Source: an optimization exercise on an open RTL-to-GDS flow (aim: small area, a short achievable clock period and few clock cycles). Production flows keep margins and buffers that such runs may drop. Function was checked by simulation only, so behaviour that the tests miss may differ from the original. The series may have gaps, and a smaller design here may also do less where the tests do not look.

<file path="design/flow/run.sh">
#!/bin/bash
# synth_recipe.tcl (not shown) runs the flow's synth.tcl, then flattens the netlist and writes it again
# the make line also repeats each setting of config.mk as NAME=value (left out here)
make -C /OpenROAD-flow-scripts/flow DESIGN_CONFIG=/design/flow/config.mk WORK_HOME=/design/flow/orfs CLKGATE_MAP_FILE= SYNTH_SCRIPT=/design/flow/synth_recipe.tcl finish
</file>
<file path="design/flow/config.mk">
export PLATFORM = sky130hd
export DESIGN_NAME = UT_TOP
export DESIGN_NICKNAME = UT_TOP
export VERILOG_FILES = /design/flow/design.v
export SDC_FILE = /design/flow/constraint.sdc
export NUM_CORES = 4
export LEC_CHECK = 0
export CAP_MARGIN = 20
export CORE_MARGIN = 2
export CORE_UTILIZATION = 40
export SLEW_MARGIN = 20
</file>
<file path="design/flow/design.v">
module B2BCD_IP #(parameter WIDTH = 4, parameter DIGIT = 2) (
    Binary_code,
    BCD_code
);
input  [WIDTH-1:0]   Binary_code;
output [DIGIT*4-1:0] BCD_code;
wire [DIGIT*4+WIDTH-1 : 0] bcd[WIDTH:0];
genvar i, j;
generate
	assign bcd[0][WIDTH-1:0] = Binary_code;
	assign bcd[0][DIGIT*4+WIDTH-1:WIDTH] = 1'b0;
	for(i = 1; i < WIDTH ; i = i + 1) begin
		assign bcd[i][WIDTH-1:0] = {bcd[i-1][WIDTH-1:0], 1'b0};
		for(j = 1; j <= DIGIT;j = j + 1)begin
			assign bcd[i][(WIDTH-1+(j*4)) -: 4] = (bcd[i-1][(WIDTH-1+(j*4)-1) -: 4] > 4) ?  bcd[i-1][(WIDTH-1+(j*4)-1) -: 4] + 2'b11 :  bcd[i-1][(WIDTH-1+(j*4)- 1) -: 4] ;  
		end
	end
	assign bcd[WIDTH] = {bcd[WIDTH-1][DIGIT*4+WIDTH-2: 0], 1'b0};
	assign BCD_code = bcd[WIDTH][DIGIT*4+WIDTH-1 : WIDTH];
endgenerate
endmodule
module UT_TOP (
    clk, rst_n, in_valid, in_time,
    out_valid, out_display, out_day
);
input clk, rst_n, in_valid;
input [30:0] in_time;
output reg out_valid;
output reg [3:0] out_display;
output reg [2:0] out_day;
reg [3:0] c_state, n_state;
parameter ST_IDLE = 'd0,
	  	  ST_INPUT = 'd1,
	  	  ST_RUN = 'd2,
	  	  ST_OUT = 'd3;
reg [3:0] out_counter;
reg [2:0] run_counter;
reg [30:0] in_binary_time;
wire [24:0] sub1_in_b;
reg [27:0] sub4_in_a;
wire [27:0] sub64_out;
wire [30:0] sub64_in_a, sub32_in_a;
wire [29:0] sub32_out;
wire [28:0] sub16_out;
wire [27:0] sub8_out;
wire [26:0] sub4_out;
wire [25:0] sub2_out;
wire [24:0] sub1_out;
wire [6:0] sub_y_op;
wire larger64y;
reg [6:0] op_y;
wire [2:0] week_day_y[6:0];
wire [5:0] week_day_y_sum0;
wire [4:0] week_day_y_sum1;
wire [3:0] week_day_y_sum2;
wire [2:0] week_day_y_sum3;
wire [11:0] sub_w_op;
wire [30:0] sub_w_out11;
wire [29:0] sub_w_out10;
wire [28:0] sub_w_out9;
wire [27:0] sub_w_out8;
wire [26:0] sub_w_out7;
reg [26:0] sub_w_pip1;
wire [25:0] sub_w_out6;
wire [24:0] sub_w_out5;
wire [23:0] sub_w_out4;
wire [22:0] sub_w_out3;
wire [21:0] sub_w_out2;
reg [21:0] sub_w_pip2;
wire [20:0] sub_w_out1;
wire [19:0] sub_w_out0;
wire [18:0] sub_wd_out2;
wire [17:0] sub_wd_out1;
wire [16:0] sub_wd_out0;
wire [2:0] sub_wd_op;
reg[24:0] month_in;
wire[24:0] month_in2;
wire [24:0] subm_out[10:0];
reg [21:0] feb;
wire largerJUL;
reg [24:0] MAR_out, JUL_out;
reg MAR_op_en, JUL_op_en;
wire [10:0] sub_m_op;
reg [21:0] day_in;
wire [20:0] sub_d_out[4:0];
wire [4:0] sub_d_op;
reg [16:0] hour_in;
wire [16:0] sub_h_out[4:0];
wire [4:0] sub_h_op;
reg [11:0] minute_in;
wire [11:0] sub_min_out[5:0];
wire [5:0] sub_min_op;
wire [2:0] display_week;
reg [5:0] display_second;
reg [3:0] display_month;
reg [10:0] display_year;
reg [4:0] display_day;
reg [4:0] display_hour;
reg [5:0] display_minute;
wire [15:0] bcd_year;
wire [7:0] bcd_month;
wire [7:0] bcd_day;
wire [7:0] bcd_hour;
wire [7:0] bcd_minute;
wire [7:0] bcd_second;
always @(posedge clk or negedge rst_n)begin
	if(!rst_n) c_state <= ST_IDLE;
	else c_state <= n_state;
end
always @(*) begin
	case(c_state)
	ST_IDLE: begin
		if(in_valid) n_state = ST_INPUT;
		else n_state = ST_IDLE;
	end
	ST_INPUT: begin
		n_state = ST_RUN;
	end
	ST_RUN: begin
		if(run_counter == 3'd2) n_state = ST_OUT;
		else n_state = ST_RUN;
	end
	ST_OUT: begin
		if(out_counter == 4'd14) n_state = ST_IDLE;
		else n_state = ST_OUT;
	end
	default: n_state = ST_IDLE;
	endcase
end
always @(posedge clk or negedge rst_n) begin
	if(!rst_n) out_counter <= 4'b0;
	else begin
		case(n_state)
		ST_OUT: out_counter <= out_counter + 1'b1;
		default: out_counter <= 4'b0;
		endcase
	end
end
always @(posedge clk or negedge rst_n) begin
	if(!rst_n) run_counter <= 3'b0;
	else begin
		case(n_state)
		ST_RUN: run_counter <= run_counter + 1'b1;
		default: run_counter <= 3'b0;
		endcase
	end
end
always @(posedge clk or negedge rst_n) begin
	if(!rst_n) in_binary_time <= 31'b0;
	else begin
		case(n_state)
		ST_IDLE: in_binary_time <= 31'b0;
		ST_INPUT: in_binary_time <= in_time;
		default: in_binary_time <= in_binary_time;
		endcase
	end
end
assign larger64y = (in_binary_time >= 31'h7861_F800) ? 1'b1 : 1'b0;  
assign sub64_in_a = (larger64y)? in_binary_time : 31'b0;
assign sub32_in_a = (larger64y)? 31'b0 : in_binary_time;
SUB_IP #(31, 31, 28) Usub64(.in_a(sub64_in_a), .in_b(31'h7861_F800), .out(sub64_out), .op(sub_y_op[6]));
SUB_IP #(31, 30, 30) Usub32(.in_a(sub32_in_a), .in_b(30'h3C30_FC00), .out(sub32_out), .op(sub_y_op[5]));
SUB_IP #(30, 29, 29) Usub16(.in_a(sub32_out), .in_b(29'h1E18_7E00), .out(sub16_out), .op(sub_y_op[4]));
SUB_IP #(29, 28, 28) Usub8(.in_a(sub16_out), .in_b(28'hF0C_3F00), .out(sub8_out), .op(sub_y_op[3]));
SUB_IP #(28, 27, 27) Usub4(.in_a(sub4_in_a), .in_b(27'h786_1F80), .out(sub4_out), .op(sub_y_op[2]));
SUB_IP #(27, 26, 26) Usub2(.in_a(sub4_out), .in_b(26'h3C2_6700), .out(sub2_out), .op(sub_y_op[1]));
assign sub1_in_b = (sub_y_op[1])? ((sub2_out >=  25'h1E2_8500)? 25'h1E1_3380 : 25'h1E2_8500) : 25'h1E1_3380;
SUB_IP #(26, 25, 25) Usub1(.in_a(sub2_out), .in_b(sub1_in_b), .out(sub1_out), .op(sub_y_op[0]));
SUB_IP #(31, 31, 31) Usub_w2048(.in_a(in_binary_time), .in_b(31'h49D4_0000), .out(sub_w_out11), .op(sub_w_op[11]));  
SUB_IP #(31, 30, 30) Usub_w1024(.in_a(sub_w_out11), .in_b(30'h24EA_0000), .out(sub_w_out10), .op(sub_w_op[10]));  
SUB_IP #(30, 29, 29) Usub_w512(.in_a(sub_w_out10), .in_b(29'h1275_0000), .out(sub_w_out9), .op(sub_w_op[9]));  
SUB_IP #(29, 28, 28) Usub_w256(.in_a(sub_w_out9), .in_b(28'h93A_8000), .out(sub_w_out8), .op(sub_w_op[8]));  
SUB_IP #(28, 27, 27) Usub_w128(.in_a(sub_w_out8), .in_b(27'h49D_4000), .out(sub_w_out7), .op(sub_w_op[7]));  
always @(posedge clk or negedge rst_n) begin
	if(!rst_n) sub_w_pip1 <= 27'b0;
	else begin
		case(n_state)
		ST_IDLE: sub_w_pip1 <= 27'b0;
		ST_RUN: begin
			sub_w_pip1 <= sub_w_out7;
		end
		ST_OUT: sub_w_pip1 <= sub_w_out7;
		default: sub_w_pip1 <= sub_w_pip1;
		endcase
	end
end
SUB_IP #(27, 26, 26) Usub_w64(.in_a(sub_w_pip1), .in_b(26'h24E_A000), .out(sub_w_out6), .op(sub_w_op[6]));  
SUB_IP #(26, 25, 25) Usub_w32(.in_a(sub_w_out6), .in_b(25'h127_5000), .out(sub_w_out5), .op(sub_w_op[5]));  
SUB_IP #(25, 24, 24) Usub_w16(.in_a(sub_w_out5), .in_b(24'h93_A800), .out(sub_w_out4), .op(sub_w_op[4]));  
SUB_IP #(24, 23, 23) Usub_w8(.in_a(sub_w_out4), .in_b(23'h49_D400), .out(sub_w_out3), .op(sub_w_op[3]));  
SUB_IP #(23, 22, 22) Usub_w4(.in_a(sub_w_out3), .in_b(22'h24_EA00), .out(sub_w_out2), .op(sub_w_op[2]));  
always @(posedge clk or negedge rst_n) begin
	if(!rst_n) sub_w_pip2 <= 22'b0;
	else begin
		case(n_state)
		ST_IDLE: sub_w_pip2 <= 22'b0;
		ST_RUN: begin
			sub_w_pip2 <= sub_w_out2;
		end
		ST_OUT: sub_w_pip2 <= sub_w_out2;
		default: sub_w_pip2 <= sub_w_pip2;
		endcase
	end
end
SUB_IP #(22, 21, 21) Usub_w2(.in_a(sub_w_pip2), .in_b(21'h12_7500), .out(sub_w_out1), .op(sub_w_op[1]));  
SUB_IP #(21, 20, 20) Usub_w1(.in_a(sub_w_out1), .in_b(20'h9_3A80), .out(sub_w_out0), .op(sub_w_op[0]));  
SUB_IP #(20, 19, 19) Usub_wd4(.in_a(sub_w_out0), .in_b(19'h5_4600), .out(sub_wd_out2), .op(sub_wd_op[2]));  
SUB_IP #(19, 18, 18) Usub_wd2(.in_a(sub_wd_out2), .in_b(18'h2_A300), .out(sub_wd_out1), .op(sub_wd_op[1]));  
SUB_IP #(18, 17, 17) Usub_wd1(.in_a(sub_wd_out1), .in_b(17'h1_5180), .out(sub_wd_out0), .op(sub_wd_op[0]));  
assign display_week = (sub_wd_op >= 2'd3)? (sub_wd_op - 2'd3): (sub_wd_op + 3'd4);
always @(posedge clk or negedge rst_n) begin
	if(!rst_n) sub4_in_a <= 28'b0;
	else begin
		case(n_state)
		ST_IDLE: sub4_in_a <= 1'b0;
		ST_RUN: begin
			if(larger64y) sub4_in_a <= sub64_out;
			else sub4_in_a <= sub8_out;
		end
		ST_OUT: begin
			if(larger64y) sub4_in_a <= sub64_out;
			else sub4_in_a <= sub8_out;
		end
		default: sub4_in_a <= sub4_in_a;
		endcase
	end
end
always @(posedge clk or negedge rst_n) begin
	if(!rst_n) op_y <= 7'b0;
	else begin
		case(n_state)
		ST_IDLE: op_y <= 1'b1;
		ST_RUN: op_y <= sub_y_op[6:0];
		ST_OUT: op_y <= sub_y_op[6:0];
		default: op_y <= op_y;
		endcase
	end
end
always @(posedge clk or negedge rst_n) begin
	if(!rst_n) month_in <= 25'b0;
	else begin
		case(n_state)
		ST_IDLE: month_in <= 1'b0;
		ST_RUN: begin
			month_in <= sub1_out;
		end
		ST_OUT: month_in <= sub1_out;
		default: month_in <= month_in;
		endcase
	end
end
always @(posedge clk or negedge rst_n) begin
	if(!rst_n) display_year <= 11'b0;
	else begin
		case(n_state)
		ST_IDLE: display_year <= 1'b0;
		ST_RUN: begin
			display_year <= 11'd1970 + sub_y_op;
		end
		ST_OUT: display_year <= 11'd1970 + sub_y_op;
		default: display_year <= display_year;
		endcase
	end
end
always @(*) begin
	if(op_y[0] == 1'b0 && op_y[1] == 1'b1) feb = 22'h26_3B80;
	else feb = 22'h24_EA00;
end
assign month_in2 = (op_y[1] && op_y[0])? (month_in - 20'h1_5180) : month_in;
SUB_IP #(25, 22, 25) Usubm1(.in_a(month_in2), .in_b(22'h28_DE80), .out(subm_out[0]), .op(sub_m_op[0]));  
SUB_LOCK_IP #(25, 22, 25) Usubm2(.in_a(subm_out[0]), .in_b(feb), .en(sub_m_op[0]),.out(subm_out[1]), .op(sub_m_op[1]));  
SUB_LOCK_IP #(25, 22, 25) Usubm3(.in_a(subm_out[1]), .in_b(22'h28_DE80), .en(sub_m_op[1]), .out(subm_out[2]), .op(sub_m_op[2]));  
SUB_LOCK_IP #(25, 22, 25) Usubm4(.in_a(MAR_out), .in_b(22'h27_8D00), .en(MAR_op_en), .out(subm_out[3]), .op(sub_m_op[3]));  
SUB_LOCK_IP #(25, 22, 25) Usubm5(.in_a(subm_out[3]), .in_b(22'h28_DE80), .en(sub_m_op[3]), .out(subm_out[4]), .op(sub_m_op[4]));  
SUB_LOCK_IP #(25, 22, 25) Usubm6(.in_a(subm_out[4]), .in_b(22'h27_8D00), .en(sub_m_op[4]), .out(subm_out[5]), .op(sub_m_op[5]));  
SUB_LOCK_IP #(25, 22, 25) Usubm7(.in_a(subm_out[5]), .in_b(22'h28_DE80), .en(sub_m_op[5]), .out(subm_out[6]), .op(sub_m_op[6]));  
SUB_LOCK_IP #(25, 22, 25) Usubm8(.in_a(JUL_out), .in_b(22'h28_DE80), .en(JUL_op_en), .out(subm_out[7]), .op(sub_m_op[7]));  
SUB_LOCK_IP #(25, 22, 25) Usubm9(.in_a(subm_out[7]), .in_b(22'h27_8D00), .en(sub_m_op[7]), .out(subm_out[8]), .op(sub_m_op[8]));  
SUB_LOCK_IP #(25, 22, 25) Usubm10(.in_a(subm_out[8]), .in_b(22'h28_DE80), .en(sub_m_op[8]), .out(subm_out[9]), .op(sub_m_op[9]));  
SUB_LOCK_IP #(25, 22, 25) Usubm11(.in_a(subm_out[9]), .in_b(22'h27_8D00), .en(sub_m_op[9]), .out(subm_out[10]), .op(sub_m_op[10]));  
always @(posedge clk or negedge rst_n) begin
	if(!rst_n) MAR_out <= 25'b0;
	else begin
		case(n_state)
		ST_IDLE: MAR_out <= 1'b0;
		ST_RUN: begin
			MAR_out <= subm_out[2];
		end
		ST_OUT: MAR_out <= subm_out[2];
		default: MAR_out <= MAR_out;
		endcase
	end
end
always @(posedge clk or negedge rst_n) begin
	if(!rst_n) MAR_op_en <= 1'b0;
	else begin
		case(n_state)
		ST_IDLE: MAR_op_en <= 1'b0;
		ST_RUN: begin
			MAR_op_en <= sub_m_op[2];
		end
		ST_OUT: MAR_op_en <= sub_m_op[2];
		default: MAR_op_en <= MAR_op_en;
		endcase
	end
end
always @(posedge clk or negedge rst_n) begin
	if(!rst_n) JUL_out <= 25'b0;
	else begin
		case(n_state)
		ST_IDLE: JUL_out <= 1'b0;
		ST_RUN: begin
			JUL_out <= subm_out[6];
		end
		ST_OUT: JUL_out <= subm_out[6];
		default: JUL_out <= JUL_out;
		endcase
	end
end
always @(posedge clk or negedge rst_n) begin
	if(!rst_n) JUL_op_en <= 1'b0;
	else begin
		case(n_state)
		ST_IDLE: JUL_op_en <= 1'b0;
		ST_RUN: begin
			JUL_op_en <= sub_m_op[6];
		end
		ST_OUT: JUL_op_en <= sub_m_op[6];
		default: JUL_op_en <= JUL_op_en;
		endcase
	end
end
always @(posedge clk or negedge rst_n) begin
	if(!rst_n) display_month <= 4'b0;
	else begin
		case(n_state)
		ST_IDLE: display_month <= 4'b0;
		ST_RUN: begin
			display_month <= sub_m_op[0] + sub_m_op[1] + sub_m_op[2]
			 + sub_m_op[3] + sub_m_op[4] + sub_m_op[5] +sub_m_op[6] 
			 + sub_m_op[7] + sub_m_op[8] + sub_m_op[9] + sub_m_op[10] + 1'b1;
		end
		ST_OUT: begin
			display_month <= sub_m_op[0] + sub_m_op[1] + sub_m_op[2]
			 + sub_m_op[3] + sub_m_op[4] + sub_m_op[5] +sub_m_op[6] 
			 + sub_m_op[7] + sub_m_op[8] + sub_m_op[9] + sub_m_op[10] + 1'b1;
		end
		default: display_month <= display_month;
		endcase
	end
end
always @(posedge clk or negedge rst_n) begin
	if(!rst_n) day_in <= 22'b0;
	else begin
		case(n_state)
		ST_IDLE: day_in <= 22'b0;
		ST_RUN: begin
			day_in <= subm_out[10][21:0];
		end
		ST_OUT: begin
			day_in <= subm_out[10][21:0];
		end
		default: day_in <= day_in;
		endcase
	end
end
SUB_IP #(22, 21, 21) Usub_d16(.in_a(day_in), .in_b(21'h15_1800), .out(sub_d_out[4]), .op(sub_d_op[4]));  
SUB_IP #(21, 20, 21) Usub_d8(.in_a(sub_d_out[4]), .in_b(20'hA_8C00), .out(sub_d_out[3]), .op(sub_d_op[3]));  
SUB_IP #(21, 20, 21) Usub_d4(.in_a(sub_d_out[3]), .in_b(20'h5_4600), .out(sub_d_out[2]), .op(sub_d_op[2]));  
SUB_IP #(21, 20, 21) Usub_d2(.in_a(sub_d_out[2]), .in_b(20'h2_A300), .out(sub_d_out[1]), .op(sub_d_op[1]));  
SUB_IP #(21, 20, 21) Usub_d1(.in_a(sub_d_out[1]), .in_b(20'h1_5180), .out(sub_d_out[0]), .op(sub_d_op[0]));  
always @(posedge clk or negedge rst_n) begin
	if(!rst_n) display_day <= 5'b0;
	else begin
		case(n_state)
		ST_IDLE: display_day <= 5'b0;
		ST_RUN: begin
			display_day <= sub_d_op + 1'b1;
		end
		ST_OUT: display_day <= sub_d_op + 1'b1;
		default: display_day <= display_day;
		endcase
	end
end
always @(posedge clk or negedge rst_n) begin
	if(!rst_n) hour_in <= 17'b0;
	else begin
		case(n_state)
		ST_IDLE: hour_in <= 17'b0;
		ST_RUN: begin
			hour_in <= sub_d_out[0][16:0];
		end
		ST_OUT: hour_in <= sub_d_out[0][16:0];
		default: hour_in <= hour_in;
		endcase
	end
end
SUB_IP #(17, 16, 17) Usub_h12(.in_a(hour_in), .in_b(16'hE100), .out(sub_h_out[4]), .op(sub_h_op[4]));  
SUB_IP #(17, 16, 17) Usub_h8(.in_a(sub_h_out[4]), .in_b(16'h7080), .out(sub_h_out[3]), .op(sub_h_op[3]));  
SUB_IP #(17, 16, 17) Usub_h4(.in_a(sub_h_out[3]), .in_b(16'h3840), .out(sub_h_out[2]), .op(sub_h_op[2]));  
SUB_IP #(17, 16, 17) Usub_h2(.in_a(sub_h_out[2]), .in_b(16'h1C20), .out(sub_h_out[1]), .op(sub_h_op[1]));  
SUB_IP #(17, 12, 17) Usub_h1(.in_a(sub_h_out[1]), .in_b(12'hE10), .out(sub_h_out[0]), .op(sub_h_op[0]));  
always @(posedge clk or negedge rst_n) begin
	if(!rst_n) display_hour <= 5'b0;
	else begin
		case(n_state)
		ST_IDLE: display_hour <= 5'b0;
		ST_RUN: begin
			display_hour <= sub_h_op;
		end
		ST_OUT: display_hour <= sub_h_op;
		default: display_hour <= display_hour;
		endcase
	end
end
always @(posedge clk or negedge rst_n) begin
	if(!rst_n) minute_in <= 12'b0;
	else begin
		case(n_state)
		ST_IDLE: minute_in <= 12'b0;
		ST_RUN: begin
			minute_in <= sub_h_out[0][11:0];
		end
		ST_OUT: minute_in <= sub_h_out[0][11:0];
		default: minute_in <= minute_in;
		endcase
	end
end
SUB_IP #(12, 12, 12) Usub_min32(.in_a(minute_in), .in_b(12'h780), .out(sub_min_out[5]), .op(sub_min_op[5]));  
SUB_IP #(12, 12, 12) Usub_min16(.in_a(sub_min_out[5]), .in_b(12'h3C0), .out(sub_min_out[4]), .op(sub_min_op[4]));  
SUB_IP #(12, 12, 12) Usub_mib8(.in_a(sub_min_out[4]), .in_b(12'h1E0), .out(sub_min_out[3]), .op(sub_min_op[3]));  
SUB_IP #(12, 8, 12) Usub_min4(.in_a(sub_min_out[3]), .in_b(8'hF0), .out(sub_min_out[2]), .op(sub_min_op[2]));  
SUB_IP #(12, 8, 12) Usub_min2(.in_a(sub_min_out[2]), .in_b(8'h78), .out(sub_min_out[1]), .op(sub_min_op[1]));  
SUB_IP #(12, 8, 12) Usub_min1(.in_a(sub_min_out[1]), .in_b(8'h3C), .out(sub_min_out[0]), .op(sub_min_op[0]));  
always @(posedge clk or negedge rst_n) begin
	if(!rst_n) display_minute <= 6'b0;
	else begin
		case(n_state)
		ST_IDLE: display_minute <= 6'b0;
		ST_RUN: begin
			display_minute <= sub_min_op;
		end
		ST_OUT: display_minute <= sub_min_op;
		default: display_minute <= display_minute;
		endcase
	end
end
always @(posedge clk or negedge rst_n) begin
	if(!rst_n) display_second <= 6'b0;
	else begin
		case(n_state)
		ST_IDLE: display_second <= 6'b0;
		ST_RUN: begin
			display_second <= sub_min_out[0][5:0];
		end
		ST_OUT: display_second <= sub_min_out[0][5:0];
		default: display_second <= display_second;
		endcase
	end
end
B2BCD_IP #(11, 4) Ubcd_year(.Binary_code(display_year),.BCD_code(bcd_year));
B2BCD_IP #(4, 2) Ubcd_month(.Binary_code(display_month),.BCD_code(bcd_month));
B2BCD_IP #(5, 2) Ubcd_day(.Binary_code(display_day),.BCD_code(bcd_day));
B2BCD_IP #(5, 2) Ubcd_hour(.Binary_code(display_hour),.BCD_code(bcd_hour));
B2BCD_IP #(6, 2) Ubcd_minute(.Binary_code(display_minute),.BCD_code(bcd_minute));
B2BCD_IP #(6, 2) Ubcd_second(.Binary_code(display_second),.BCD_code(bcd_second));
always @(posedge clk or negedge rst_n) begin
	if(!rst_n) out_valid <= 1'b0;
	else begin
		case(n_state)
		ST_OUT: out_valid <= 1'b1;
		default: out_valid <= 1'b0;
		endcase
	end
end
always @(posedge clk or negedge rst_n) begin
	if(!rst_n) out_display <= 4'b0;
	else begin
		case(n_state)
		ST_OUT: begin
			case (out_counter)
				4'd0: out_display <= bcd_year[15:12];
				4'd1: out_display <= bcd_year[11:8];
				4'd2: out_display <= bcd_year[7:4];
				4'd3: out_display <= bcd_year[3:0];
				4'd4: out_display <= bcd_month[7:4];
				4'd5: out_display <= bcd_month[3:0];
				4'd6: out_display <= bcd_day[7:4];
				4'd7: out_display <= bcd_day[3:0];
				4'd8: out_display <= bcd_hour[7:4];
				4'd9: out_display <= bcd_hour[3:0];
				4'd10: out_display <= bcd_minute[7:4];
				4'd11: out_display <= bcd_minute[3:0];
				4'd12: out_display <= bcd_second[7:4];
				4'd13: out_display <= bcd_second[3:0];
				default: out_display <= 1'b0;
			endcase
		end
		default: out_display <= 4'b0;
		endcase
	end
end
always @(posedge clk or negedge rst_n) begin
	if(!rst_n) out_day <= 3'b0;
	else begin
		case(n_state)
		ST_OUT: out_day <= display_week;
		default: out_day <= 3'b0;
		endcase
	end
end
endmodule
module SUB_IP #(parameter WIDTH_IN_A = 4, parameter WIDTH_IN_B = 4, parameter WIDTH_OUT = 4) (
    in_a,
	in_b,
    out,
	op
);
	input [WIDTH_IN_A-1:0] in_a;
	input [WIDTH_IN_B-1:0] in_b;
	output reg [WIDTH_OUT-1:0] out;
	output reg op;
	generate
		always @(*) begin: SUB
			if(in_a >= in_b) out = in_a - in_b;
			else out = in_a;
		end
		always @(*) begin: OP
			if(in_a >= in_b) op = 1'b1;
			else op = 1'b0;
		end
	endgenerate
endmodule
module SUB_LOCK_IP #(parameter WIDTH_IN_A = 4, parameter WIDTH_IN_B = 4, parameter WIDTH_OUT = 4) (
    in_a,
	in_b,
	en,
    out,
	op
);
	input [WIDTH_IN_A-1:0] in_a;
	input [WIDTH_IN_B-1:0] in_b;
	input en;
	output reg [WIDTH_OUT-1:0] out;
	output reg op;
	generate
		always @(*) begin: SUB_L
			if((in_a >= in_b) && en) out = in_a - in_b;
			else out = in_a;
		end
		always @(*) begin: OP_L
			if((in_a >= in_b) && en) op = 1'b1;
			else op = 1'b0;
		end
	endgenerate
endmodule
</file>
<file path="design/flow/constraint.sdc">
create_clock -name core_clock -period 9.0 [get_ports {clk}]
set_input_delay 1.8000 -clock core_clock [delete_from_list [all_inputs] [get_ports {clk}]]
set_output_delay 1.8000 -clock core_clock [all_outputs]
set_load 0.01 [all_outputs]
</file>
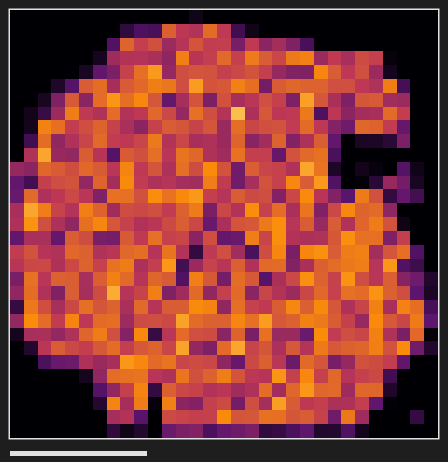
*Cell area per tile, run 1*
Scale bar: 100 um. The die is cut into 31 by 31 equal tiles; black is low, pale yellow is high, 0 to 100% covered.
The mean over all tiles is 41%. The fullest tile reaches 86%. 19% of the tiles are nearly empty.

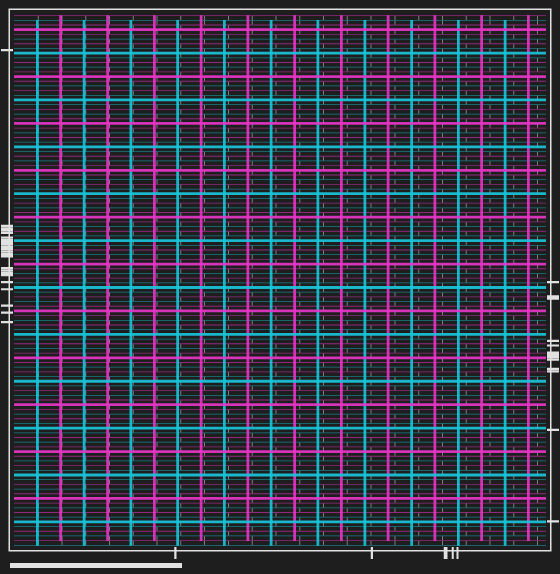
*PDN straps and rails, run 1*
Scale bar: 100 um. Pins as bars on the die edge. Tap cells in grey.
Key: VDD = magenta; VSS = cyan
The core has 113 rows. 42 signal pins sit on the boundary.

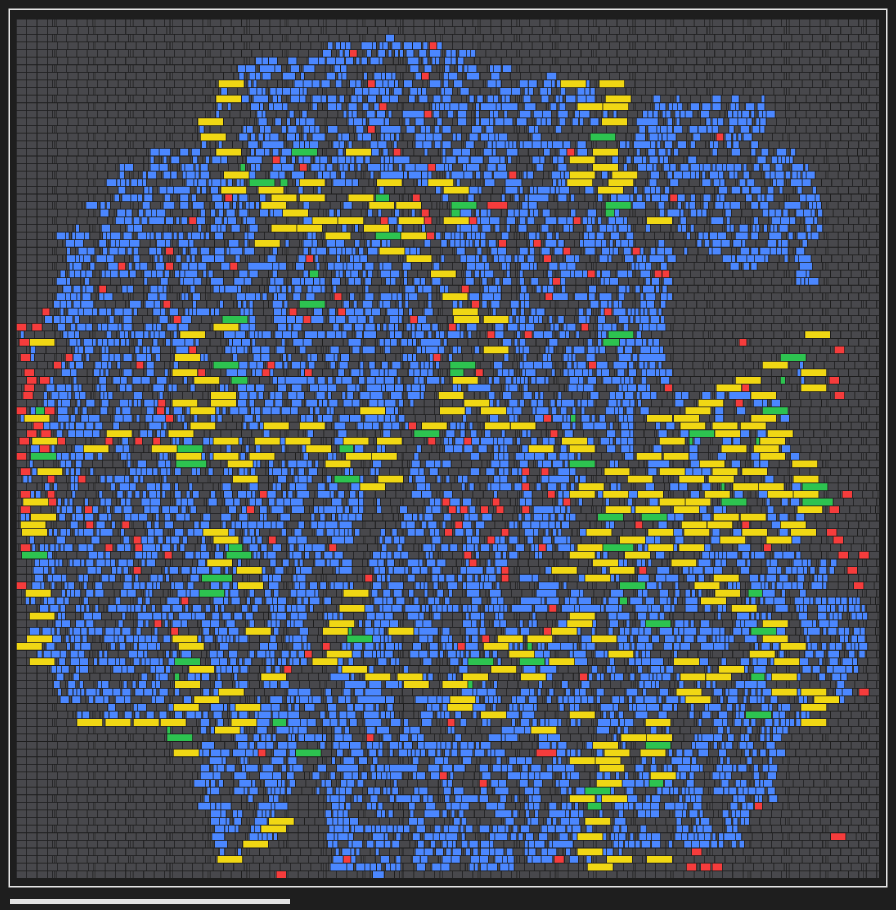
*Placement by cell class, run 1*
Scale bar: 100 um. Fill, decap, tap and diode cells in grey.
Key: clock drivers and dummy loads = green [cells 70]; remaining buffers and delay cells = red [cells 185]; remaining logic cells = blue [cells 4,612]; registers = yellow [cells 279]

==> run 1: synthesized netlist by cell type, drive strengths merged, types with 102 or more instances <==
cell / n / area share
a21oi: 290 / 0.039
clkbuf: 177 / 0.017
dfrtp: 279 / 0.18
ha: 150 / 0.049
inv: 203 / 0.020
mux2i: 102 / 0.027
nand2: 580 / 0.057
nand3: 149 / 0.020
nor2: 423 / 0.042
nor3: 161 / 0.021
o21ai: 381 / 0.050
xnor2: 390 / 0.089
xor2: 154 / 0.035
==> run 1: per-stage QoR <==
step	hold WS (ps)	worst slack (ps)	utilization
final	461.4	396.3	0.4399
after global routing	494.7	-15.10	0.4399
after global placement	454.0	195.4	0.4244
after CTS	464.1	38.75	0.4384
after floorplan	431.8	429.9	-
after detailed placement	456.5	73.22	0.4244
==> run 1: per-layer routing <==
layer  vias up  global-route usage  wire length (um)
met5         -                   0                 0
li1      19020                   -                 -
met3       158             0.02144              5647
met1     18550              0.3282             55490
met4         0             0.05894              2618
met2      1136              0.3842             54450
==> run 1: cell families after synthesis <==
kind of cell	Yosys count
mux	141
buf+inv	470
fa+ha+maj	156
flops	279
xor+xnor	545
compound gates	1622
simple gates	1942
==> run 1: placed cells by master (no fill, tap or decap), types with 57 or more instances in the layout <==
cell type and n:
sky130_fd_sc_hd__xnor2_1 385, sky130_fd_sc_hd__buf_4 142, sky130_fd_sc_hd__o21ai_1 58, sky130_fd_sc_hd__xor2_1 153, sky130_fd_sc_hd__ha_1 150, sky130_fd_sc_hd__and2_1 71
sky130_fd_sc_hd__nand2_1 576, sky130_fd_sc_hd__dfrtp_1 279, sky130_fd_sc_hd__a22o_1 80, sky130_fd_sc_hd__o21ai_0 317, sky130_fd_sc_hd__mux2i_1 99, sky130_fd_sc_hd__nor3_1 158
sky130_fd_sc_hd__o22ai_1 80, sky130_fd_sc_hd__or3_1 57, sky130_fd_sc_hd__and3_1 58, sky130_fd_sc_hd__nor2_1 416, sky130_fd_sc_hd__a31oi_1 80, sky130_fd_sc_hd__inv_1 193
sky130_fd_sc_hd__nor4_1 69, sky130_fd_sc_hd__nand3_1 148, sky130_fd_sc_hd__o211ai_1 65, sky130_fd_sc_hd__a21oi_1 283
==> results_tabular.tex, run 1 <==
\begin{tabular}{lr}
\hline
Metric & Value \\
\hline
\multicolumn{2}{l}{\textbf{Synth}} \\
EDFF count, synth & 0 \\
Average size of a mapped cell & approximately 7.4 sq um \\
Simple-gate area share of the yosys netlist & 0.2562 \\
Total number of yosys warnings & 28 \\
Async set-or-reset flop fraction in the synthesized netlist & 1.000 \\
Synthesized-area fraction occupied by ao, oa, aoi and oai cells & 0.2953 \\
Area of the mapped netlist & between 0.03 and 0.04 sq mm \\
Combinational family with the most area after synthesis & compound AO/OA/AOI/OAI gates \\
Post-synth cell types & 141 \\
Portion of netlist area occupied by mux cells & 0.03867 \\
Net count after synthesis & $\sim$5.3k \\
Synthesized-area fraction occupied by adder cells & 0.05217 \\
Fraction of the yosys area taken by sequential cells & 0.1824 \\
Primary flip-flop cell chosen by synthesis mapping & sky130\_fd\_sc\_hd\_\_dfrtp\_1 \\
Synth Instances & roughly 5.2k \\
Synthesis-stage register bit count & around 280 \\
Xor/xnor share of the synthesized area & 0.1255 \\
\multicolumn{2}{l}{\textbf{Cells and area}} \\
Area taken by multi-input logic gates & 0.02955 sq mm \\
Fraction of standard cell area in multi-input logic & 0.7079 \\
Largest registers in the final layout & in\_binary\_time: 31 flops, sub4\_in\_a: 28 flops \\
Multi-input logic cell count & between 4k and 5k \\
Inverters & a little over 200 \\
Flip-flop count of the largest register, all copies and words added & 31 \\
Fillers & between 9k and 10k \\
Number of sequential storage elements & between 200 and 300 \\
Top register by number of flip-flops & in\_binary\_time \\
Final Non-Filler Cells & 6,411 \\
Net total in the final layout & roughly 5.3k \\
Proportion of cell area spent on the clock network & 0.03178 \\
Dominant kind of cell by area & multi-input gates \\
Sequential share of cell area & 0.1673 \\
Non-clock buffer share of cell area & 0.03645 \\
Post-synthesis to final-layout area growth & 9.042\% \\
Fraction of final layout cells sized beyond drive strength 1 & 0.08725 \\
Buffers, non-clock & 185 \\
Number of antenna repair diodes & 0 \\
Final standard cell area without fillers & around 0.042 sq mm \\
FF/Latch Area & around 0.0070 sq mm \\
Number of clock buffers in the layout & 52 \\
\multicolumn{2}{l}{\textbf{Clock network}} \\
CTS HTree Levels & 2 \\
Number of buffers inserted to repair setup after CTS & 0 \\
Number of hold-repair buffers added at the cts stage & 0 \\
Maximum count of clock buffers along a single path & 3 \\
CTS tree & yes \\
Total number of clock tree sinks & between 200 and 300 \\
Worst-path clk slew & about 60 ps \\
Quantity of gates resized following cts & 0 \\
Number of CTS-inserted buffers & 38 \\
Later-pin clock latency in the skew report & 590 ps \\
CTS root buf & sky130\_fd\_sc\_hd\_\_clkbuf\_16 \\
\multicolumn{2}{l}{\textbf{Global route}} \\
Initial antenna violation count & 1 \\
Largest net degree at the start of global routing & around 170 \\
Global-route wire length before repair & $\sim$190 mm \\
Total global-route track usage & 0.2335 \\
Vias in the first global route & about 36k \\
Grt ovf & 0 \\
\multicolumn{2}{l}{\textbf{Route}} \\
Average vias per placed instance & $\sim$6.1 \\
Vias after detailed routing & 38.87k \\
Remaining number of nets flagged by the antenna check after routing & 0 \\
Number of optimization iterations in the first detailed-route pass & 6 \\
Routed Wire Length & about 120 mm \\
\# DRC & 0 \\
WL per Instance & $\sim$18 um \\
Initial DRC Count & around 3.2k \\
\multicolumn{2}{l}{\textbf{Floorplanning}} \\
Num ports & between 40 and 50 \\
Initial core utilization & 0.4035 \\
Die Footprint & 0.09818 sq mm \\
Total core area & $\sim$0.095 sq mm \\
Die extent in x & about 310 um \\
Rows & between 100 and 150 \\
Well Taps & 1,265 \\
DIE HEIGHT & about 310 um \\
\multicolumn{2}{l}{\textbf{Timing}} \\
Final slew viol count & 0 \\
Maximum clock rate & around 120 MHz \\
Final Hold Fails & 0 \\
Max-Slew Margin vs Limit & 0.2928 \\
Post-layout minimum cycle time & $\sim$8600 ps \\
Period utilisation layout & 0.9560 \\
Final-layout setup total negative slack & 0 ps \\
Setup skew after layout & about 30 ps \\
Actual transition at the worst max-transition pin & 1058 ps \\
Setup-violating endpoint count in the final report & 0 \\
\multicolumn{2}{l}{\textbf{Min path}} \\
Class of the worst hold path & flip-flop to flip-flop \\
Hold wc startpoint & run\_counter[0]\$\_DFF\_PN0\_ \\
Cell depth of the worst hold path & 1 \\
Hold-critical path endpoint & run\_counter[0]\$\_DFF\_PN0\_ \\
\multicolumn{2}{l}{\textbf{Critical path}} \\
Destination of the critical timing path & display\_month[2]\$\_DFFE\_PN0P\_ \\
Worst-case reg-to-reg path depth & 33 \\
CP dominant cell by count & sky130\_fd\_sc\_hd\_\_fa\_1 \\
Critical path launch point type & flip-flop \\
CP Max Fanout & 14 \\
Worst path arrival time & approximately 9000 ps \\
Required time at the endpoint of the critical path & 9440 ps \\
Worst setup path startpoint & JUL\_out[7]\$\_DFFE\_PN0P\_ \\
Start-to-end type of the worst setup path & flip-flop to flip-flop \\
Cell class contributing the biggest share of worst-path delay & adder cells \\
Slowest stage cell on the critical path & sky130\_fd\_sc\_hd\_\_or4\_1 \\
Buf+Inv Stages, Crit Path & 6 \\
Setup slack of the worst register-to-register path & roughly 400 ps \\
Critical R2R Launch & JUL\_out[7]\$\_DFFE\_PN0P\_ \\
Stages on the worst setup path & 33 \\
Kind of end point of the critical path & flip-flop \\
Endpoint of the worst-slack reg-to-reg timing path & display\_month[2]\$\_DFFE\_PN0P\_ \\
Maximum cell stage delay along the critical path & 580 ps \\
\multicolumn{2}{l}{\textbf{Placed design}} \\
Number of buffers added on ports & 41 \\
DP Wirelength & 90.07 mm \\
Routability Congestion & approximately 0.93 \\
Placed cell count & $\sim$6.3k \\
Standard cell area after detailed placement & between 0.04 and 0.05 sq mm \\
\multicolumn{2}{l}{\textbf{Run status}} \\
Status & finished clean \\
\multicolumn{2}{l}{\textbf{Flow run}} \\
Max Cap Viol & 0 \\
\hline
\end{tabular}
Testbench counts for the RTL of run 1, summed over its fixed seeds: cycles 9,208.
--- run 2 (changed files replaced; the others as in run 1) ---
==> design/flow/design.v <==
module B2BCD_IP (
    input  [5:0] bin,
    output [3:0] tens,
    output [3:0] units
);
assign tens  = bin / 6'd10;
assign units = bin % 6'd10;
endmodule
module UT_TOP (
    clk, rst_n, in_valid, in_time,
    out_valid, out_display, out_day
);
input clk, rst_n, in_valid;
input [30:0] in_time;
output reg out_valid;
output reg [3:0] out_display;
output reg [2:0] out_day;
reg [4:0] cnt;
reg [9:0]  R1;     
reg [15:0] S;      
reg [6:0]  LO;     
reg [1:0]  QD;     
reg [2:0]  W;      
reg        gt, lt; 
reg [10:0] R2;
reg [6:0]  Y;
reg [1:0]  HH;
reg [3:0]  MO;
reg [4:0]  DY;
wire [11:0] x1 = {R1, S[15:14]};
wire [1:0]  q1 = (x1 >= 12'd2025) ? 2'd3 : (x1 >= 12'd1350) ? 2'd2 : (x1 >= 12'd675) ? 2'd1 : 2'd0;
wire [11:0] r1n = (x1 >= 12'd2025) ? x1 - 12'd2025 : (x1 >= 12'd1350) ? x1 - 12'd1350 :
                  (x1 >= 12'd675) ? x1 - 12'd675 : x1;
wire [12:0] x2 = {R2, QD};
wire [1:0]  q2 = (x2 >= 13'd4383) ? 2'd3 : (x2 >= 13'd2922) ? 2'd2 : (x2 >= 13'd1461) ? 2'd1 : 2'd0;
wire [12:0] r2n = (x2 >= 13'd4383) ? x2 - 13'd4383 : (x2 >= 13'd2922) ? x2 - 13'd2922 :
                  (x2 >= 13'd1461) ? x2 - 13'd1461 : x2;
reg [2:0] wn;
always @(*) begin
    case ({W, q1})
        default: wn = ({W, 2'b00} + q1) % 7;
    endcase
end
reg [1:0] gdig;
always @(*) begin
    case (cnt[3:0])
        4'd2, 4'd3, 4'd4: gdig = 2'd2;
        4'd5: gdig = 2'd3;
        4'd7: gdig = 2'd3;
        4'd8: gdig = 2'd1;
        default: gdig = 2'd0;
    endcase
end
wire [1:0]  hh = (R1 >= 10'd450) ? 2'd2 : (R1 >= 10'd225) ? 2'd1 : 2'd0;
wire [9:0]  r1h = (R1 >= 10'd450) ? R1 - 10'd450 : (R1 >= 10'd225) ? R1 - 10'd225 : R1;
wire [8:0]  xh = {R1[7:0], LO[6]};
wire        bh = (xh >= 9'd225);
wire [8:0]  rh = bh ? xh - 9'd225 : xh;
wire [6:0]  xm = {R1[7:2], R1[1]};
wire        bm = (xm >= 7'd60);
wire [6:0]  rm = bm ? xm - 7'd60 : xm;
wire [8:0] doy  = R2[10:2];
wire       leap = (Y[1:0] == 2'b10);
wire [8:0] doyL = doy - (leap && (doy[8:5] != 4'd0));
wire [3:0] mcalc = (doy >= 9'd31) + (doyL >= 9'd59) + (doyL >= 9'd90) + (doyL >= 9'd120) +
                   (doyL >= 9'd151) + (doyL >= 9'd181) + (doyL >= 9'd212) + (doyL >= 9'd243) +
                   (doyL >= 9'd273) + (doyL >= 9'd304) + (doyL >= 9'd334);
reg [8:0] mst;    
always @(*) begin
    case (MO)
        4'd0: mst = 9'h1FF;
        4'd1: mst = 9'd30;
        4'd2: mst = 9'd58;
        4'd3: mst = 9'd89;
        4'd4: mst = 9'd119;
        4'd5: mst = 9'd150;
        4'd6: mst = 9'd180;
        4'd7: mst = 9'd211;
        4'd8: mst = 9'd242;
        4'd9: mst = 9'd272;
        4'd10: mst = 9'd303;
        default: mst = 9'd333;
    endcase
end
wire [8:0] dcalc = ((MO <= 4'd1) ? doy : doyL) - mst;
wire [7:0] yv = {1'b0, Y} + 8'd70;
wire [6:0] y99 = (yv >= 8'd100) ? yv - 8'd100 : yv[6:0];
wire [3:0] ytens = y99 / 7'd10;
wire [3:0] yunits = y99 % 7'd10;
reg [5:0] cv;
always @(*) begin
    case (cnt)
        5'd15, 5'd16: cv = {1'b0, DY};
        5'd17, 5'd18: cv = {1'b0, HH, LO[2:0]};
        5'd19, 5'd20: cv = {R1[1:0], LO[6:3]};
        default:      cv = R1[7:2];
    endcase
end
wire [3:0] ctens, cunits;
B2BCD_IP u_bcd (.bin(cv), .tens(ctens), .units(cunits));
wire GE = gt | ~lt;
wire [3:0] mo1 = MO + 4'd1;
reg [3:0] dig;
always @(*) begin
    case (cnt)
        5'd9:  dig = GE ? 4'd2 : 4'd1;
        5'd10: dig = GE ? 4'd0 : 4'd9;
        5'd11: dig = ytens;
        5'd12: dig = yunits;
        5'd13: dig = (MO >= 4'd9) ? 4'd1 : 4'd0;
        5'd14: dig = (MO >= 4'd9) ? MO - 4'd9 : mo1;
        5'd15, 5'd17, 5'd19, 5'd21: dig = ctens;
        5'd16, 5'd18, 5'd20, 5'd22: dig = cunits;
        default: dig = 4'd0;
    endcase
end
wire dslot = (cnt >= 5'd9) && (cnt <= 5'd22);
always @(posedge clk or negedge rst_n) begin
    if (!rst_n) begin
        cnt <= 5'd0;
        out_valid <= 1'b0;
        out_display <= 4'd0;
        out_day <= 3'd0;
    end else begin
        if (in_valid) cnt <= 5'd1;
        else if (cnt == 5'd23) cnt <= 5'd0;
        else if (cnt != 5'd0) cnt <= cnt + 5'd1;
        out_valid <= dslot;
        out_display <= dslot ? dig : 4'd0;
        out_day <= dslot ? W : 3'd0;
    end
end
always @(posedge clk) begin
    if (in_valid) begin
        R1 <= {2'b00, in_time[30:23]};
        S  <= in_time[22:7];
        LO <= in_time[6:0];
        QD <= 2'd0;
        W  <= 3'd2;
        gt <= 1'b0;
        lt <= 1'b0;
        R2 <= 11'd0;
    end else begin
        if (cnt >= 5'd1 && cnt <= 5'd8) begin
            R1 <= r1n[9:0];
            S  <= {S[13:0], 2'b00};
            QD <= q1;
            W  <= wn;
            if (!gt && !lt) begin
                gt <= (q1 > gdig);
                lt <= (q1 < gdig);
            end
        end
        if (cnt == 5'd9) QD <= 2'd2;
        if (cnt >= 5'd1 && cnt <= 5'd10) begin
            R2 <= r2n[10:0];
            Y  <= {Y[4:0], q2};
        end
        if (cnt == 5'd9) begin
            R1 <= r1h;
            HH <= hh;
        end
        if (cnt >= 5'd10 && cnt <= 5'd12) begin
            R1[7:0] <= rh[7:0];
            LO <= {LO[5:0], bh};
        end
        if (cnt >= 5'd13 && cnt <= 5'd18) begin
            R1[7:0] <= {rm[5:0], R1[0], LO[6]};
            LO[6:3] <= {LO[5:3], bm};
        end
        if (cnt == 5'd11) MO <= mcalc;
        if (cnt == 5'd12) DY <= dcalc[4:0];
    end
end
endmodule
==> design/flow/config.mk <==
export PLATFORM = sky130hd
export DESIGN_NAME = UT_TOP
export DESIGN_NICKNAME = UT_TOP
export VERILOG_FILES = /design/flow/design.v
export SDC_FILE = /design/flow/constraint.sdc
export NUM_CORES = 4
export LEC_CHECK = 0
export ABC_AREA = 1
export CAP_MARGIN = 20
export CORE_MARGIN = 2
export CORE_UTILIZATION = 60
export SLEW_MARGIN = 20
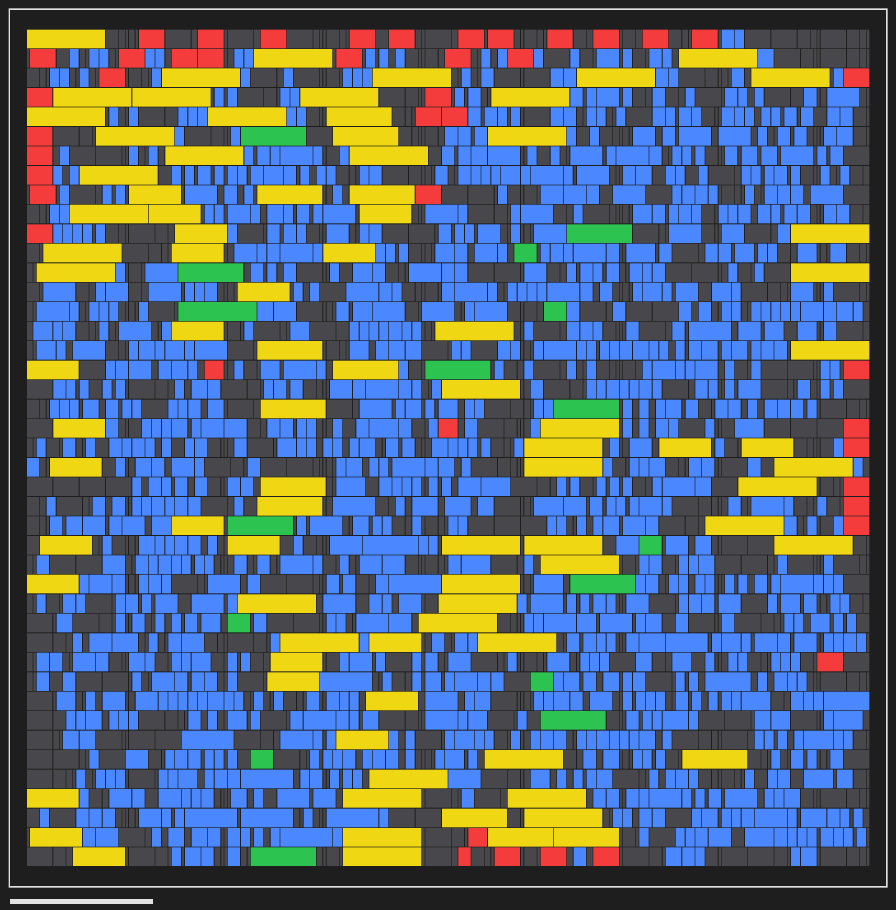
*Placement by cell class, run 2*
Scale bar: 20 um. Fill, decap, tap and diode cells in grey.
Key: clock drivers and dummy loads = green [cells 16]; remaining logic cells = blue [cells 1,101]; remaining buffers and delay cells = red [cells 44]; registers = yellow [cells 87]

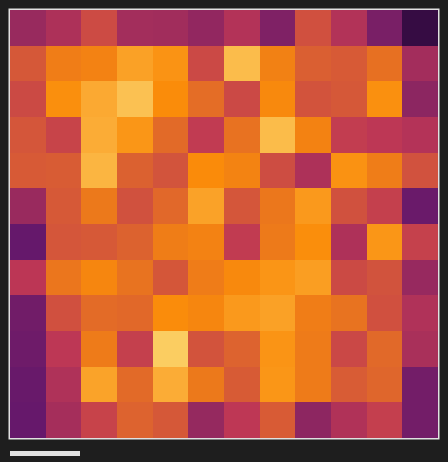
*Cell area per tile, run 2*
Scale bar: 20 um. The die is cut into 12 by 12 equal tiles; black is low, pale yellow is high, 0 to 100% covered.
The mean over all tiles is 60%. 18% of the tiles are over 75% full. The fullest tile reaches 89%.

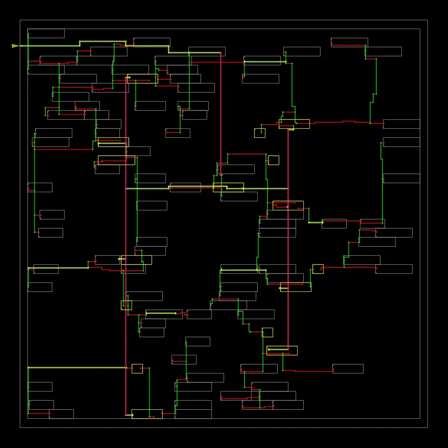
*The clock network, run 2*
total number of clock tree sinks: 87
setup skew after layout: 13.47 ps

==> run 2 against run 1 <==
Compared with the run above:
- critical endpoint is now mst[2]$_DFF_P_
- critical path depth is 8 lower
- die area is 85% lower
- final cell count shrank 78%
- area after synthesis shrank 78%
- non-clock buffer count fell by 141
- wire length shrank 81%
- design area fell by 78%
- global-route usage increased by 7.4 points
- first-iteration DRC count down 79%
==> results_tabular.tex, run 2 <==
\begin{tabular}{lr}
\hline
Metric & Value \\
\hline
\multicolumn{2}{l}{\textbf{Run status}} \\
Status & finished clean (unchanged) \\
\multicolumn{2}{l}{\textbf{Synth}} \\
Combinational family with the most area after synthesis & simple AND/OR/NAND/NOR gates (was compound AO/OA/AOI/OAI gates) \\
Synth top area cells & sky130\_fd\_sc\_hd\_\_edfxtp\_1 18\%, sky130\_fd\_sc\_hd\_\_nand2\_1 12\%, sky130\_fd\_sc\_hd\_\_ha\_1 8.8\% (was sky130\_fd\_sc\_hd\_\_dfrtp\_1 18\%, sky130\_fd\_sc\_hd\_\_xnor2\_1 8.9\%, sky130\_fd\_sc\_hd\_\_nand2\_1 5.7\%) \\
Async set-or-reset flop fraction in the synthesized netlist & 0.1494 (was 1.000) \\
Post-synth cell types & 60 (was 141) \\
Net count after synthesis & 1,322 (was 5,345) \\
Xor/xnor share of the synthesized area & 0.03856 (was 0.1255) \\
Area share of the largest cell type after synthesis & 0.1751 (was 0.1824) \\
Portion of netlist area occupied by mux cells & 0 (was 0.03867) \\
Synthesized-area fraction occupied by ao, oa, aoi and oai cells & 0.2037 (was 0.2953) \\
Area of the mapped netlist & 0.008404 sq mm (was 0.03828 sq mm) \\
Synth Instances & 1,221 (was 5,155) \\
Post-synth top cells & 276 x sky130\_fd\_sc\_hd\_\_nand2\_1, 172 x sky130\_fd\_sc\_hd\_\_inv\_1, 113 x sky130\_fd\_sc\_hd\_\_nor2\_1 (was 577 x sky130\_fd\_sc\_hd\_\_nand2\_1, 417 x sky130\_fd\_sc\_hd\_\_nor2\_1, 389 x sky130\_fd\_sc\_hd\_\_xnor2\_1) \\
Average size of a mapped cell & 6.883 sq um (was 7.425 sq um) \\
Fraction of the yosys area taken by sequential cells & 0.2733 (was 0.1824) \\
Primary flip-flop cell chosen by synthesis mapping & sky130\_fd\_sc\_hd\_\_edfxtp\_1 (was sky130\_fd\_sc\_hd\_\_dfrtp\_1) \\
Synthesis-stage register bit count & 87 (was 279) \\
Total number of yosys warnings & 1 (was 28) \\
Synthesized-area fraction occupied by adder cells & 0.1069 (was 0.05217) \\
Synth area leader & sky130\_fd\_sc\_hd\_\_edfxtp\_1 (was sky130\_fd\_sc\_hd\_\_dfrtp\_1) \\
Most repeated cell in the gate-level netlist after synthesis & sky130\_fd\_sc\_hd\_\_nand2\_1 (unchanged) \\
EDFF count, synth & 49 (was 0) \\
Simple-gate area share of the yosys netlist & 0.2753 (was 0.2562) \\
\multicolumn{2}{l}{\textbf{Timing}} \\
Post-layout minimum cycle time & 6263 ps (was 8604 ps) \\
Final-layout setup total negative slack & 0 ps (unchanged) \\
Setup ws final & 2737 ps (was 396.3 ps) \\
Max-Slew Margin vs Limit & 0.3933 (was 0.2928) \\
Actual transition at the worst max-transition pin & 910.0 ps (was 1058 ps) \\
Final slew viol count & 0 (unchanged) \\
Final Hold Fails & 0 (unchanged) \\
Setup repair after global routing missed its margin & no \\
Period utilisation layout & 0.6959 (was 0.9560) \\
Setup-violating endpoint count in the final report & 0 (unchanged) \\
Maximum clock rate & 159.7 MHz (was 116.2 MHz) \\
\multicolumn{2}{l}{\textbf{Clock network}} \\
Maximum count of clock buffers along a single path & 2 (was 3) \\
CTS tree & yes (unchanged) \\
Worst-path clk slew & 80 ps (was 60 ps) \\
Number of buffers inserted to repair setup after CTS & 0 (unchanged) \\
Quantity of gates resized following cts & 0 (unchanged) \\
Number of CTS-inserted buffers & 9 (was 38) \\
CTS HTree Levels & 3 (was 2) \\
Number of hold-repair buffers added at the cts stage & 0 (unchanged) \\
CTS root buf & sky130\_fd\_sc\_hd\_\_clkbuf\_16 (unchanged) \\
Later-pin clock latency in the skew report & 370 ps (was 590 ps) \\
\multicolumn{2}{l}{\textbf{Cells and area}} \\
Final Non-Filler Cells & 1,428 (was 6,411) \\
Post-synthesis to final-layout area growth & 9.692\% (was 9.042\%) \\
Fillers & 1,271 (was 9,496) \\
Fraction of standard cell area in multi-input logic & 0.5692 (was 0.7079) \\
Largest registers in the final layout & S: 16 flops, R2: 11 flops, R1: 10 flops (was in\_binary\_time: 31 flops, sub4\_in\_a: 28 flops) \\
Number of sequential storage elements & 87 (was 279) \\
Non-clock buffer share of cell area & 0.04642 (was 0.03645) \\
Commonest non-fill, non-tap cells in the layout & 276 x sky130\_fd\_sc\_hd\_\_nand2\_1, 172 x sky130\_fd\_sc\_hd\_\_inv\_1, 113 x sky130\_fd\_sc\_hd\_\_nor2\_1, 99 x sky130\_fd\_sc\_hd\_\_o21ai\_0, 79 x sky130\_fd\_sc\_hd\_\_a21oi\_1 (was 576 x sky130\_fd\_sc\_hd\_\_nand2\_1, 416 x sky130\_fd\_sc\_hd\_\_nor2\_1, 385 x sky130\_fd\_sc\_hd\_\_xnor2\_1, 317 x sky130\_fd\_sc\_hd\_\_o21ai\_0, 283 x sky130\_fd\_sc\_hd\_\_a21oi\_1) \\
Most common cell after layout, fill and taps aside & sky130\_fd\_sc\_hd\_\_nand2\_1 (unchanged) \\
Net total in the final layout & 1,344 (was 5,306) \\
Number of clock buffers in the layout & 9 (was 52) \\
Dominant kind of cell by area & multi-input gates (unchanged) \\
Multi-input logic cell count & 911 (was 4,406) \\
Flip-flop count of the largest register, all copies and words added & 16 (was 31) \\
Top register by number of flip-flops & S (was in\_binary\_time) \\
Fraction of final layout cells sized beyond drive strength 1 & 0.06891 (was 0.08725) \\
Number of antenna repair diodes & 0 (unchanged) \\
Area taken by multi-input logic gates & 0.005248 sq mm (was 0.02955 sq mm) \\
FF/Latch Area & 0.002297 sq mm (was 0.006982 sq mm) \\
Inverters & 190 (was 206) \\
Sequential share of cell area & 0.2492 (was 0.1673) \\
Buffers, non-clock & 44 (was 185) \\
Proportion of cell area spent on the clock network & 0.03339 (was 0.03178) \\
\multicolumn{2}{l}{\textbf{Route}} \\
\# DRC & 0 (unchanged) \\
WL per Instance & 16.00 um (was 18.44 um) \\
Initial DRC Count & 661 (was 3,185) \\
Average vias per placed instance & 5.806 (was 6.062) \\
Remaining number of nets flagged by the antenna check after routing & 0 (unchanged) \\
Routed Wire Length & 22.84 mm (was 118.2 mm) \\
Vias after detailed routing & 8,291 (was 38.87k) \\
Number of optimization iterations in the first detailed-route pass & 7 (was 6) \\
\multicolumn{2}{l}{\textbf{Floorplanning}} \\
Rows & 43 (was 113) \\
Die extent in x & 122.4 um (was 313.3 um) \\
Num ports & 42 (unchanged) \\
DIE HEIGHT & 122.4 um (was 313.3 um) \\
Die Footprint & 0.01497 sq mm (was 0.09818 sq mm) \\
Well Taps & 180 (was 1,265) \\
Initial core utilization & 0.6102 (was 0.4035) \\
Total core area & 0.01377 sq mm (was 0.09487 sq mm) \\
\multicolumn{2}{l}{\textbf{Critical path}} \\
Critical path launch point type & flip-flop (unchanged) \\
Start-to-end type of the worst setup path & flip-flop to flip-flop (unchanged) \\
Cell class contributing the biggest share of worst-path delay & adder cells (unchanged) \\
Kind of end point of the critical path & flip-flop (unchanged) \\
CP Max Fanout & 8 (was 14) \\
Required time at the endpoint of the critical path & 9250 ps (was 9440 ps) \\
Worst path arrival time & 6520 ps (was 9040 ps) \\
Slowest stage cell on the critical path & sky130\_fd\_sc\_hd\_\_fa\_1 (was sky130\_fd\_sc\_hd\_\_or4\_1) \\
Maximum cell stage delay along the critical path & 550 ps (was 580 ps) \\
Buf+Inv Stages, Crit Path & 5 (was 6) \\
\multicolumn{2}{l}{\textbf{Placed design}} \\
Routability Congestion & 0.9857 (was 0.9314) \\
Pre-CTS setup slack & 2776 ps (was 73.22 ps) \\
DP Wirelength & 17.34 mm (was 90.07 mm) \\
Number of buffers added on ports & 41 (unchanged) \\
Placed cell count & 1,412 (was 6,338) \\
\multicolumn{2}{l}{\textbf{Flow run}} \\
Max Cap Viol & 0 (unchanged) \\
\multicolumn{2}{l}{\textbf{Global route}} \\
Total global-route track usage & 0.3071 (was 0.2335) \\
Global-route wire length before repair & 36.13 mm (was 193.4 mm) \\
Vias in the first global route & 7,471 (was 36.01k) \\
Initial antenna violation count & 1 (unchanged) \\
Grt ovf & 0 (unchanged) \\
Largest net degree at the start of global routing & 52 (was 174) \\
\multicolumn{2}{l}{\textbf{Min path}} \\
Class of the worst hold path & flip-flop to flip-flop (unchanged) \\
\hline
\end{tabular}
Testbench counts for the RTL of run 2, summed over its fixed seeds: cycles 12,280.
-- run 2: cell count changes in the layout (fill, tap and decap cells not counted), sizes merged, moves of 123 or more --
cell / previous run / this run
buf: 145 / 4
nor2: 423 / 121
nand2: 580 / 296
a21oi: 290 / 80
xnor2: 390 / 6
dfrtp: 279 / 13
nor3: 161 / 13
xor2: 154 / 31
o21ai: 381 / 115
-- run 2: worst min-delay path: stages (launching register included) --
cell,delay [ps]
sky130_fd_sc_hd__dfxtp_1,320
sky130_fd_sc_hd__inv_1,70
sky130_fd_sc_hd__a21oi_1,60
-- run 2: path summary, 6_finish.rpt --
kind                                    start                       end  slack [ps]  depth (start not counted)
max in group asynchronous               rst_n  out_display[3]$_DFF_PN0_        6590                          1
min reg2reg                   gt$_SDFFE_PP0P_           gt$_SDFFE_PP0P_         480                          2
min in group asynchronous               rst_n       out_valid$_DFF_PN0_        1890                          1
max                        R2[7]$_SDFFE_PP0P_            mst[2]$_DFF_P_        2740                         25
min                           gt$_SDFFE_PP0P_           gt$_SDFFE_PP0P_         480                          2
max reg2reg                R2[7]$_SDFFE_PP0P_            mst[2]$_DFF_P_        2740                         25
-- run 2: metal layers --
| metal | wire (um) | share of wire | vias up | global-route usage |
|---|---|---|---|---|
| li1 | - | - | 4109 | - |
| met1 | 10010 | 0.44 | 3814 | 0.4051 |
| met2 | 10520 | 0.46 | 306 | 0.5024 |
| met3 | 1426 | 0.062 | 60 | 0.03439 |
| met4 | 874 | 0.038 | 2 | 0.1487 |
| met5 | 13 | 0.00057 | - | 0 |
-- run 2: stage by stage --
stage / cell area, sq um / util / hold WS, ps
after floorplan: 8404 / - / 445.8
after global placement: 8911 / 0.6470 / 459.7
after detailed placement: 8911 / 0.6470 / 475.3
after CTS: 9219 / 0.6693 / 487.3
after global routing: 9219 / 0.6693 / 510.4
final: 9219 / 0.6693 / 483.0
## Run 3: what changed since run 2
--- a/design/flow/config.mk
+++ b/design/flow/config.mk
@@ -6,7 +6,6 @@
 export NUM_CORES = 4
 export LEC_CHECK = 0
-export ABC_AREA = 1
 export CAP_MARGIN = 20
 export CORE_MARGIN = 2
-export CORE_UTILIZATION = 60
+export CORE_UTILIZATION = 40
 export SLEW_MARGIN = 20
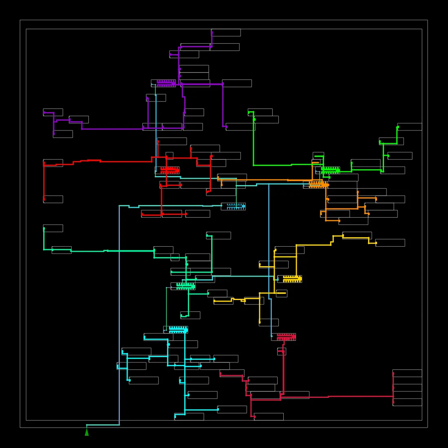
*Clock tree branches, run 3*
CTS root buf: sky130_fd_sc_hd__clkbuf_16
number of sequential storage elements: 87

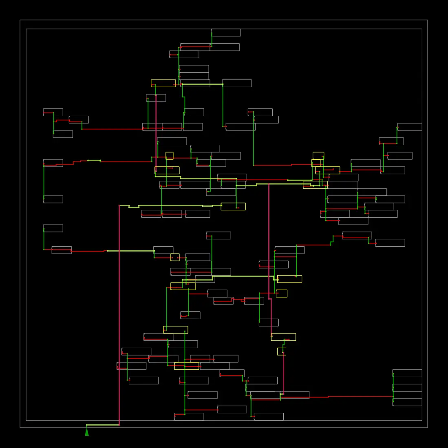
*The clock network, run 3*
number of CTS-inserted buffers: 9
setup skew after layout: 5.675 ps
later-pin clock latency in the skew report: 360 ps
number of clock buffers in the layout: 10

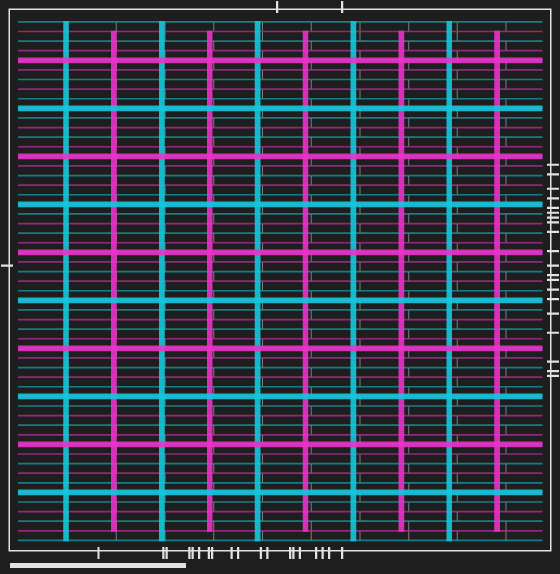
*PDN straps and rails, run 3*
Scale bar: 50 um. Pins as bars on the die edge. Tap cells in grey.
Key: VSS = cyan; VDD = magenta
55 met1 rails follow the rows. 280 tap cells.

==> run 3 against run 2 <==
Compared with the run above:
- via count fell by 1.1%
- wire length rose by 5.8%
- register-to-register slack got worse by 260 ps
- first-iteration DRC count fell by 15%
- design area rose by 5.3%
- highest routed layer is now met4
==> results_tabular.tex, run 3 <==
\begin{tabular}{lr}
\hline
Metric & Value \\
\hline
\multicolumn{2}{l}{\textbf{Critical path}} \\
Critical path launch point type & flip-flop (unchanged) \\
CP Max Fanout & 11 (was 8) \\
CP dominant cell by count & sky130\_fd\_sc\_hd\_\_fa\_1 \\
Cell class contributing the biggest share of worst-path delay & adder cells (unchanged) \\
Kind of end point of the critical path & flip-flop (unchanged) \\
Required time at the endpoint of the critical path & 9230 ps (was 9250 ps) \\
Buf+Inv Stages, Crit Path & 3 (was 5) \\
Maximum cell stage delay along the critical path & 510 ps (was 550 ps) \\
Start-to-end type of the worst setup path & flip-flop to flip-flop (unchanged) \\
Slowest stage cell on the critical path & sky130\_fd\_sc\_hd\_\_nor4\_1 (was sky130\_fd\_sc\_hd\_\_fa\_1) \\
Worst path arrival time & 6750 ps (was 6520 ps) \\
\multicolumn{2}{l}{\textbf{Clock network}} \\
Worst-path clk slew & 70 ps (was 80 ps) \\
Quantity of gates resized following cts & 0 (unchanged) \\
CTS tree & yes (unchanged) \\
Number of hold-repair buffers added at the cts stage & 0 (unchanged) \\
Maximum count of clock buffers along a single path & 2 (unchanged) \\
CTS HTree Levels & 3 (unchanged) \\
Number of buffers inserted to repair setup after CTS & 0 (unchanged) \\
Total number of clock tree sinks & 87 (unchanged) \\
\multicolumn{2}{l}{\textbf{Placed design}} \\
Placed cell count & 1,370 (was 1,412) \\
DP Wirelength & 17.82 mm (was 17.34 mm) \\
Pre-CTS setup slack & 2473 ps (was 2776 ps) \\
Number of buffers added on ports & 41 (unchanged) \\
Standard cell area after detailed placement & 0.009404 sq mm (was 0.008911 sq mm) \\
Routability Congestion & 0.9224 (was 0.9857) \\
\multicolumn{2}{l}{\textbf{Cells and area}} \\
Post-synthesis to final-layout area growth & 9.387\% (was 9.692\%) \\
Largest registers in the final layout & S: 16 flops, R2: 11 flops, R1: 10 flops (unchanged) \\
Flip-flop count of the largest register, all copies and words added & 16 (unchanged) \\
Finished Core Util & 0.4450 (was 0.6693) \\
Final Non-Filler Cells & 1,386 (was 1,428) \\
Most common cell after layout, fill and taps aside & sky130\_fd\_sc\_hd\_\_nand2\_1 (unchanged) \\
Net total in the final layout & 1,202 (was 1,344) \\
Number of antenna repair diodes & 0 (unchanged) \\
Top register by number of flip-flops & S (unchanged) \\
Final standard cell area without fillers & 0.009711 sq mm (was 0.009219 sq mm) \\
Fraction of final layout cells sized beyond drive strength 1 & 0.06962 (was 0.06891) \\
Commonest non-fill, non-tap cells in the layout & 108 x sky130\_fd\_sc\_hd\_\_nand2\_1, 95 x sky130\_fd\_sc\_hd\_\_nor2\_1, 79 x sky130\_fd\_sc\_hd\_\_a21oi\_1, 76 x sky130\_fd\_sc\_hd\_\_o21ai\_0, 69 x sky130\_fd\_sc\_hd\_\_inv\_1 (was 276 x sky130\_fd\_sc\_hd\_\_nand2\_1, 172 x sky130\_fd\_sc\_hd\_\_inv\_1, 113 x sky130\_fd\_sc\_hd\_\_nor2\_1, 99 x sky130\_fd\_sc\_hd\_\_o21ai\_0, 79 x sky130\_fd\_sc\_hd\_\_a21oi\_1) \\
\multicolumn{2}{l}{\textbf{Synth}} \\
Most repeated cell in the gate-level netlist after synthesis & sky130\_fd\_sc\_hd\_\_nand2\_1 (unchanged) \\
Synth area leader & sky130\_fd\_sc\_hd\_\_edfxtp\_1 (unchanged) \\
Primary flip-flop cell chosen by synthesis mapping & sky130\_fd\_sc\_hd\_\_edfxtp\_1 (unchanged) \\
Post-synth top cells & 108 x sky130\_fd\_sc\_hd\_\_nand2\_1, 95 x sky130\_fd\_sc\_hd\_\_nor2\_1, 79 x sky130\_fd\_sc\_hd\_\_a21oi\_1 (was 276 x sky130\_fd\_sc\_hd\_\_nand2\_1, 172 x sky130\_fd\_sc\_hd\_\_inv\_1, 113 x sky130\_fd\_sc\_hd\_\_nor2\_1) \\
Net count after synthesis & 1,212 (was 1,322) \\
Synth top area cells & sky130\_fd\_sc\_hd\_\_edfxtp\_1 17\%, sky130\_fd\_sc\_hd\_\_ha\_1 8.3\%, sky130\_fd\_sc\_hd\_\_dfxtp\_1 5.6\% (was sky130\_fd\_sc\_hd\_\_edfxtp\_1 18\%, sky130\_fd\_sc\_hd\_\_nand2\_1 12\%, sky130\_fd\_sc\_hd\_\_ha\_1 8.8\%) \\
EDFF count, synth & 49 (unchanged) \\
Fraction of the yosys area taken by sequential cells & 0.2588 (was 0.2733) \\
Post-synth cell types & 98 (was 60) \\
Async set-or-reset flop fraction in the synthesized netlist & 0.1494 (unchanged) \\
Synth Instances & 1,111 (was 1,221) \\
Synthesis-stage register bit count & 87 (unchanged) \\
Average size of a mapped cell & 7.990 sq um (was 6.883 sq um) \\
Area of the mapped netlist & 0.008877 sq mm (was 0.008404 sq mm) \\
Total number of yosys warnings & 1 (unchanged) \\
Area share of the largest cell type after synthesis & 0.1658 (was 0.1751) \\
\multicolumn{2}{l}{\textbf{Flow run}} \\
Max Cap Viol & 0 (unchanged) \\
\multicolumn{2}{l}{\textbf{Min path}} \\
Class of the worst hold path & flip-flop to flip-flop (unchanged) \\
\multicolumn{2}{l}{\textbf{Timing}} \\
Final Hold Fails & 0 (unchanged) \\
Actual transition at the worst max-transition pin & 1023 ps (was 910.0 ps) \\
Worst-case hold slack & 512.8 ps (was 483.0 ps) \\
Setup-violating endpoint count in the final report & 0 (unchanged) \\
Max-Slew Margin vs Limit & 0.3135 (was 0.3933) \\
Final slew viol count & 0 (unchanged) \\
Setup ws final & 2477 ps (was 2737 ps) \\
Final-layout setup total negative slack & 0 ps (unchanged) \\
Maximum clock rate & 153.3 MHz (was 159.7 MHz) \\
Period utilisation layout & 0.7247 (was 0.6959) \\
Post-layout minimum cycle time & 6523 ps (was 6263 ps) \\
Setup repair after global routing missed its margin & no (unchanged) \\
\multicolumn{2}{l}{\textbf{Route}} \\
Average vias per placed instance & 5.918 (was 5.806) \\
Initial DRC Count & 564 (was 661) \\
Routed Wire Length & 24.16 mm (was 22.84 mm) \\
Top layer used by detailed routing & met4 (was met5) \\
\# DRC & 0 (unchanged) \\
Met3 Wirelength & 1.255 mm (was 1.426 mm) \\
Vias after detailed routing & 8,203 (was 8,291) \\
Number of optimization iterations in the first detailed-route pass & 5 (was 7) \\
Remaining number of nets flagged by the antenna check after routing & 0 (unchanged) \\
Routed met1 length & 11.10 mm (was 10.01 mm) \\
WL per Instance & 17.43 um (was 16.00 um) \\
Routed length on met2 & 11.11 mm (was 10.52 mm) \\
\multicolumn{2}{l}{\textbf{Global route}} \\
Vias in the first global route & 7,618 (was 7,471) \\
Largest net degree at the start of global routing & 68 (was 52) \\
Initial antenna violation count & 0 (was 1) \\
Global-route wire length before repair & 39.53 mm (was 36.13 mm) \\
Total global-route track usage & 0.2050 (was 0.3071) \\
Grt ovf & 0 (unchanged) \\
\multicolumn{2}{l}{\textbf{Floorplanning}} \\
Die Footprint & 0.02340 sq mm (was 0.01497 sq mm) \\
Num ports & 42 (unchanged) \\
Die extent in x & 153.0 um (was 122.4 um) \\
Total core area & 0.02182 sq mm (was 0.01377 sq mm) \\
Rows & 54 (was 43) \\
DIE HEIGHT & 153.0 um (was 122.4 um) \\
Initial core utilization & 0.4068 (was 0.6102) \\
\multicolumn{2}{l}{\textbf{Run status}} \\
Status & finished clean (unchanged) \\
\hline
\end{tabular}
run 3: changes by cell type after synthesis, moves of 18 or more:
cell                       before  now
sky130_fd_sc_hd__clkbuf_1      20   49
sky130_fd_sc_hd__inv_1        172   69
sky130_fd_sc_hd__mux2_2         0   24
sky130_fd_sc_hd__mux2i_1        0   20
sky130_fd_sc_hd__nand2_1      276  108
sky130_fd_sc_hd__nand3_1       63   32
sky130_fd_sc_hd__nor2_1       113   95
sky130_fd_sc_hd__o21ai_0       99   76
sky130_fd_sc_hd__xnor2_1        6   36
run 3: metal layers:
metal	global-route usage	up-vias
met5	0	-
met1	0.2798	3844
met4	0.08289	0
met2	0.3278	261
li1	-	4058
met3	0.02864	40
run 3: final timing paths:
check,from,end,slack [ps],cells after the start
setup reg to reg,R2[7]$_SDFFE_PP0P_,mst[1]$_DFF_P_,2480,26
min in group asynchronous,rst_n,out_day[1]$_DFF_PN0_,1950,1
setup / recovery,R2[7]$_SDFFE_PP0P_,mst[1]$_DFF_P_,2480,26
hold reg to reg,lt$_SDFFE_PP0P_,lt$_SDFFE_PP0P_,510,2
max in group asynchronous,rst_n,cnt[4]$_DFFE_PN0P_,6490,1
hold / removal,lt$_SDFFE_PP0P_,lt$_SDFFE_PP0P_,510,2
run 3: logic make-up (layout without fill, tap and decap cells):
kind of cell,after synthesis,count (layout),share of synthesized area
simple gates,355,355,0.1910
mux,45,45,0.05469
buf+inv,138,133,0.06145
flops,87,87,0.2588
xor+xnor,50,50,0.04933
fa+ha+maj,68,68,0.1023
compound gates,368,368,0.2825
run 3: final cells by class:
type | instances | area (sq um)
clock buffer | 10 | 250.2
clock inverter | 6 | 56.30
fill | 2169 | 12110
inverter | 69 | 259.0
multi-input combinational | 886 | 6040
sequential | 87 | 2297
tap | 280 | 350.3
timing repair buffer | 48 | 457.9
run 3: worst register-to-register path, delay by kind of cell (launching register included):
kind	cells	cell delay, ps
xor+xnor	1	510
flops	1	420
compound gates	6	1100
fa+ha+maj	8	2880
mux	1	80
buf+inv	3	250
simple gates	7	1160
## Run 4: files that changed since run 3, shown whole
==> design/flow/design.v <==
module B2BCD_IP (
    input  [5:0] bin,
    output reg [7:0] bcd
);
always @(*) begin
    case (bin)
        6'd0: bcd = 8'h00;
        6'd1: bcd = 8'h01;
        6'd2: bcd = 8'h02;
        6'd3: bcd = 8'h03;
        6'd4: bcd = 8'h04;
        6'd5: bcd = 8'h05;
        6'd6: bcd = 8'h06;
        6'd7: bcd = 8'h07;
        6'd8: bcd = 8'h08;
        6'd9: bcd = 8'h09;
        6'd10: bcd = 8'h10;
        6'd11: bcd = 8'h11;
        6'd12: bcd = 8'h12;
        6'd13: bcd = 8'h13;
        6'd14: bcd = 8'h14;
        6'd15: bcd = 8'h15;
        6'd16: bcd = 8'h16;
        6'd17: bcd = 8'h17;
        6'd18: bcd = 8'h18;
        6'd19: bcd = 8'h19;
        6'd20: bcd = 8'h20;
        6'd21: bcd = 8'h21;
        6'd22: bcd = 8'h22;
        6'd23: bcd = 8'h23;
        6'd24: bcd = 8'h24;
        6'd25: bcd = 8'h25;
        6'd26: bcd = 8'h26;
        6'd27: bcd = 8'h27;
        6'd28: bcd = 8'h28;
        6'd29: bcd = 8'h29;
        6'd30: bcd = 8'h30;
        6'd31: bcd = 8'h31;
        6'd32: bcd = 8'h32;
        6'd33: bcd = 8'h33;
        6'd34: bcd = 8'h34;
        6'd35: bcd = 8'h35;
        6'd36: bcd = 8'h36;
        6'd37: bcd = 8'h37;
        6'd38: bcd = 8'h38;
        6'd39: bcd = 8'h39;
        6'd40: bcd = 8'h40;
        6'd41: bcd = 8'h41;
        6'd42: bcd = 8'h42;
        6'd43: bcd = 8'h43;
        6'd44: bcd = 8'h44;
        6'd45: bcd = 8'h45;
        6'd46: bcd = 8'h46;
        6'd47: bcd = 8'h47;
        6'd48: bcd = 8'h48;
        6'd49: bcd = 8'h49;
        6'd50: bcd = 8'h50;
        6'd51: bcd = 8'h51;
        6'd52: bcd = 8'h52;
        6'd53: bcd = 8'h53;
        6'd54: bcd = 8'h54;
        6'd55: bcd = 8'h55;
        6'd56: bcd = 8'h56;
        6'd57: bcd = 8'h57;
        6'd58: bcd = 8'h58;
        6'd59: bcd = 8'h59;
        6'd60: bcd = 8'h60;
        6'd61: bcd = 8'h61;
        6'd62: bcd = 8'h62;
        6'd63: bcd = 8'h63;
    endcase
end
endmodule
module YEAR_LUT (
    input  [4:0] y4,
    output reg [3:0] t,
    output reg [2:0] u
);
always @(*) begin
    case (y4)
        5'd0: begin t = 4'd7; u = 3'd0; end
        5'd1: begin t = 4'd7; u = 3'd2; end
        5'd2: begin t = 4'd7; u = 3'd4; end
        5'd3: begin t = 4'd8; u = 3'd1; end
        5'd4: begin t = 4'd8; u = 3'd3; end
        5'd5: begin t = 4'd9; u = 3'd0; end
        5'd6: begin t = 4'd9; u = 3'd2; end
        5'd7: begin t = 4'd9; u = 3'd4; end
        5'd8: begin t = 4'd0; u = 3'd1; end
        5'd9: begin t = 4'd0; u = 3'd3; end
        5'd10: begin t = 4'd1; u = 3'd0; end
        5'd11: begin t = 4'd1; u = 3'd2; end
        5'd12: begin t = 4'd1; u = 3'd4; end
        5'd13: begin t = 4'd2; u = 3'd1; end
        5'd14: begin t = 4'd2; u = 3'd3; end
        5'd15: begin t = 4'd3; u = 3'd0; end
        5'd16: begin t = 4'd3; u = 3'd2; end
        5'd17: begin t = 4'd3; u = 3'd4; end
        5'd18: begin t = 4'd4; u = 3'd1; end
        5'd19: begin t = 4'd4; u = 3'd3; end
        5'd20: begin t = 4'd5; u = 3'd0; end
        5'd21: begin t = 4'd5; u = 3'd2; end
        5'd22: begin t = 4'd5; u = 3'd4; end
        5'd23: begin t = 4'd6; u = 3'd1; end
        5'd24: begin t = 4'd6; u = 3'd3; end
        5'd25: begin t = 4'd7; u = 3'd0; end
        5'd26: begin t = 4'd7; u = 3'd2; end
        5'd27: begin t = 4'd7; u = 3'd4; end
        5'd28: begin t = 4'd8; u = 3'd1; end
        5'd29: begin t = 4'd8; u = 3'd3; end
        5'd30: begin t = 4'd9; u = 3'd0; end
        5'd31: begin t = 4'd9; u = 3'd2; end
    endcase
end
endmodule
module UT_TOP (
    clk, rst_n, in_valid, in_time,
    out_valid, out_display, out_day
);
input clk, rst_n, in_valid;
input [30:0] in_time;
output reg out_valid;
output reg [3:0] out_display;
output reg [2:0] out_day;
reg [4:0] cnt;
wire idle = (cnt == 5'd0);
reg [9:0]  R1;     
reg [15:0] S;      
reg [6:0]  LO;     
reg [1:0]  QD;     
reg [2:0]  W;      
reg        gt, lt; 
reg [10:0] R2;
reg [4:0]  Y;      
reg [1:0]  YO;     
reg [1:0]  HH;
reg [3:0]  MO;
reg [4:0]  DY;
wire [11:0] x1 = {R1, S[15:14]};
wire        c1a = (x1 >= 12'd675), c1b = (x1 >= 12'd1350), c1c = (x1 >= 12'd2025);
wire [1:0]  q1 = c1c ? 2'd3 : c1b ? 2'd2 : c1a ? 2'd1 : 2'd0;
wire [11:0] r1n = c1c ? x1 - 12'd2025 : c1b ? x1 - 12'd1350 : c1a ? x1 - 12'd675 : x1;
wire [12:0] x2 = {R2, QD};
wire        c2a = (x2 >= 13'd1461), c2b = (x2 >= 13'd2922), c2c = (x2 >= 13'd4383);
wire [1:0]  q2 = c2c ? 2'd3 : c2b ? 2'd2 : c2a ? 2'd1 : 2'd0;
wire [12:0] r2n = c2c ? x2 - 13'd4383 : c2b ? x2 - 13'd2922 : c2a ? x2 - 13'd1461 : x2;
reg [2:0] wn;
always @(*) begin
    case ({W, q1})
        5'd0: wn = 3'd0;   5'd1: wn = 3'd1;   5'd2: wn = 3'd2;   5'd3: wn = 3'd3;
        5'd4: wn = 3'd4;   5'd5: wn = 3'd5;   5'd6: wn = 3'd6;   5'd7: wn = 3'd0;
        5'd8: wn = 3'd1;   5'd9: wn = 3'd2;   5'd10: wn = 3'd3;  5'd11: wn = 3'd4;
        5'd12: wn = 3'd5;  5'd13: wn = 3'd6;  5'd14: wn = 3'd0;  5'd15: wn = 3'd1;
        5'd16: wn = 3'd2;  5'd17: wn = 3'd3;  5'd18: wn = 3'd4;  5'd19: wn = 3'd5;
        5'd20: wn = 3'd6;  5'd21: wn = 3'd0;  5'd22: wn = 3'd1;  5'd23: wn = 3'd2;
        5'd24: wn = 3'd3;  5'd25: wn = 3'd4;  5'd26: wn = 3'd5;  5'd27: wn = 3'd6;
        5'd28: wn = 3'd0;  5'd29: wn = 3'd1;  5'd30: wn = 3'd2;  default: wn = 3'd3;
    endcase
end
reg [1:0] gdig;
always @(*) begin
    case (cnt[3:0])
        4'd2, 4'd3, 4'd4: gdig = 2'd2;
        4'd5: gdig = 2'd3;
        4'd7: gdig = 2'd3;
        4'd8: gdig = 2'd1;
        default: gdig = 2'd0;
    endcase
end
wire GEnow = gt | (~lt & c1a);
wire GE = gt | ~lt;
wire        ch1 = (R1 >= 10'd225), ch2 = (R1 >= 10'd450);
wire [1:0]  hh = ch2 ? 2'd2 : ch1 ? 2'd1 : 2'd0;
wire [9:0]  r1h = ch2 ? R1 - 10'd450 : ch1 ? R1 - 10'd225 : R1;
wire [8:0]  xh = {R1[7:0], LO[6]};
wire        bh = (xh >= 9'd225);
wire [8:0]  rh = bh ? xh - 9'd225 : xh;
wire [7:0]  RH = R1[7:0];
wire        cm1 = (RH >= 8'd60), cm2 = (RH >= 8'd120), cm3 = (RH >= 8'd180);
wire [1:0]  mq = cm3 ? 2'd3 : cm2 ? 2'd2 : cm1 ? 2'd1 : 2'd0;
wire [7:0]  rmq = cm3 ? RH - 8'd180 : cm2 ? RH - 8'd120 : cm1 ? RH - 8'd60 : RH;
wire [6:0]  xm = {R1[5:0], LO[6]};
wire        bm = (xm >= 7'd60);
wire [6:0]  rm = bm ? xm - 7'd60 : xm;
wire [8:0] doy  = R2[10:2];
wire       leap = (YO == 2'd2);
wire T1  = (doy >= 9'd31);
wire T2  = leap ? (doy >= 9'd60)  : (doy >= 9'd59);
wire T3  = leap ? (doy >= 9'd91)  : (doy >= 9'd90);
wire T4  = leap ? (doy >= 9'd121) : (doy >= 9'd120);
wire T5  = leap ? (doy >= 9'd152) : (doy >= 9'd151);
wire T6  = leap ? (doy >= 9'd182) : (doy >= 9'd181);
wire T7  = leap ? (doy >= 9'd213) : (doy >= 9'd212);
wire T8  = leap ? (doy >= 9'd244) : (doy >= 9'd243);
wire T9  = leap ? (doy >= 9'd274) : (doy >= 9'd273);
wire T10 = leap ? (doy >= 9'd305) : (doy >= 9'd304);
wire T11 = leap ? (doy >= 9'd335) : (doy >= 9'd334);
wire [3:0] mcalc;
assign mcalc[3] = T8;
assign mcalc[2] = T4 & ~T8;
assign mcalc[1] = (T2 & ~T4) | (T6 & ~T8) | T10;
assign mcalc[0] = (T1 & ~T2) | (T3 & ~T4) | (T5 & ~T6) | (T7 & ~T8) | (T9 & ~T10) | T11;
reg [4:0] mst;
always @(*) begin
    case ({leap, MO})
        5'd0:  mst = 5'd31;  5'd1:  mst = 5'd30;  5'd2:  mst = 5'd26;  5'd3:  mst = 5'd25;
        5'd4:  mst = 5'd23;  5'd5:  mst = 5'd22;  5'd6:  mst = 5'd20;  5'd7:  mst = 5'd19;
        5'd8:  mst = 5'd18;  5'd9:  mst = 5'd16;  5'd10: mst = 5'd15;  5'd11: mst = 5'd13;
        5'd16: mst = 5'd31;  5'd17: mst = 5'd30;  5'd18: mst = 5'd27;  5'd19: mst = 5'd26;
        5'd20: mst = 5'd24;  5'd21: mst = 5'd23;  5'd22: mst = 5'd21;  5'd23: mst = 5'd20;
        5'd24: mst = 5'd19;  5'd25: mst = 5'd17;  5'd26: mst = 5'd16;  5'd27: mst = 5'd14;
        default: mst = 5'd0;
    endcase
end
wire [4:0] dcalc = doy[4:0] - mst;
reg [3:0] mun;
always @(*) begin
    case (MO)
        4'd0: mun = 4'd1;  4'd1: mun = 4'd2;  4'd2: mun = 4'd3;  4'd3: mun = 4'd4;
        4'd4: mun = 4'd5;  4'd5: mun = 4'd6;  4'd6: mun = 4'd7;  4'd7: mun = 4'd8;
        4'd8: mun = 4'd9;  4'd9: mun = 4'd0;  4'd10: mun = 4'd1; default: mun = 4'd2;
    endcase
end
wire [3:0] yt;
wire [2:0] yu;
YEAR_LUT u_year (.y4(Y), .t(yt), .u(yu));
wire [1:0] yo = (cnt == 5'd10) ? q2 : YO;
wire       ycarry = (yu == 3'd4) && yo[1];
wire [3:0] ytens = ycarry ? ((yt == 4'd9) ? 4'd0 : yt + 4'd1) : yt;
wire [3:0] yu2 = {yu, 1'b0} + yo;
wire [3:0] yunits = (yu2 >= 4'd10) ? yu2 - 4'd10 : yu2;
reg [5:0] cv;
always @(*) begin
    case (cnt)
        5'd14, 5'd15: cv = {1'b0, DY};
        5'd16, 5'd17: cv = {1'b0, HH, LO[2:0]};
        5'd18, 5'd19: cv = {LO[6:3], R1[7:6]};
        default:      cv = R1[5:0];
    endcase
end
wire [7:0] cbcd;
B2BCD_IP u_bcd (.bin(cv), .bcd(cbcd));
reg [3:0] dig;
always @(*) begin
    case (cnt)
        5'd8:  dig = GEnow ? 4'd2 : 4'd1;
        5'd9:  dig = GE ? 4'd0 : 4'd9;
        5'd10: dig = ytens;
        5'd11: dig = yunits;
        5'd12: dig = (MO >= 4'd9) ? 4'd1 : 4'd0;
        5'd13: dig = mun;
        5'd14, 5'd16, 5'd18, 5'd20: dig = cbcd[7:4];
        default: dig = cbcd[3:0];
    endcase
end
wire dslot = (cnt >= 5'd8) && (cnt <= 5'd21);
always @(posedge clk or negedge rst_n) begin
    if (!rst_n) begin
        cnt <= 5'd0;
        out_valid <= 1'b0;
        out_display <= 4'd0;
        out_day <= 3'd0;
    end else begin
        if (in_valid) cnt <= 5'd1;
        else if (cnt == 5'd22) cnt <= 5'd0;
        else if (!idle) cnt <= cnt + 5'd1;
        out_valid <= dslot;
        out_display <= dslot ? dig : 4'd0;
        if (cnt == 5'd8) out_day <= wn;
        else if (!dslot) out_day <= 3'd0;
    end
end
always @(posedge clk) begin
    if (idle) begin
        R1 <= {2'b00, in_time[30:23]};
        S  <= in_time[22:7];
        LO <= in_time[6:0];
        QD <= 2'd0;
        W  <= 3'd2;
        gt <= 1'b0;
        lt <= 1'b0;
        R2 <= 11'd0;
    end else begin
        S  <= {S[13:0], 2'b00};
        QD <= (cnt == 5'd9) ? 2'd2 : q1;
        W  <= wn;
        if (!gt && !lt) begin
            gt <= (q1 > gdig);
            lt <= (q1 < gdig);
        end
        if (cnt <= 5'd10) R2 <= r2n[10:0];
        if (cnt <= 5'd9) Y <= {Y[2:0], q2};
        if (cnt == 5'd10) YO <= q2;
        if (cnt <= 5'd8) R1 <= r1n[9:0];
        if (cnt == 5'd9) begin
            R1 <= r1h;
            HH <= hh;
        end
        if (cnt >= 5'd10 && cnt <= 5'd12) begin
            R1[7:0] <= rh[7:0];
            LO <= {LO[5:0], bh};
        end
        if (cnt == 5'd13) R1[7:0] <= {mq, rmq[5:0]};
        if (cnt >= 5'd14 && cnt <= 5'd17) begin
            R1[5:0] <= rm[5:0];
            R1[7:6] <= {R1[6], bm};
            LO[6:3] <= {LO[5:3], R1[7]};
        end
        if (cnt == 5'd11) MO <= mcalc;
        if (cnt == 5'd12) DY <= dcalc;
    end
end
endmodule
==> design/flow/config.mk <==
export PLATFORM = sky130hd
export DESIGN_NAME = UT_TOP
export DESIGN_NICKNAME = UT_TOP
export VERILOG_FILES = /design/flow/design.v
export SDC_FILE = /design/flow/constraint.sdc
export NUM_CORES = 4
export LEC_CHECK = 0
export ABC_AREA = 0
export ABC_CLOCK_PERIOD_IN_PS = 2500
export CAP_MARGIN = 20
export CORE_MARGIN = 2
export CORE_UTILIZATION = 60
export SETUP_SLACK_MARGIN = 5
export SLEW_MARGIN = 20
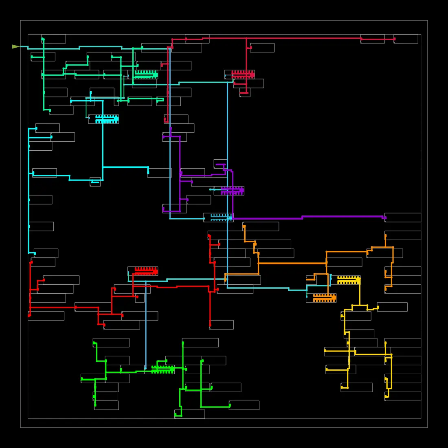
*Clock tree branches, run 4*
number of sequential storage elements: 93
CTS HTree Levels: 3
total number of clock tree sinks: 93

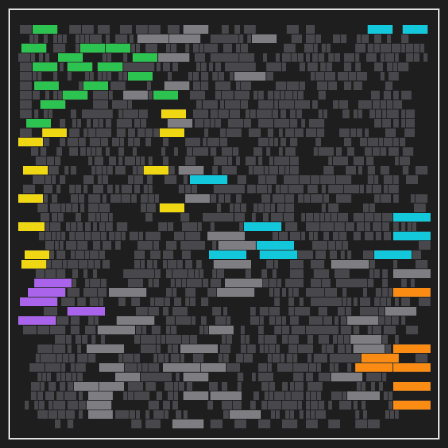
*Where the registers sit, run 4*
Other sequential cells in the stronger grey, the rest of the logic in the fainter grey.
Key: S = green [sequential cells 16, where upper left]; R1 = cyan [sequential cells 10]; R2 = yellow [sequential cells 11]; LO = orange [sequential cells 7, where lower right]; Y = purple [sequential cells 5]

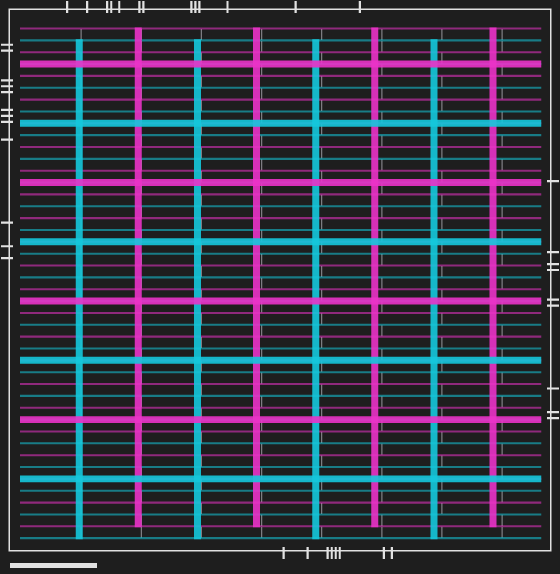
*PDN straps and rails, run 4*
Scale bar: 20 um. Pins as bars on the die edge. Tap cells in grey.
Key: VDD = magenta; VSS = cyan
180 tap cells. 8 straps on met4. The core has 43 rows.

==> run 4 against run 3 <==
Compared with the run above:
- final cell count shrank 4.3%
- register-to-register slack better by 2700 ps
- critical path type unchanged
- core utilization rose by 23 points
==> results_tabular.tex, run 4 <==
\begin{tabular}{lr}
\hline
Metric & Value \\
\hline
\multicolumn{2}{l}{\textbf{Run status}} \\
Status & finished clean (unchanged) \\
\multicolumn{2}{l}{\textbf{Clock network}} \\
Number of hold-repair buffers added at the cts stage & 0 (unchanged) \\
Later-pin clock latency in the skew report & 360 ps (about the same) \\
Number of CTS-inserted buffers & 9 (unchanged) \\
Worst-path clk slew & 70 ps (about the same) \\
CTS tree & yes (unchanged) \\
CTS root buf & sky130\_fd\_sc\_hd\_\_clkbuf\_16 (unchanged) \\
Maximum count of clock buffers along a single path & 2 (unchanged) \\
\multicolumn{2}{l}{\textbf{Timing}} \\
Worst-case hold slack & 419.7 ps (was 512.8 ps) \\
Max-Slew Margin vs Limit & 0.2778 (was 0.3135) \\
Final-layout setup total negative slack & 0 ps (unchanged) \\
Period utilisation layout & 0.4203 (was 0.7247) \\
Post-layout minimum cycle time & 3782 ps (was 6523 ps) \\
Actual transition at the worst max-transition pin & 1083 ps (was 1023 ps) \\
Setup skew after layout & 8.677 ps (was 5.675 ps) \\
Final slew viol count & 0 (unchanged) \\
Setup-violating endpoint count in the final report & 0 (unchanged) \\
Setup ws final & 5218 ps (was 2477 ps) \\
Setup repair after global routing missed its margin & no (unchanged) \\
Final Hold Fails & 0 (unchanged) \\
Maximum clock rate & 264.4 MHz (was 153.3 MHz) \\
\multicolumn{2}{l}{\textbf{Cells and area}} \\
Commonest non-fill, non-tap cells in the layout & 166 x sky130\_fd\_sc\_hd\_\_nand2\_1, 120 x sky130\_fd\_sc\_hd\_\_a21oi\_1, 95 x sky130\_fd\_sc\_hd\_\_nor2\_1, 82 x sky130\_fd\_sc\_hd\_\_o21ai\_0, 69 x sky130\_fd\_sc\_hd\_\_ha\_1 (was 108 x sky130\_fd\_sc\_hd\_\_nand2\_1, 95 x sky130\_fd\_sc\_hd\_\_nor2\_1, 79 x sky130\_fd\_sc\_hd\_\_a21oi\_1, 76 x sky130\_fd\_sc\_hd\_\_o21ai\_0, 69 x sky130\_fd\_sc\_hd\_\_inv\_1) \\
Buffers, non-clock & 56 (was 48) \\
Number of clock buffers in the layout & 12 (was 10) \\
Net total in the final layout & 1,246 (was 1,202) \\
Final standard cell area without fillers & 0.009388 sq mm (was 0.009711 sq mm) \\
Final Non-Filler Cells & 1,327 (was 1,386) \\
Fillers & 1,225 (was 2,169) \\
Proportion of cell area spent on the clock network & 0.03185 (was 0.03157) \\
Fraction of final layout cells sized beyond drive strength 1 & 0.06016 (was 0.06962) \\
FF/Latch Area & 0.002260 sq mm (was 0.002297 sq mm) \\
Multi-input logic cell count & 919 (was 886) \\
Post-synthesis to final-layout area growth & 8.802\% (was 9.387\%) \\
Area taken by multi-input logic gates & 0.005841 sq mm (was 0.006040 sq mm) \\
Number of antenna repair diodes & 0 (unchanged) \\
Finished Core Util & 0.6711 (was 0.4450) \\
Most common cell after layout, fill and taps aside & sky130\_fd\_sc\_hd\_\_nand2\_1 (unchanged) \\
Fraction of standard cell area in multi-input logic & 0.6222 (was 0.6220) \\
Largest registers in the final layout & S: 16 flops, R2: 11 flops, R1: 10 flops (unchanged) \\
Inverters & 63 (was 69) \\
Sequential share of cell area & 0.2407 (was 0.2366) \\
Dominant kind of cell by area & multi-input gates (unchanged) \\
Flip-flop count of the largest register, all copies and words added & 16 (unchanged) \\
Non-clock buffer share of cell area & 0.05611 (was 0.04716) \\
Top register by number of flip-flops & S (unchanged) \\
\multicolumn{2}{l}{\textbf{Placed design}} \\
Pre-CTS setup slack & 4972 ps (was 2473 ps) \\
Number of buffers added on ports & 41 (unchanged) \\
Routability Congestion & 0.9973 (was 0.9224) \\
Standard cell area after detailed placement & 0.009000 sq mm (was 0.009404 sq mm) \\
DP Wirelength & 18.67 mm (was 17.82 mm) \\
Placed cell count & 1,302 (was 1,370) \\
\multicolumn{2}{l}{\textbf{Floorplanning}} \\
Die Footprint & 0.01536 sq mm (was 0.02340 sq mm) \\
Well Taps & 180 (was 280) \\
Die extent in x & 123.9 um (was 153.0 um) \\
Initial core utilization & 0.6168 (was 0.4068) \\
DIE HEIGHT & 123.9 um (was 153.0 um) \\
Num ports & 42 (unchanged) \\
Total core area & 0.01399 sq mm (was 0.02182 sq mm) \\
Rows & 43 (was 54) \\
\multicolumn{2}{l}{\textbf{Synth}} \\
Primary flip-flop cell chosen by synthesis mapping & sky130\_fd\_sc\_hd\_\_dfxtp\_1 (was sky130\_fd\_sc\_hd\_\_edfxtp\_1) \\
Post-synth cell types & 81 (was 98) \\
Synthesis-stage register bit count & 93 (was 87) \\
Area share of the largest cell type after synthesis & 0.1148 (was 0.1658) \\
Synth area leader & sky130\_fd\_sc\_hd\_\_edfxtp\_1 (unchanged) \\
Area of the mapped netlist & 0.008628 sq mm (was 0.008877 sq mm) \\
Post-synth top cells & 166 x sky130\_fd\_sc\_hd\_\_nand2\_1, 121 x sky130\_fd\_sc\_hd\_\_a21oi\_1, 96 x sky130\_fd\_sc\_hd\_\_nor2\_1 (was 108 x sky130\_fd\_sc\_hd\_\_nand2\_1, 95 x sky130\_fd\_sc\_hd\_\_nor2\_1, 79 x sky130\_fd\_sc\_hd\_\_a21oi\_1) \\
Net count after synthesis & 1,256 (was 1,212) \\
EDFF count, synth & 33 (was 49) \\
Average size of a mapped cell & 7.490 sq um (was 7.990 sq um) \\
Fraction of the yosys area taken by sequential cells & 0.2616 (was 0.2588) \\
Synth top area cells & sky130\_fd\_sc\_hd\_\_edfxtp\_1 11\%, sky130\_fd\_sc\_hd\_\_dfxtp\_1 11\%, sky130\_fd\_sc\_hd\_\_ha\_1 10\% (was sky130\_fd\_sc\_hd\_\_edfxtp\_1 17\%, sky130\_fd\_sc\_hd\_\_ha\_1 8.3\%, sky130\_fd\_sc\_hd\_\_dfxtp\_1 5.6\%) \\
Total number of yosys warnings & 3 (was 1) \\
Async set-or-reset flop fraction in the synthesized netlist & 0.1398 (was 0.1494) \\
Synth Instances & 1,152 (was 1,111) \\
Most repeated cell in the gate-level netlist after synthesis & sky130\_fd\_sc\_hd\_\_nand2\_1 (unchanged) \\
\multicolumn{2}{l}{\textbf{Critical path}} \\
Kind of end point of the critical path & flip-flop (unchanged) \\
Slowest stage cell on the critical path & sky130\_fd\_sc\_hd\_\_or4\_4 (was sky130\_fd\_sc\_hd\_\_nor4\_1) \\
Required time at the endpoint of the critical path & 9210 ps (was 9230 ps) \\
Worst setup path startpoint & cnt[1]\$\_DFFE\_PN0P\_ (was R2[7]\$\_SDFFE\_PP0P\_) \\
Maximum cell stage delay along the critical path & 610 ps (was 510 ps) \\
CP Max Fanout & 14 (was 11) \\
Critical R2R Launch & cnt[1]\$\_DFFE\_PN0P\_ (was R2[7]\$\_SDFFE\_PP0P\_) \\
Cell class contributing the biggest share of worst-path delay & compound AO/OA/AOI/OAI gates (was adder cells) \\
Critical path launch point type & flip-flop (unchanged) \\
Worst path cell trace & inv\_1, ha\_1, or4\_4, a221oi\_4, a22o\_1, nor2\_1, or3\_1, a31oi\_1, o21ai\_1, a211oi\_1 \\
Worst path arrival time & 4000 ps (was 6750 ps) \\
Buf+Inv Stages, Crit Path & 1 (was 3) \\
Start-to-end type of the worst setup path & flip-flop to flip-flop (unchanged) \\
\multicolumn{2}{l}{\textbf{Route}} \\
Initial DRC Count & 1,164 (was 564) \\
Vias after detailed routing & 8,734 (was 8,203) \\
\# DRC & 0 (unchanged) \\
Remaining number of nets flagged by the antenna check after routing & 0 (unchanged) \\
Number of optimization iterations in the first detailed-route pass & 9 (was 5) \\
Average vias per placed instance & 6.582 (was 5.918) \\
WL per Instance & 19.41 um (was 17.43 um) \\
Routed Wire Length & 25.76 mm (was 24.16 mm) \\
\multicolumn{2}{l}{\textbf{Flow run}} \\
Max Cap Viol & 0 (unchanged) \\
\multicolumn{2}{l}{\textbf{Global route}} \\
Grt ovf & 0 (unchanged) \\
Global-route wire length before repair & 40.59 mm (was 39.53 mm) \\
Vias in the first global route & 7,789 (was 7,618) \\
Total global-route track usage & 0.3381 (was 0.2050) \\
Initial antenna violation count & 0 (unchanged) \\
Largest net degree at the start of global routing & 50 (was 68) \\
\multicolumn{2}{l}{\textbf{Min path}} \\
Class of the worst hold path & flip-flop to flip-flop (unchanged) \\
Hold wc startpoint & S[12]\$\_DFF\_P\_ (was lt\$\_SDFFE\_PP0P\_) \\
\hline
\end{tabular}
Testbench counts for the RTL of run 4, summed over its fixed seeds: cycles 11,768.
## run 4: cell types whose count changed in the layout (fill, tap and decap cells not counted), moves of 11 or more
| cell | change |
|---|---|
| sky130_fd_sc_hd__a21o_1 | +11 |
| sky130_fd_sc_hd__mux2_2 | -18 |
| sky130_fd_sc_hd__nand2_1 | +58 |
| sky130_fd_sc_hd__edfxtp_1 | -16 |
| sky130_fd_sc_hd__a21oi_1 | +41 |
| sky130_fd_sc_hd__dfxtp_1 | +21 |
## run 4: final timing paths
| kind | to | slack [ps] | depth (start not counted) |
|---|---|---|---|
| hold / removal | S[14]$_DFF_P_ | 420 | 2 |
| setup reg to reg | out_display[0]$_DFF_PN0_ | 5220 | 10 |
| hold reg to reg | S[14]$_DFF_P_ | 420 | 2 |
| min in group asynchronous | out_display[0]$_DFF_PN0_ | 1930 | 1 |
| setup / recovery | out_display[0]$_DFF_PN0_ | 5220 | 10 |
| max in group asynchronous | cnt[3]$_DFFE_PN0P_ | 6490 | 1 |
## run 4: cell families (layout without fill, tap and decap cells)
| kind of cell | Yosys count | in the layout | synth area share |
|---|---|---|---|
| fa+ha+maj | 70 | 70 | 0.1024 |
| mux | 20 | 20 | 0.02697 |
| buf+inv | 140 | 135 | 0.06395 |
| compound gates | 397 | 397 | 0.2999 |
| flops | 93 | 93 | 0.2616 |
| simple gates | 390 | 390 | 0.2026 |
| xor+xnor | 42 | 42 | 0.04263 |
## run 4: metal layers
| metal | track usage | part of all wire |
|---|---|---|
| met1 | 0.4638 | 0.42 |
| met2 | 0.5343 | 0.45 |
| met3 | 0.05723 | 0.097 |
| met4 | 0.1278 | 0.038 |
| met5 | 0 | 0 |
## run 4: tightest hold or removal path: cells and delay by family, from the launching register on
kind | cells | cell delay [ps]
AND/OR/NAND/NOR | 2 | 90
flip-flops | 1 | 310
## run 4: what timing repair did
| action | 4_1_cts | 5_1_grt |
|---|---|---|
| pin swaps | 0 | 1 |
| setup endpoints to repair | 2 | 15 |
| setup buffers | 0 | 8 |
| resized for setup | 1 | 7 |
| cloned | 0 | 0 |
## Run 5: what changed since run 4
--- a/design/flow/config.mk
+++ b/design/flow/config.mk
@@ -6,6 +6,5 @@
 export NUM_CORES = 4
 export LEC_CHECK = 0
-export ABC_AREA = 0
-export ABC_CLOCK_PERIOD_IN_PS = 2500
+export ABC_AREA = 1
 export CAP_MARGIN = 20
 export CORE_MARGIN = 2
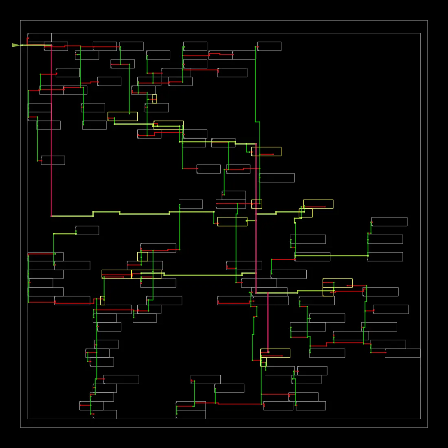
*The clock network, run 5*
number of clock buffers in the layout: 11
setup skew after layout: 8.966 ps

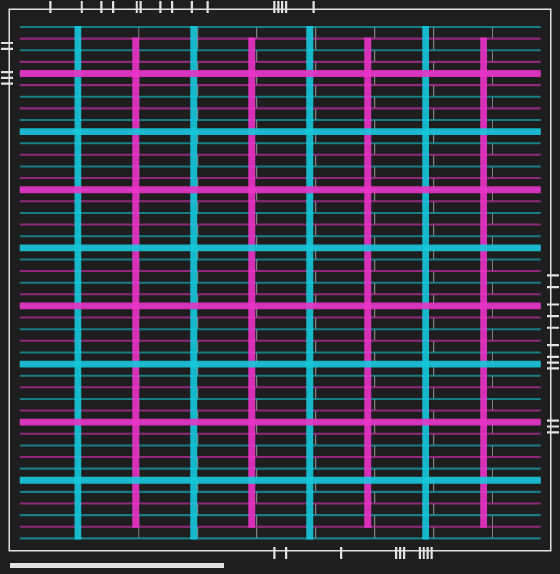
*PDN straps and rails, run 5*
Scale bar: 50 um. Pins as bars on the die edge. Tap cells in grey.
Key: VSS = cyan; VDD = magenta
8 straps on met5. The core has 44 rows. 8 straps on met4. 45 met1 rails follow the rows. 42 signal pins sit on the boundary.

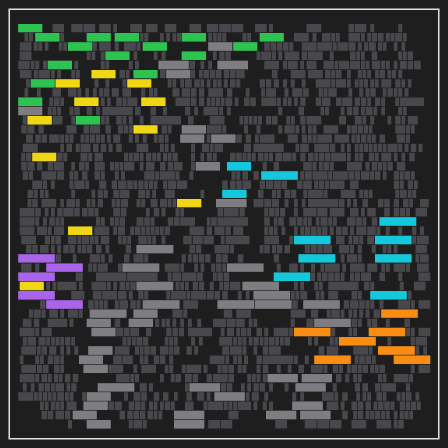
*Where the registers sit, run 5*
Other sequential cells in the stronger grey, the rest of the logic in the fainter grey.
Key: S = green [sequential cells 16]; Y = purple [sequential cells 5]; R2 = yellow [sequential cells 11]; R1 = cyan [sequential cells 10]; LO = orange [sequential cells 7, where lower right]

==> run 5 against run 4 <==
Compared with the run above:
- sequential cell count stayed put
- via count grew 10%
- worst hold slack got worse by 0.77 ps
- maximum frequency up 4.2%
- design area grew 5.0%
- synthesized cell count rose by 23%
- clock skew about the same
- wire length grew 1.7%
- non-clock buffer count rose by 3
- critical endpoint is now out_day[1]$_DFFE_PN0P_
==> results_tabular.tex, run 5 <==
\begin{tabular}{lr}
\hline
Metric & Value \\
\hline
\multicolumn{2}{l}{\textbf{Run status}} \\
Status & finished clean (unchanged) \\
\multicolumn{2}{l}{\textbf{Critical path}} \\
Slowest stage cell on the critical path & sky130\_fd\_sc\_hd\_\_edfxtp\_1 (was sky130\_fd\_sc\_hd\_\_or4\_4) \\
Endpoint of the worst-slack reg-to-reg timing path & out\_day[1]\$\_DFFE\_PN0P\_ (was out\_display[0]\$\_DFF\_PN0\_) \\
Kind of end point of the critical path & flip-flop (unchanged) \\
Start-to-end type of the worst setup path & flip-flop to flip-flop (unchanged) \\
Required time at the endpoint of the critical path & 9220 ps (was 9210 ps) \\
CP Max Fanout & 12 (was 14) \\
Cell class contributing the biggest share of worst-path delay & simple AND/OR/NAND/NOR gates (was compound AO/OA/AOI/OAI gates) \\
Critical R2R Launch & R1[2]\$\_DFFE\_PP\_ (was cnt[1]\$\_DFFE\_PN0P\_) \\
\multicolumn{2}{l}{\textbf{Floorplanning}} \\
Initial core utilization & 0.6160 (was 0.6168) \\
Die Footprint & 0.01597 sq mm (was 0.01536 sq mm) \\
Total core area & 0.01459 sq mm (was 0.01399 sq mm) \\
Num ports & 42 (unchanged) \\
DIE HEIGHT & 126.4 um (was 123.9 um) \\
\multicolumn{2}{l}{\textbf{Route}} \\
Top layer used by detailed routing & met4 (unchanged) \\
Average vias per placed instance & 5.919 (was 6.582) \\
Number of optimization iterations in the first detailed-route pass & 6 (was 9) \\
Vias after detailed routing & 9,625 (was 8,734) \\
\# DRC & 0 (unchanged) \\
Routed met1 length & 10.81 mm (was 10.77 mm) \\
\multicolumn{2}{l}{\textbf{Cells and area}} \\
Final standard cell area without fillers & 0.009854 sq mm (was 0.009388 sq mm) \\
Buffers, non-clock & 59 (was 56) \\
Largest registers in the final layout & S: 16 flops, R2: 11 flops, R1: 10 flops (unchanged) \\
Number of sequential storage elements & 93 (unchanged) \\
Non-clock buffer share of cell area & 0.05663 (was 0.05611) \\
Proportion of cell area spent on the clock network & 0.02793 (was 0.03185) \\
Multi-input logic cell count & 1,098 (was 919) \\
Fraction of final layout cells sized beyond drive strength 1 & 0.05895 (was 0.06016) \\
Commonest non-fill, non-tap cells in the layout & 428 x sky130\_fd\_sc\_hd\_\_nand2\_1, 156 x sky130\_fd\_sc\_hd\_\_inv\_1, 117 x sky130\_fd\_sc\_hd\_\_nand3\_1, 115 x sky130\_fd\_sc\_hd\_\_o21ai\_0, 108 x sky130\_fd\_sc\_hd\_\_nor2\_1 (was 166 x sky130\_fd\_sc\_hd\_\_nand2\_1, 120 x sky130\_fd\_sc\_hd\_\_a21oi\_1, 95 x sky130\_fd\_sc\_hd\_\_nor2\_1, 82 x sky130\_fd\_sc\_hd\_\_o21ai\_0, 69 x sky130\_fd\_sc\_hd\_\_ha\_1) \\
Flip-flop count of the largest register, all copies and words added & 16 (unchanged) \\
Post-synthesis to final-layout area growth & 9.663\% (was 8.802\%) \\
Inverters & 176 (was 63) \\
Net total in the final layout & 1,541 (was 1,246) \\
Fillers & 1,338 (was 1,225) \\
FF/Latch Area & 0.002257 sq mm (was 0.002260 sq mm) \\
Area taken by multi-input logic gates & 0.005858 sq mm (was 0.005841 sq mm) \\
\multicolumn{2}{l}{\textbf{Clock network}} \\
Total number of clock tree sinks & 93 (unchanged) \\
Worst-path clk slew & 70 ps (about the same) \\
Maximum count of clock buffers along a single path & 2 (unchanged) \\
Later-pin clock latency in the skew report & 350 ps (was 360 ps) \\
CTS tree & yes (unchanged) \\
CTS HTree Levels & 3 (unchanged) \\
\multicolumn{2}{l}{\textbf{Synth}} \\
Synthesis-stage register bit count & 93 (unchanged) \\
Total number of yosys warnings & 3 (unchanged) \\
Synth top area cells & sky130\_fd\_sc\_hd\_\_nand2\_1 18\%, sky130\_fd\_sc\_hd\_\_edfxtp\_1 11\%, sky130\_fd\_sc\_hd\_\_dfxtp\_1 10\% (was sky130\_fd\_sc\_hd\_\_edfxtp\_1 11\%, sky130\_fd\_sc\_hd\_\_dfxtp\_1 11\%, sky130\_fd\_sc\_hd\_\_ha\_1 10\%) \\
Post-synth top cells & 429 x sky130\_fd\_sc\_hd\_\_nand2\_1, 156 x sky130\_fd\_sc\_hd\_\_inv\_1, 118 x sky130\_fd\_sc\_hd\_\_nand3\_1 (was 166 x sky130\_fd\_sc\_hd\_\_nand2\_1, 121 x sky130\_fd\_sc\_hd\_\_a21oi\_1, 96 x sky130\_fd\_sc\_hd\_\_nor2\_1) \\
Area share of the largest cell type after synthesis & 0.1792 (was 0.1148) \\
Area of the mapped netlist & 0.008986 sq mm (was 0.008628 sq mm) \\
EDFF count, synth & 33 (unchanged) \\
Most repeated cell in the gate-level netlist after synthesis & sky130\_fd\_sc\_hd\_\_nand2\_1 (unchanged) \\
Fraction of the yosys area taken by sequential cells & 0.2512 (was 0.2616) \\
\multicolumn{2}{l}{\textbf{Timing}} \\
Final slew viol count & 0 (unchanged) \\
Worst-case hold slack & 418.9 ps (was 419.7 ps) \\
Final Hold Fails & 0 (unchanged) \\
Maximum clock rate & 275.4 MHz (was 264.4 MHz) \\
\multicolumn{2}{l}{\textbf{Global route}} \\
Total global-route track usage & 0.3246 (was 0.3381) \\
Grt ovf & 0 (unchanged) \\
Most utilized layer in the global route result & met2 (unchanged) \\
Vias in the first global route & 8,841 (was 7,789) \\
Initial antenna violation count & 0 (unchanged) \\
\multicolumn{2}{l}{\textbf{Flow run}} \\
Max Cap Viol & 0 (unchanged) \\
\multicolumn{2}{l}{\textbf{Placed design}} \\
Number of buffers added on ports & 41 (unchanged) \\
Standard cell area after detailed placement & 0.009454 sq mm (was 0.009000 sq mm) \\
\multicolumn{2}{l}{\textbf{Min path}} \\
Class of the worst hold path & flip-flop to flip-flop (unchanged) \\
\hline
\end{tabular}
## run 5: cell count changes after synthesis, moves of 14 or more
cell	previous run	this run
sky130_fd_sc_hd__nor3_1	30	11
sky130_fd_sc_hd__inv_1	60	156
sky130_fd_sc_hd__o21ai_0	82	115
sky130_fd_sc_hd__a21o_1	16	0
sky130_fd_sc_hd__xnor2_1	35	2
sky130_fd_sc_hd__xor2_1	7	37
sky130_fd_sc_hd__clkbuf_1	59	18
sky130_fd_sc_hd__a211oi_1	23	5
sky130_fd_sc_hd__a21oi_1	121	77
sky130_fd_sc_hd__nand2b_1	14	0
sky130_fd_sc_hd__nand3_1	26	118
sky130_fd_sc_hd__nand2_1	166	429
## run 5: what timing repair did
item | 4_1_cts | 5_1_grt
endpoints found under the hold margin | 0 | 0
gates resized for setup | 0 | 6
hold buffers | 0 | 0
endpoints found under the setup margin | 0 | 5
buffers inserted | 0 | 12
## run 5: worst min path at each step
stage | from | endpoint | slack [ps] | cells after the start
final | S[2]$_DFF_P_ | S[4]$_DFF_P_ | 420 | 2
after global placement | S[9]$_DFF_P_ | S[11]$_DFF_P_ | 400 | 2
after CTS | S[2]$_DFF_P_ | S[4]$_DFF_P_ | 420 | 2
after global routing | S[4]$_DFF_P_ | S[6]$_DFF_P_ | 440 | 2
after detailed placement | S[8]$_DFF_P_ | S[10]$_DFF_P_ | 400 | 2
after floorplan | S[8]$_DFF_P_ | S[10]$_DFF_P_ | 400 | 2
## run 5: cell families after synthesis
| family | share of synthesized area |
|---|---|
| compound gates | 0.1834 |
| xor+xnor | 0.03801 |
| flops | 0.2512 |
| buf+inv | 0.09816 |
| fa+ha+maj | 0.09830 |
| simple gates | 0.3299 |
| mux | 0.001114 |
## run 5: stage by stage
step	utilization	worst slack, ps
4_1_cts	0.6669	5125
5_1_grt	0.6755	5045
2_1_floorplan	-	6037
6_report	0.6755	5369
3_5_place_dp	0.6480	5145
3_3_place_gp	0.6480	5252
## Run 6: what changed since run 5
==> design/flow/flow/run.sh (new file) <==
#!/bin/bash
# Standard layout, except that synthesis maps adders and comparators through ABC
# (no full/half-adder cell extraction), and timing repair aims for 2.5 ns paths.
set -euo pipefail
bash standard.sh ADDER_MAP_FILE= SETUP_SLACK_MARGIN=6.5 finish > flow_make.log 2>&1
==> design/flow/standard.sh (new file) <==
#!/bin/bash
# synth_recipe.tcl (not shown) runs the flow's synth.tcl, then flattens the netlist and writes it again
# the make line also repeats each setting of config.mk as NAME=value (left out here)
make -C /OpenROAD-flow-scripts/flow DESIGN_CONFIG=/design/flow/config.mk WORK_HOME=/design/flow/orfs CLKGATE_MAP_FILE= SYNTH_SCRIPT=/design/flow/synth_recipe.tcl "${@:-finish}"
removed: design/flow/run.sh
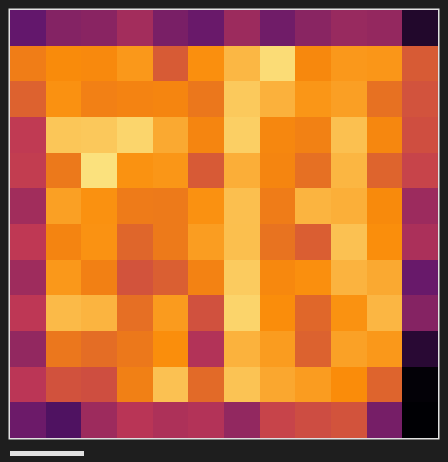
*Cell area per tile, run 6*
Scale bar: 20 um. The die is cut into 12 by 12 equal tiles; black is low, pale yellow is high, 0 to 100% covered.
1.4% of the tiles are nearly empty. The mean over all tiles is 65%. The fullest tile reaches 94%. The densest ninth of the die: centre. 38% of the tiles are over 75% full.

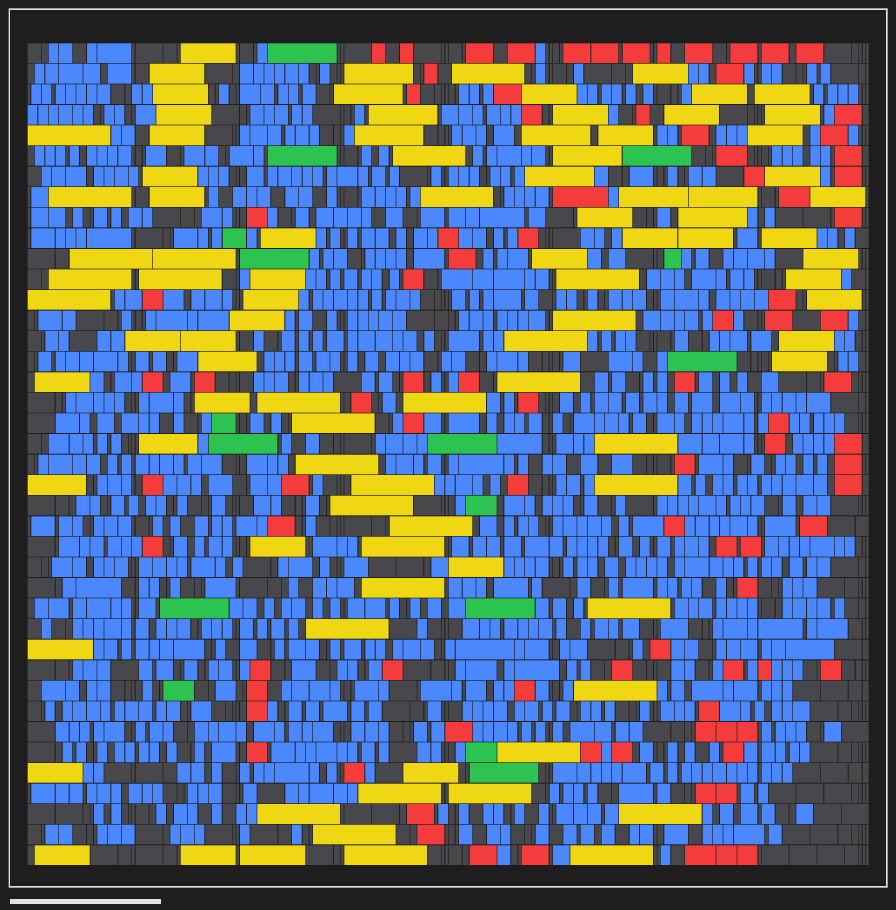
*Placement by cell class, run 6*
Scale bar: 20 um. Fill, decap, tap and diode cells in grey.
Key: clock drivers and dummy loads = green [cells 16]; remaining logic cells = blue [cells 1,102]; remaining buffers and delay cells = red [cells 92]; registers = yellow [cells 93]

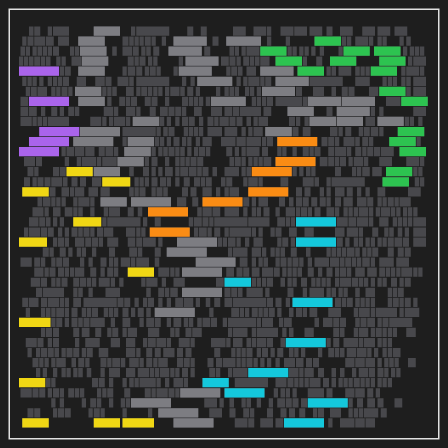
*Where the registers sit, run 6*
Other sequential cells in the stronger grey, the rest of the logic in the fainter grey.
Key: LO = orange [sequential cells 7]; Y = purple [sequential cells 5]; R1 = cyan [sequential cells 10]; R2 = yellow [sequential cells 11]; S = green [sequential cells 16, where upper right]
Another 44 sequential cells are not coloured.

==> run 6 against run 5 <==
Compared with the run above:
- critical endpoint is now out_day[2]
- sequential share of layout area is 2.7 points higher
- sequential cell count stayed put
- clock skew is 1.9 ps higher
- critical path type is now flip-flop to primary output
- still clean on timing, DRC and antenna
==> results_tabular.tex, run 6 <==
\begin{tabular}{lr}
\hline
Metric & Value \\
\hline
\multicolumn{2}{l}{\textbf{Cells and area}} \\
Most common cell after layout, fill and taps aside & sky130\_fd\_sc\_hd\_\_nand2\_1 (unchanged) \\
Flip-flop count of the largest register, all copies and words added & 16 (unchanged) \\
Area taken by multi-input logic gates & 0.004737 sq mm (was 0.005858 sq mm) \\
Net total in the final layout & 1,332 (was 1,541) \\
Fillers & 1,069 (was 1,338) \\
FF/Latch Area & 0.002272 sq mm (was 0.002257 sq mm) \\
Fraction of final layout cells sized beyond drive strength 1 & 0.1397 (was 0.05895) \\
Number of antenna repair diodes & 0 (unchanged) \\
\multicolumn{2}{l}{\textbf{Min path}} \\
Hold wc startpoint & S[5]\$\_DFF\_P\_ (was S[2]\$\_DFF\_P\_) \\
Cell depth of the worst hold path & 2 (unchanged) \\
Hold-critical path endpoint & S[7]\$\_DFF\_P\_ (was S[4]\$\_DFF\_P\_) \\
\multicolumn{2}{l}{\textbf{Critical path}} \\
Cell class contributing the biggest share of worst-path delay & flip-flops (was simple AND/OR/NAND/NOR gates) \\
CP Max Fanout & 2 (was 12) \\
Worst path arrival time & 900 ps (was 3850 ps) \\
Worst path cell trace & buf\_2 (was inv\_2, ha\_1, inv\_1, nor2\_1, nand4\_1, nand3\_2, clkinvlp\_4, nand2\_1, inv\_1, ha\_1, or2\_2, a21boi\_0, o21ai\_0, nand2\_1, o21ai\_0, o21ai\_0) \\
Worst-case reg-to-reg path depth & 11 (was 16) \\
Start-to-end type of the worst setup path & flip-flop to primary output (was flip-flop to flip-flop) \\
Slowest stage cell on the critical path & sky130\_fd\_sc\_hd\_\_dfrtp\_1 (was sky130\_fd\_sc\_hd\_\_edfxtp\_1) \\
\multicolumn{2}{l}{\textbf{Synth}} \\
Synthesis-stage register bit count & 93 (unchanged) \\
Synth top area cells & sky130\_fd\_sc\_hd\_\_nand2\_1 20\%, sky130\_fd\_sc\_hd\_\_edfxtp\_1 13\%, sky130\_fd\_sc\_hd\_\_dfxtp\_1 13\% (was sky130\_fd\_sc\_hd\_\_nand2\_1 18\%, sky130\_fd\_sc\_hd\_\_edfxtp\_1 11\%, sky130\_fd\_sc\_hd\_\_dfxtp\_1 10\%) \\
Most repeated cell in the gate-level netlist after synthesis & sky130\_fd\_sc\_hd\_\_nand2\_1 (unchanged) \\
Net count after synthesis & 1,267 (was 1,518) \\
Async set-or-reset flop fraction in the synthesized netlist & 0.1398 (unchanged) \\
Average size of a mapped cell & 6.089 sq um (was 6.355 sq um) \\
EDFF count, synth & 33 (unchanged) \\
Primary flip-flop cell chosen by synthesis mapping & sky130\_fd\_sc\_hd\_\_dfxtp\_1 (unchanged) \\
Total number of yosys warnings & 3 (unchanged) \\
Synth area leader & sky130\_fd\_sc\_hd\_\_nand2\_1 (unchanged) \\
\multicolumn{2}{l}{\textbf{Timing}} \\
Setup-violating endpoint count in the final report & 0 (unchanged) \\
Period utilisation layout & 0.2995 (was 0.4034) \\
Maximum clock rate & 371.0 MHz (was 275.4 MHz) \\
Final-layout setup total negative slack & 0 ps (unchanged) \\
Final Hold Fails & 0 (unchanged) \\
Post-layout minimum cycle time & 2696 ps (was 3631 ps) \\
Final slew viol count & 0 (unchanged) \\
\multicolumn{2}{l}{\textbf{Floorplanning}} \\
Rows & 40 (was 44) \\
Die extent in x & 115.9 um (was 126.4 um) \\
Total core area & 0.01211 sq mm (was 0.01459 sq mm) \\
Die Footprint & 0.01342 sq mm (was 0.01597 sq mm) \\
\multicolumn{2}{l}{\textbf{Global route}} \\
Most utilized layer in the global route result & met2 (unchanged) \\
Met1 layer usage reported by global route & 0.4223 (was 0.4181) \\
Largest net degree at the start of global routing & 47 (was 55) \\
Total global-route track usage & 0.3339 (was 0.3246) \\
\multicolumn{2}{l}{\textbf{Clock network}} \\
CTS root buf & sky130\_fd\_sc\_hd\_\_clkbuf\_16 (unchanged) \\
Total number of clock tree sinks & 93 (unchanged) \\
Number of hold-repair buffers added at the cts stage & 0 (unchanged) \\
Number of buffers inserted to repair setup after CTS & 16 (was 0) \\
CTS HTree Levels & 3 (unchanged) \\
Number of CTS-inserted buffers & 9 (unchanged) \\
\multicolumn{2}{l}{\textbf{Route}} \\
Routed Wire Length & 22.95 mm (was 26.19 mm) \\
Number of optimization iterations in the first detailed-route pass & 6 (unchanged) \\
WL per Instance & 15.60 um (was 16.10 um) \\
Initial DRC Count & 1,117 (was 956) \\
Vias after detailed routing & 8,586 (was 9,625) \\
\multicolumn{2}{l}{\textbf{Placed design}} \\
Number of buffers added on ports & 41 (unchanged) \\
\multicolumn{2}{l}{\textbf{Run status}} \\
Status & finished clean (unchanged) \\
\multicolumn{2}{l}{\textbf{Flow run}} \\
Max Cap Viol & 0 (unchanged) \\
\hline
\end{tabular}
## run 6: changes by cell type in the layout (fill, tap and decap cells not counted), moves of 12 or more
| cell | delta |
|---|---|
| sky130_fd_sc_hd__buf_4 | +31 |
| sky130_fd_sc_hd__ha_1 | -69 |
| sky130_fd_sc_hd__nand2_2 | +12 |
| sky130_fd_sc_hd__o21ai_0 | -24 |
| sky130_fd_sc_hd__nand2_1 | -43 |
| sky130_fd_sc_hd__nand3_1 | -31 |
| sky130_fd_sc_hd__inv_1 | -41 |
| sky130_fd_sc_hd__xor2_1 | -13 |
| sky130_fd_sc_hd__nor2_1 | +12 |
## run 6: how the worst max path moves through the flow
| stage | from | to | slack [ps] | cells after the start |
|---|---|---|---|---|
| floorplan | in_time[27] | R1[4]$_DFFE_PP_ | 6690 | 3 |
| global placement | cnt[0]$_DFFE_PN0P_ | R1[2]$_DFFE_PP_ | 6040 | 9 |
| detailed placement | R1[2]$_DFFE_PP_ | out_day[0]$_DFFE_PN0P_ | 5890 | 13 |
| CTS | out_day[2]$_DFFE_PN0P_ | out_day[2] | 6300 | 1 |
| global route | out_day[2]$_DFFE_PN0P_ | out_day[2] | 6290 | 1 |
| finish | out_day[2]$_DFFE_PN0P_ | out_day[2] | 6300 | 1 |
## run 6: cells by family after synthesis
logic type,synth area share
xor gates and xnor gates,0.02917
AOI/OAI and AO/OA,0.1940
buffers and inverters,0.09967
and+or+nand+nor,0.3765
DFF,0.3007
## run 6: routing by layer
layer	vias up	routed length [um]	share of wire
met5	-	0	0
met4	0	1163	0.051
met3	114	2016	0.088
met2	474	10750	0.47
met1	3817	9018	0.39
li1	4181	-	-
## run 6: cell type report
class / count / share of cell area
Inverter: 147 / 0.06506
Multi-Input combinational cell: 955 / 0.5332
Clock buffer: 10 / 0.02817
Timing Repair Buffer: 92 / 0.08773
Clock inverter: 6 / 0.006478
Tap cell: 168 / 0.02366
Sequential cell: 93 / 0.2557
## run 6: per-stage QoR
stage	cells	instance area, sq um	hold WS [ps]
after floorplan	1233	7507	403.0
after global placement	1405	7946	405.0
after detailed placement	1405	7946	408.8
after CTS	1437	8394	426.3
after global routing	1471	8885	438.5
final	1471	8885	426.5

## what the ideal ports hide
No port has a modelled driver above. Below, the same layouts with a new extraction and two added sets of constraints.
Step 1 assumes that a clkbuf_16 drives the clock port and a buf_2 every other input.
Step 2 adds t to the input delays and takes it off the output delays; t is the mean of the earliest and latest rising clock arrival at the registers after step 1. Input paths then give back, and output paths get back, about the clock's delay inside the block.
Three values: ideal, step 1, step 2; two values: the first two.
run | shift t [ns] | setup WS [ns] | worst setup path at the end | latest minus earliest clock arrival (ns)
run 1 | 0.646 | 0.396 / 0.396 / 0.396 | register to register | 0.033 / 0.034
run 2 | 0.400 | 2.737 / 2.737 / 2.737 | register to register | 0.016 / 0.016
run 3 | 0.397 | 2.477 / 2.477 / 2.477 | register to register | 0.006 / 0.007
run 4 | 0.394 | 5.218 / 5.218 / 5.218 | register to register | 0.009 / 0.009
run 5 | 0.393 | 5.369 / 5.369 / 5.369 | register to register | 0.009 / 0.009
run 6 | 0.397 | 6.304 / 6.264 / 6.183 | input to register | 0.011 / 0.011
After both steps every run listed still meets setup and hold. The setup slack of run 6, which loses most, moves by -0.040 ns with the drivers and by -0.121 ns with both steps.
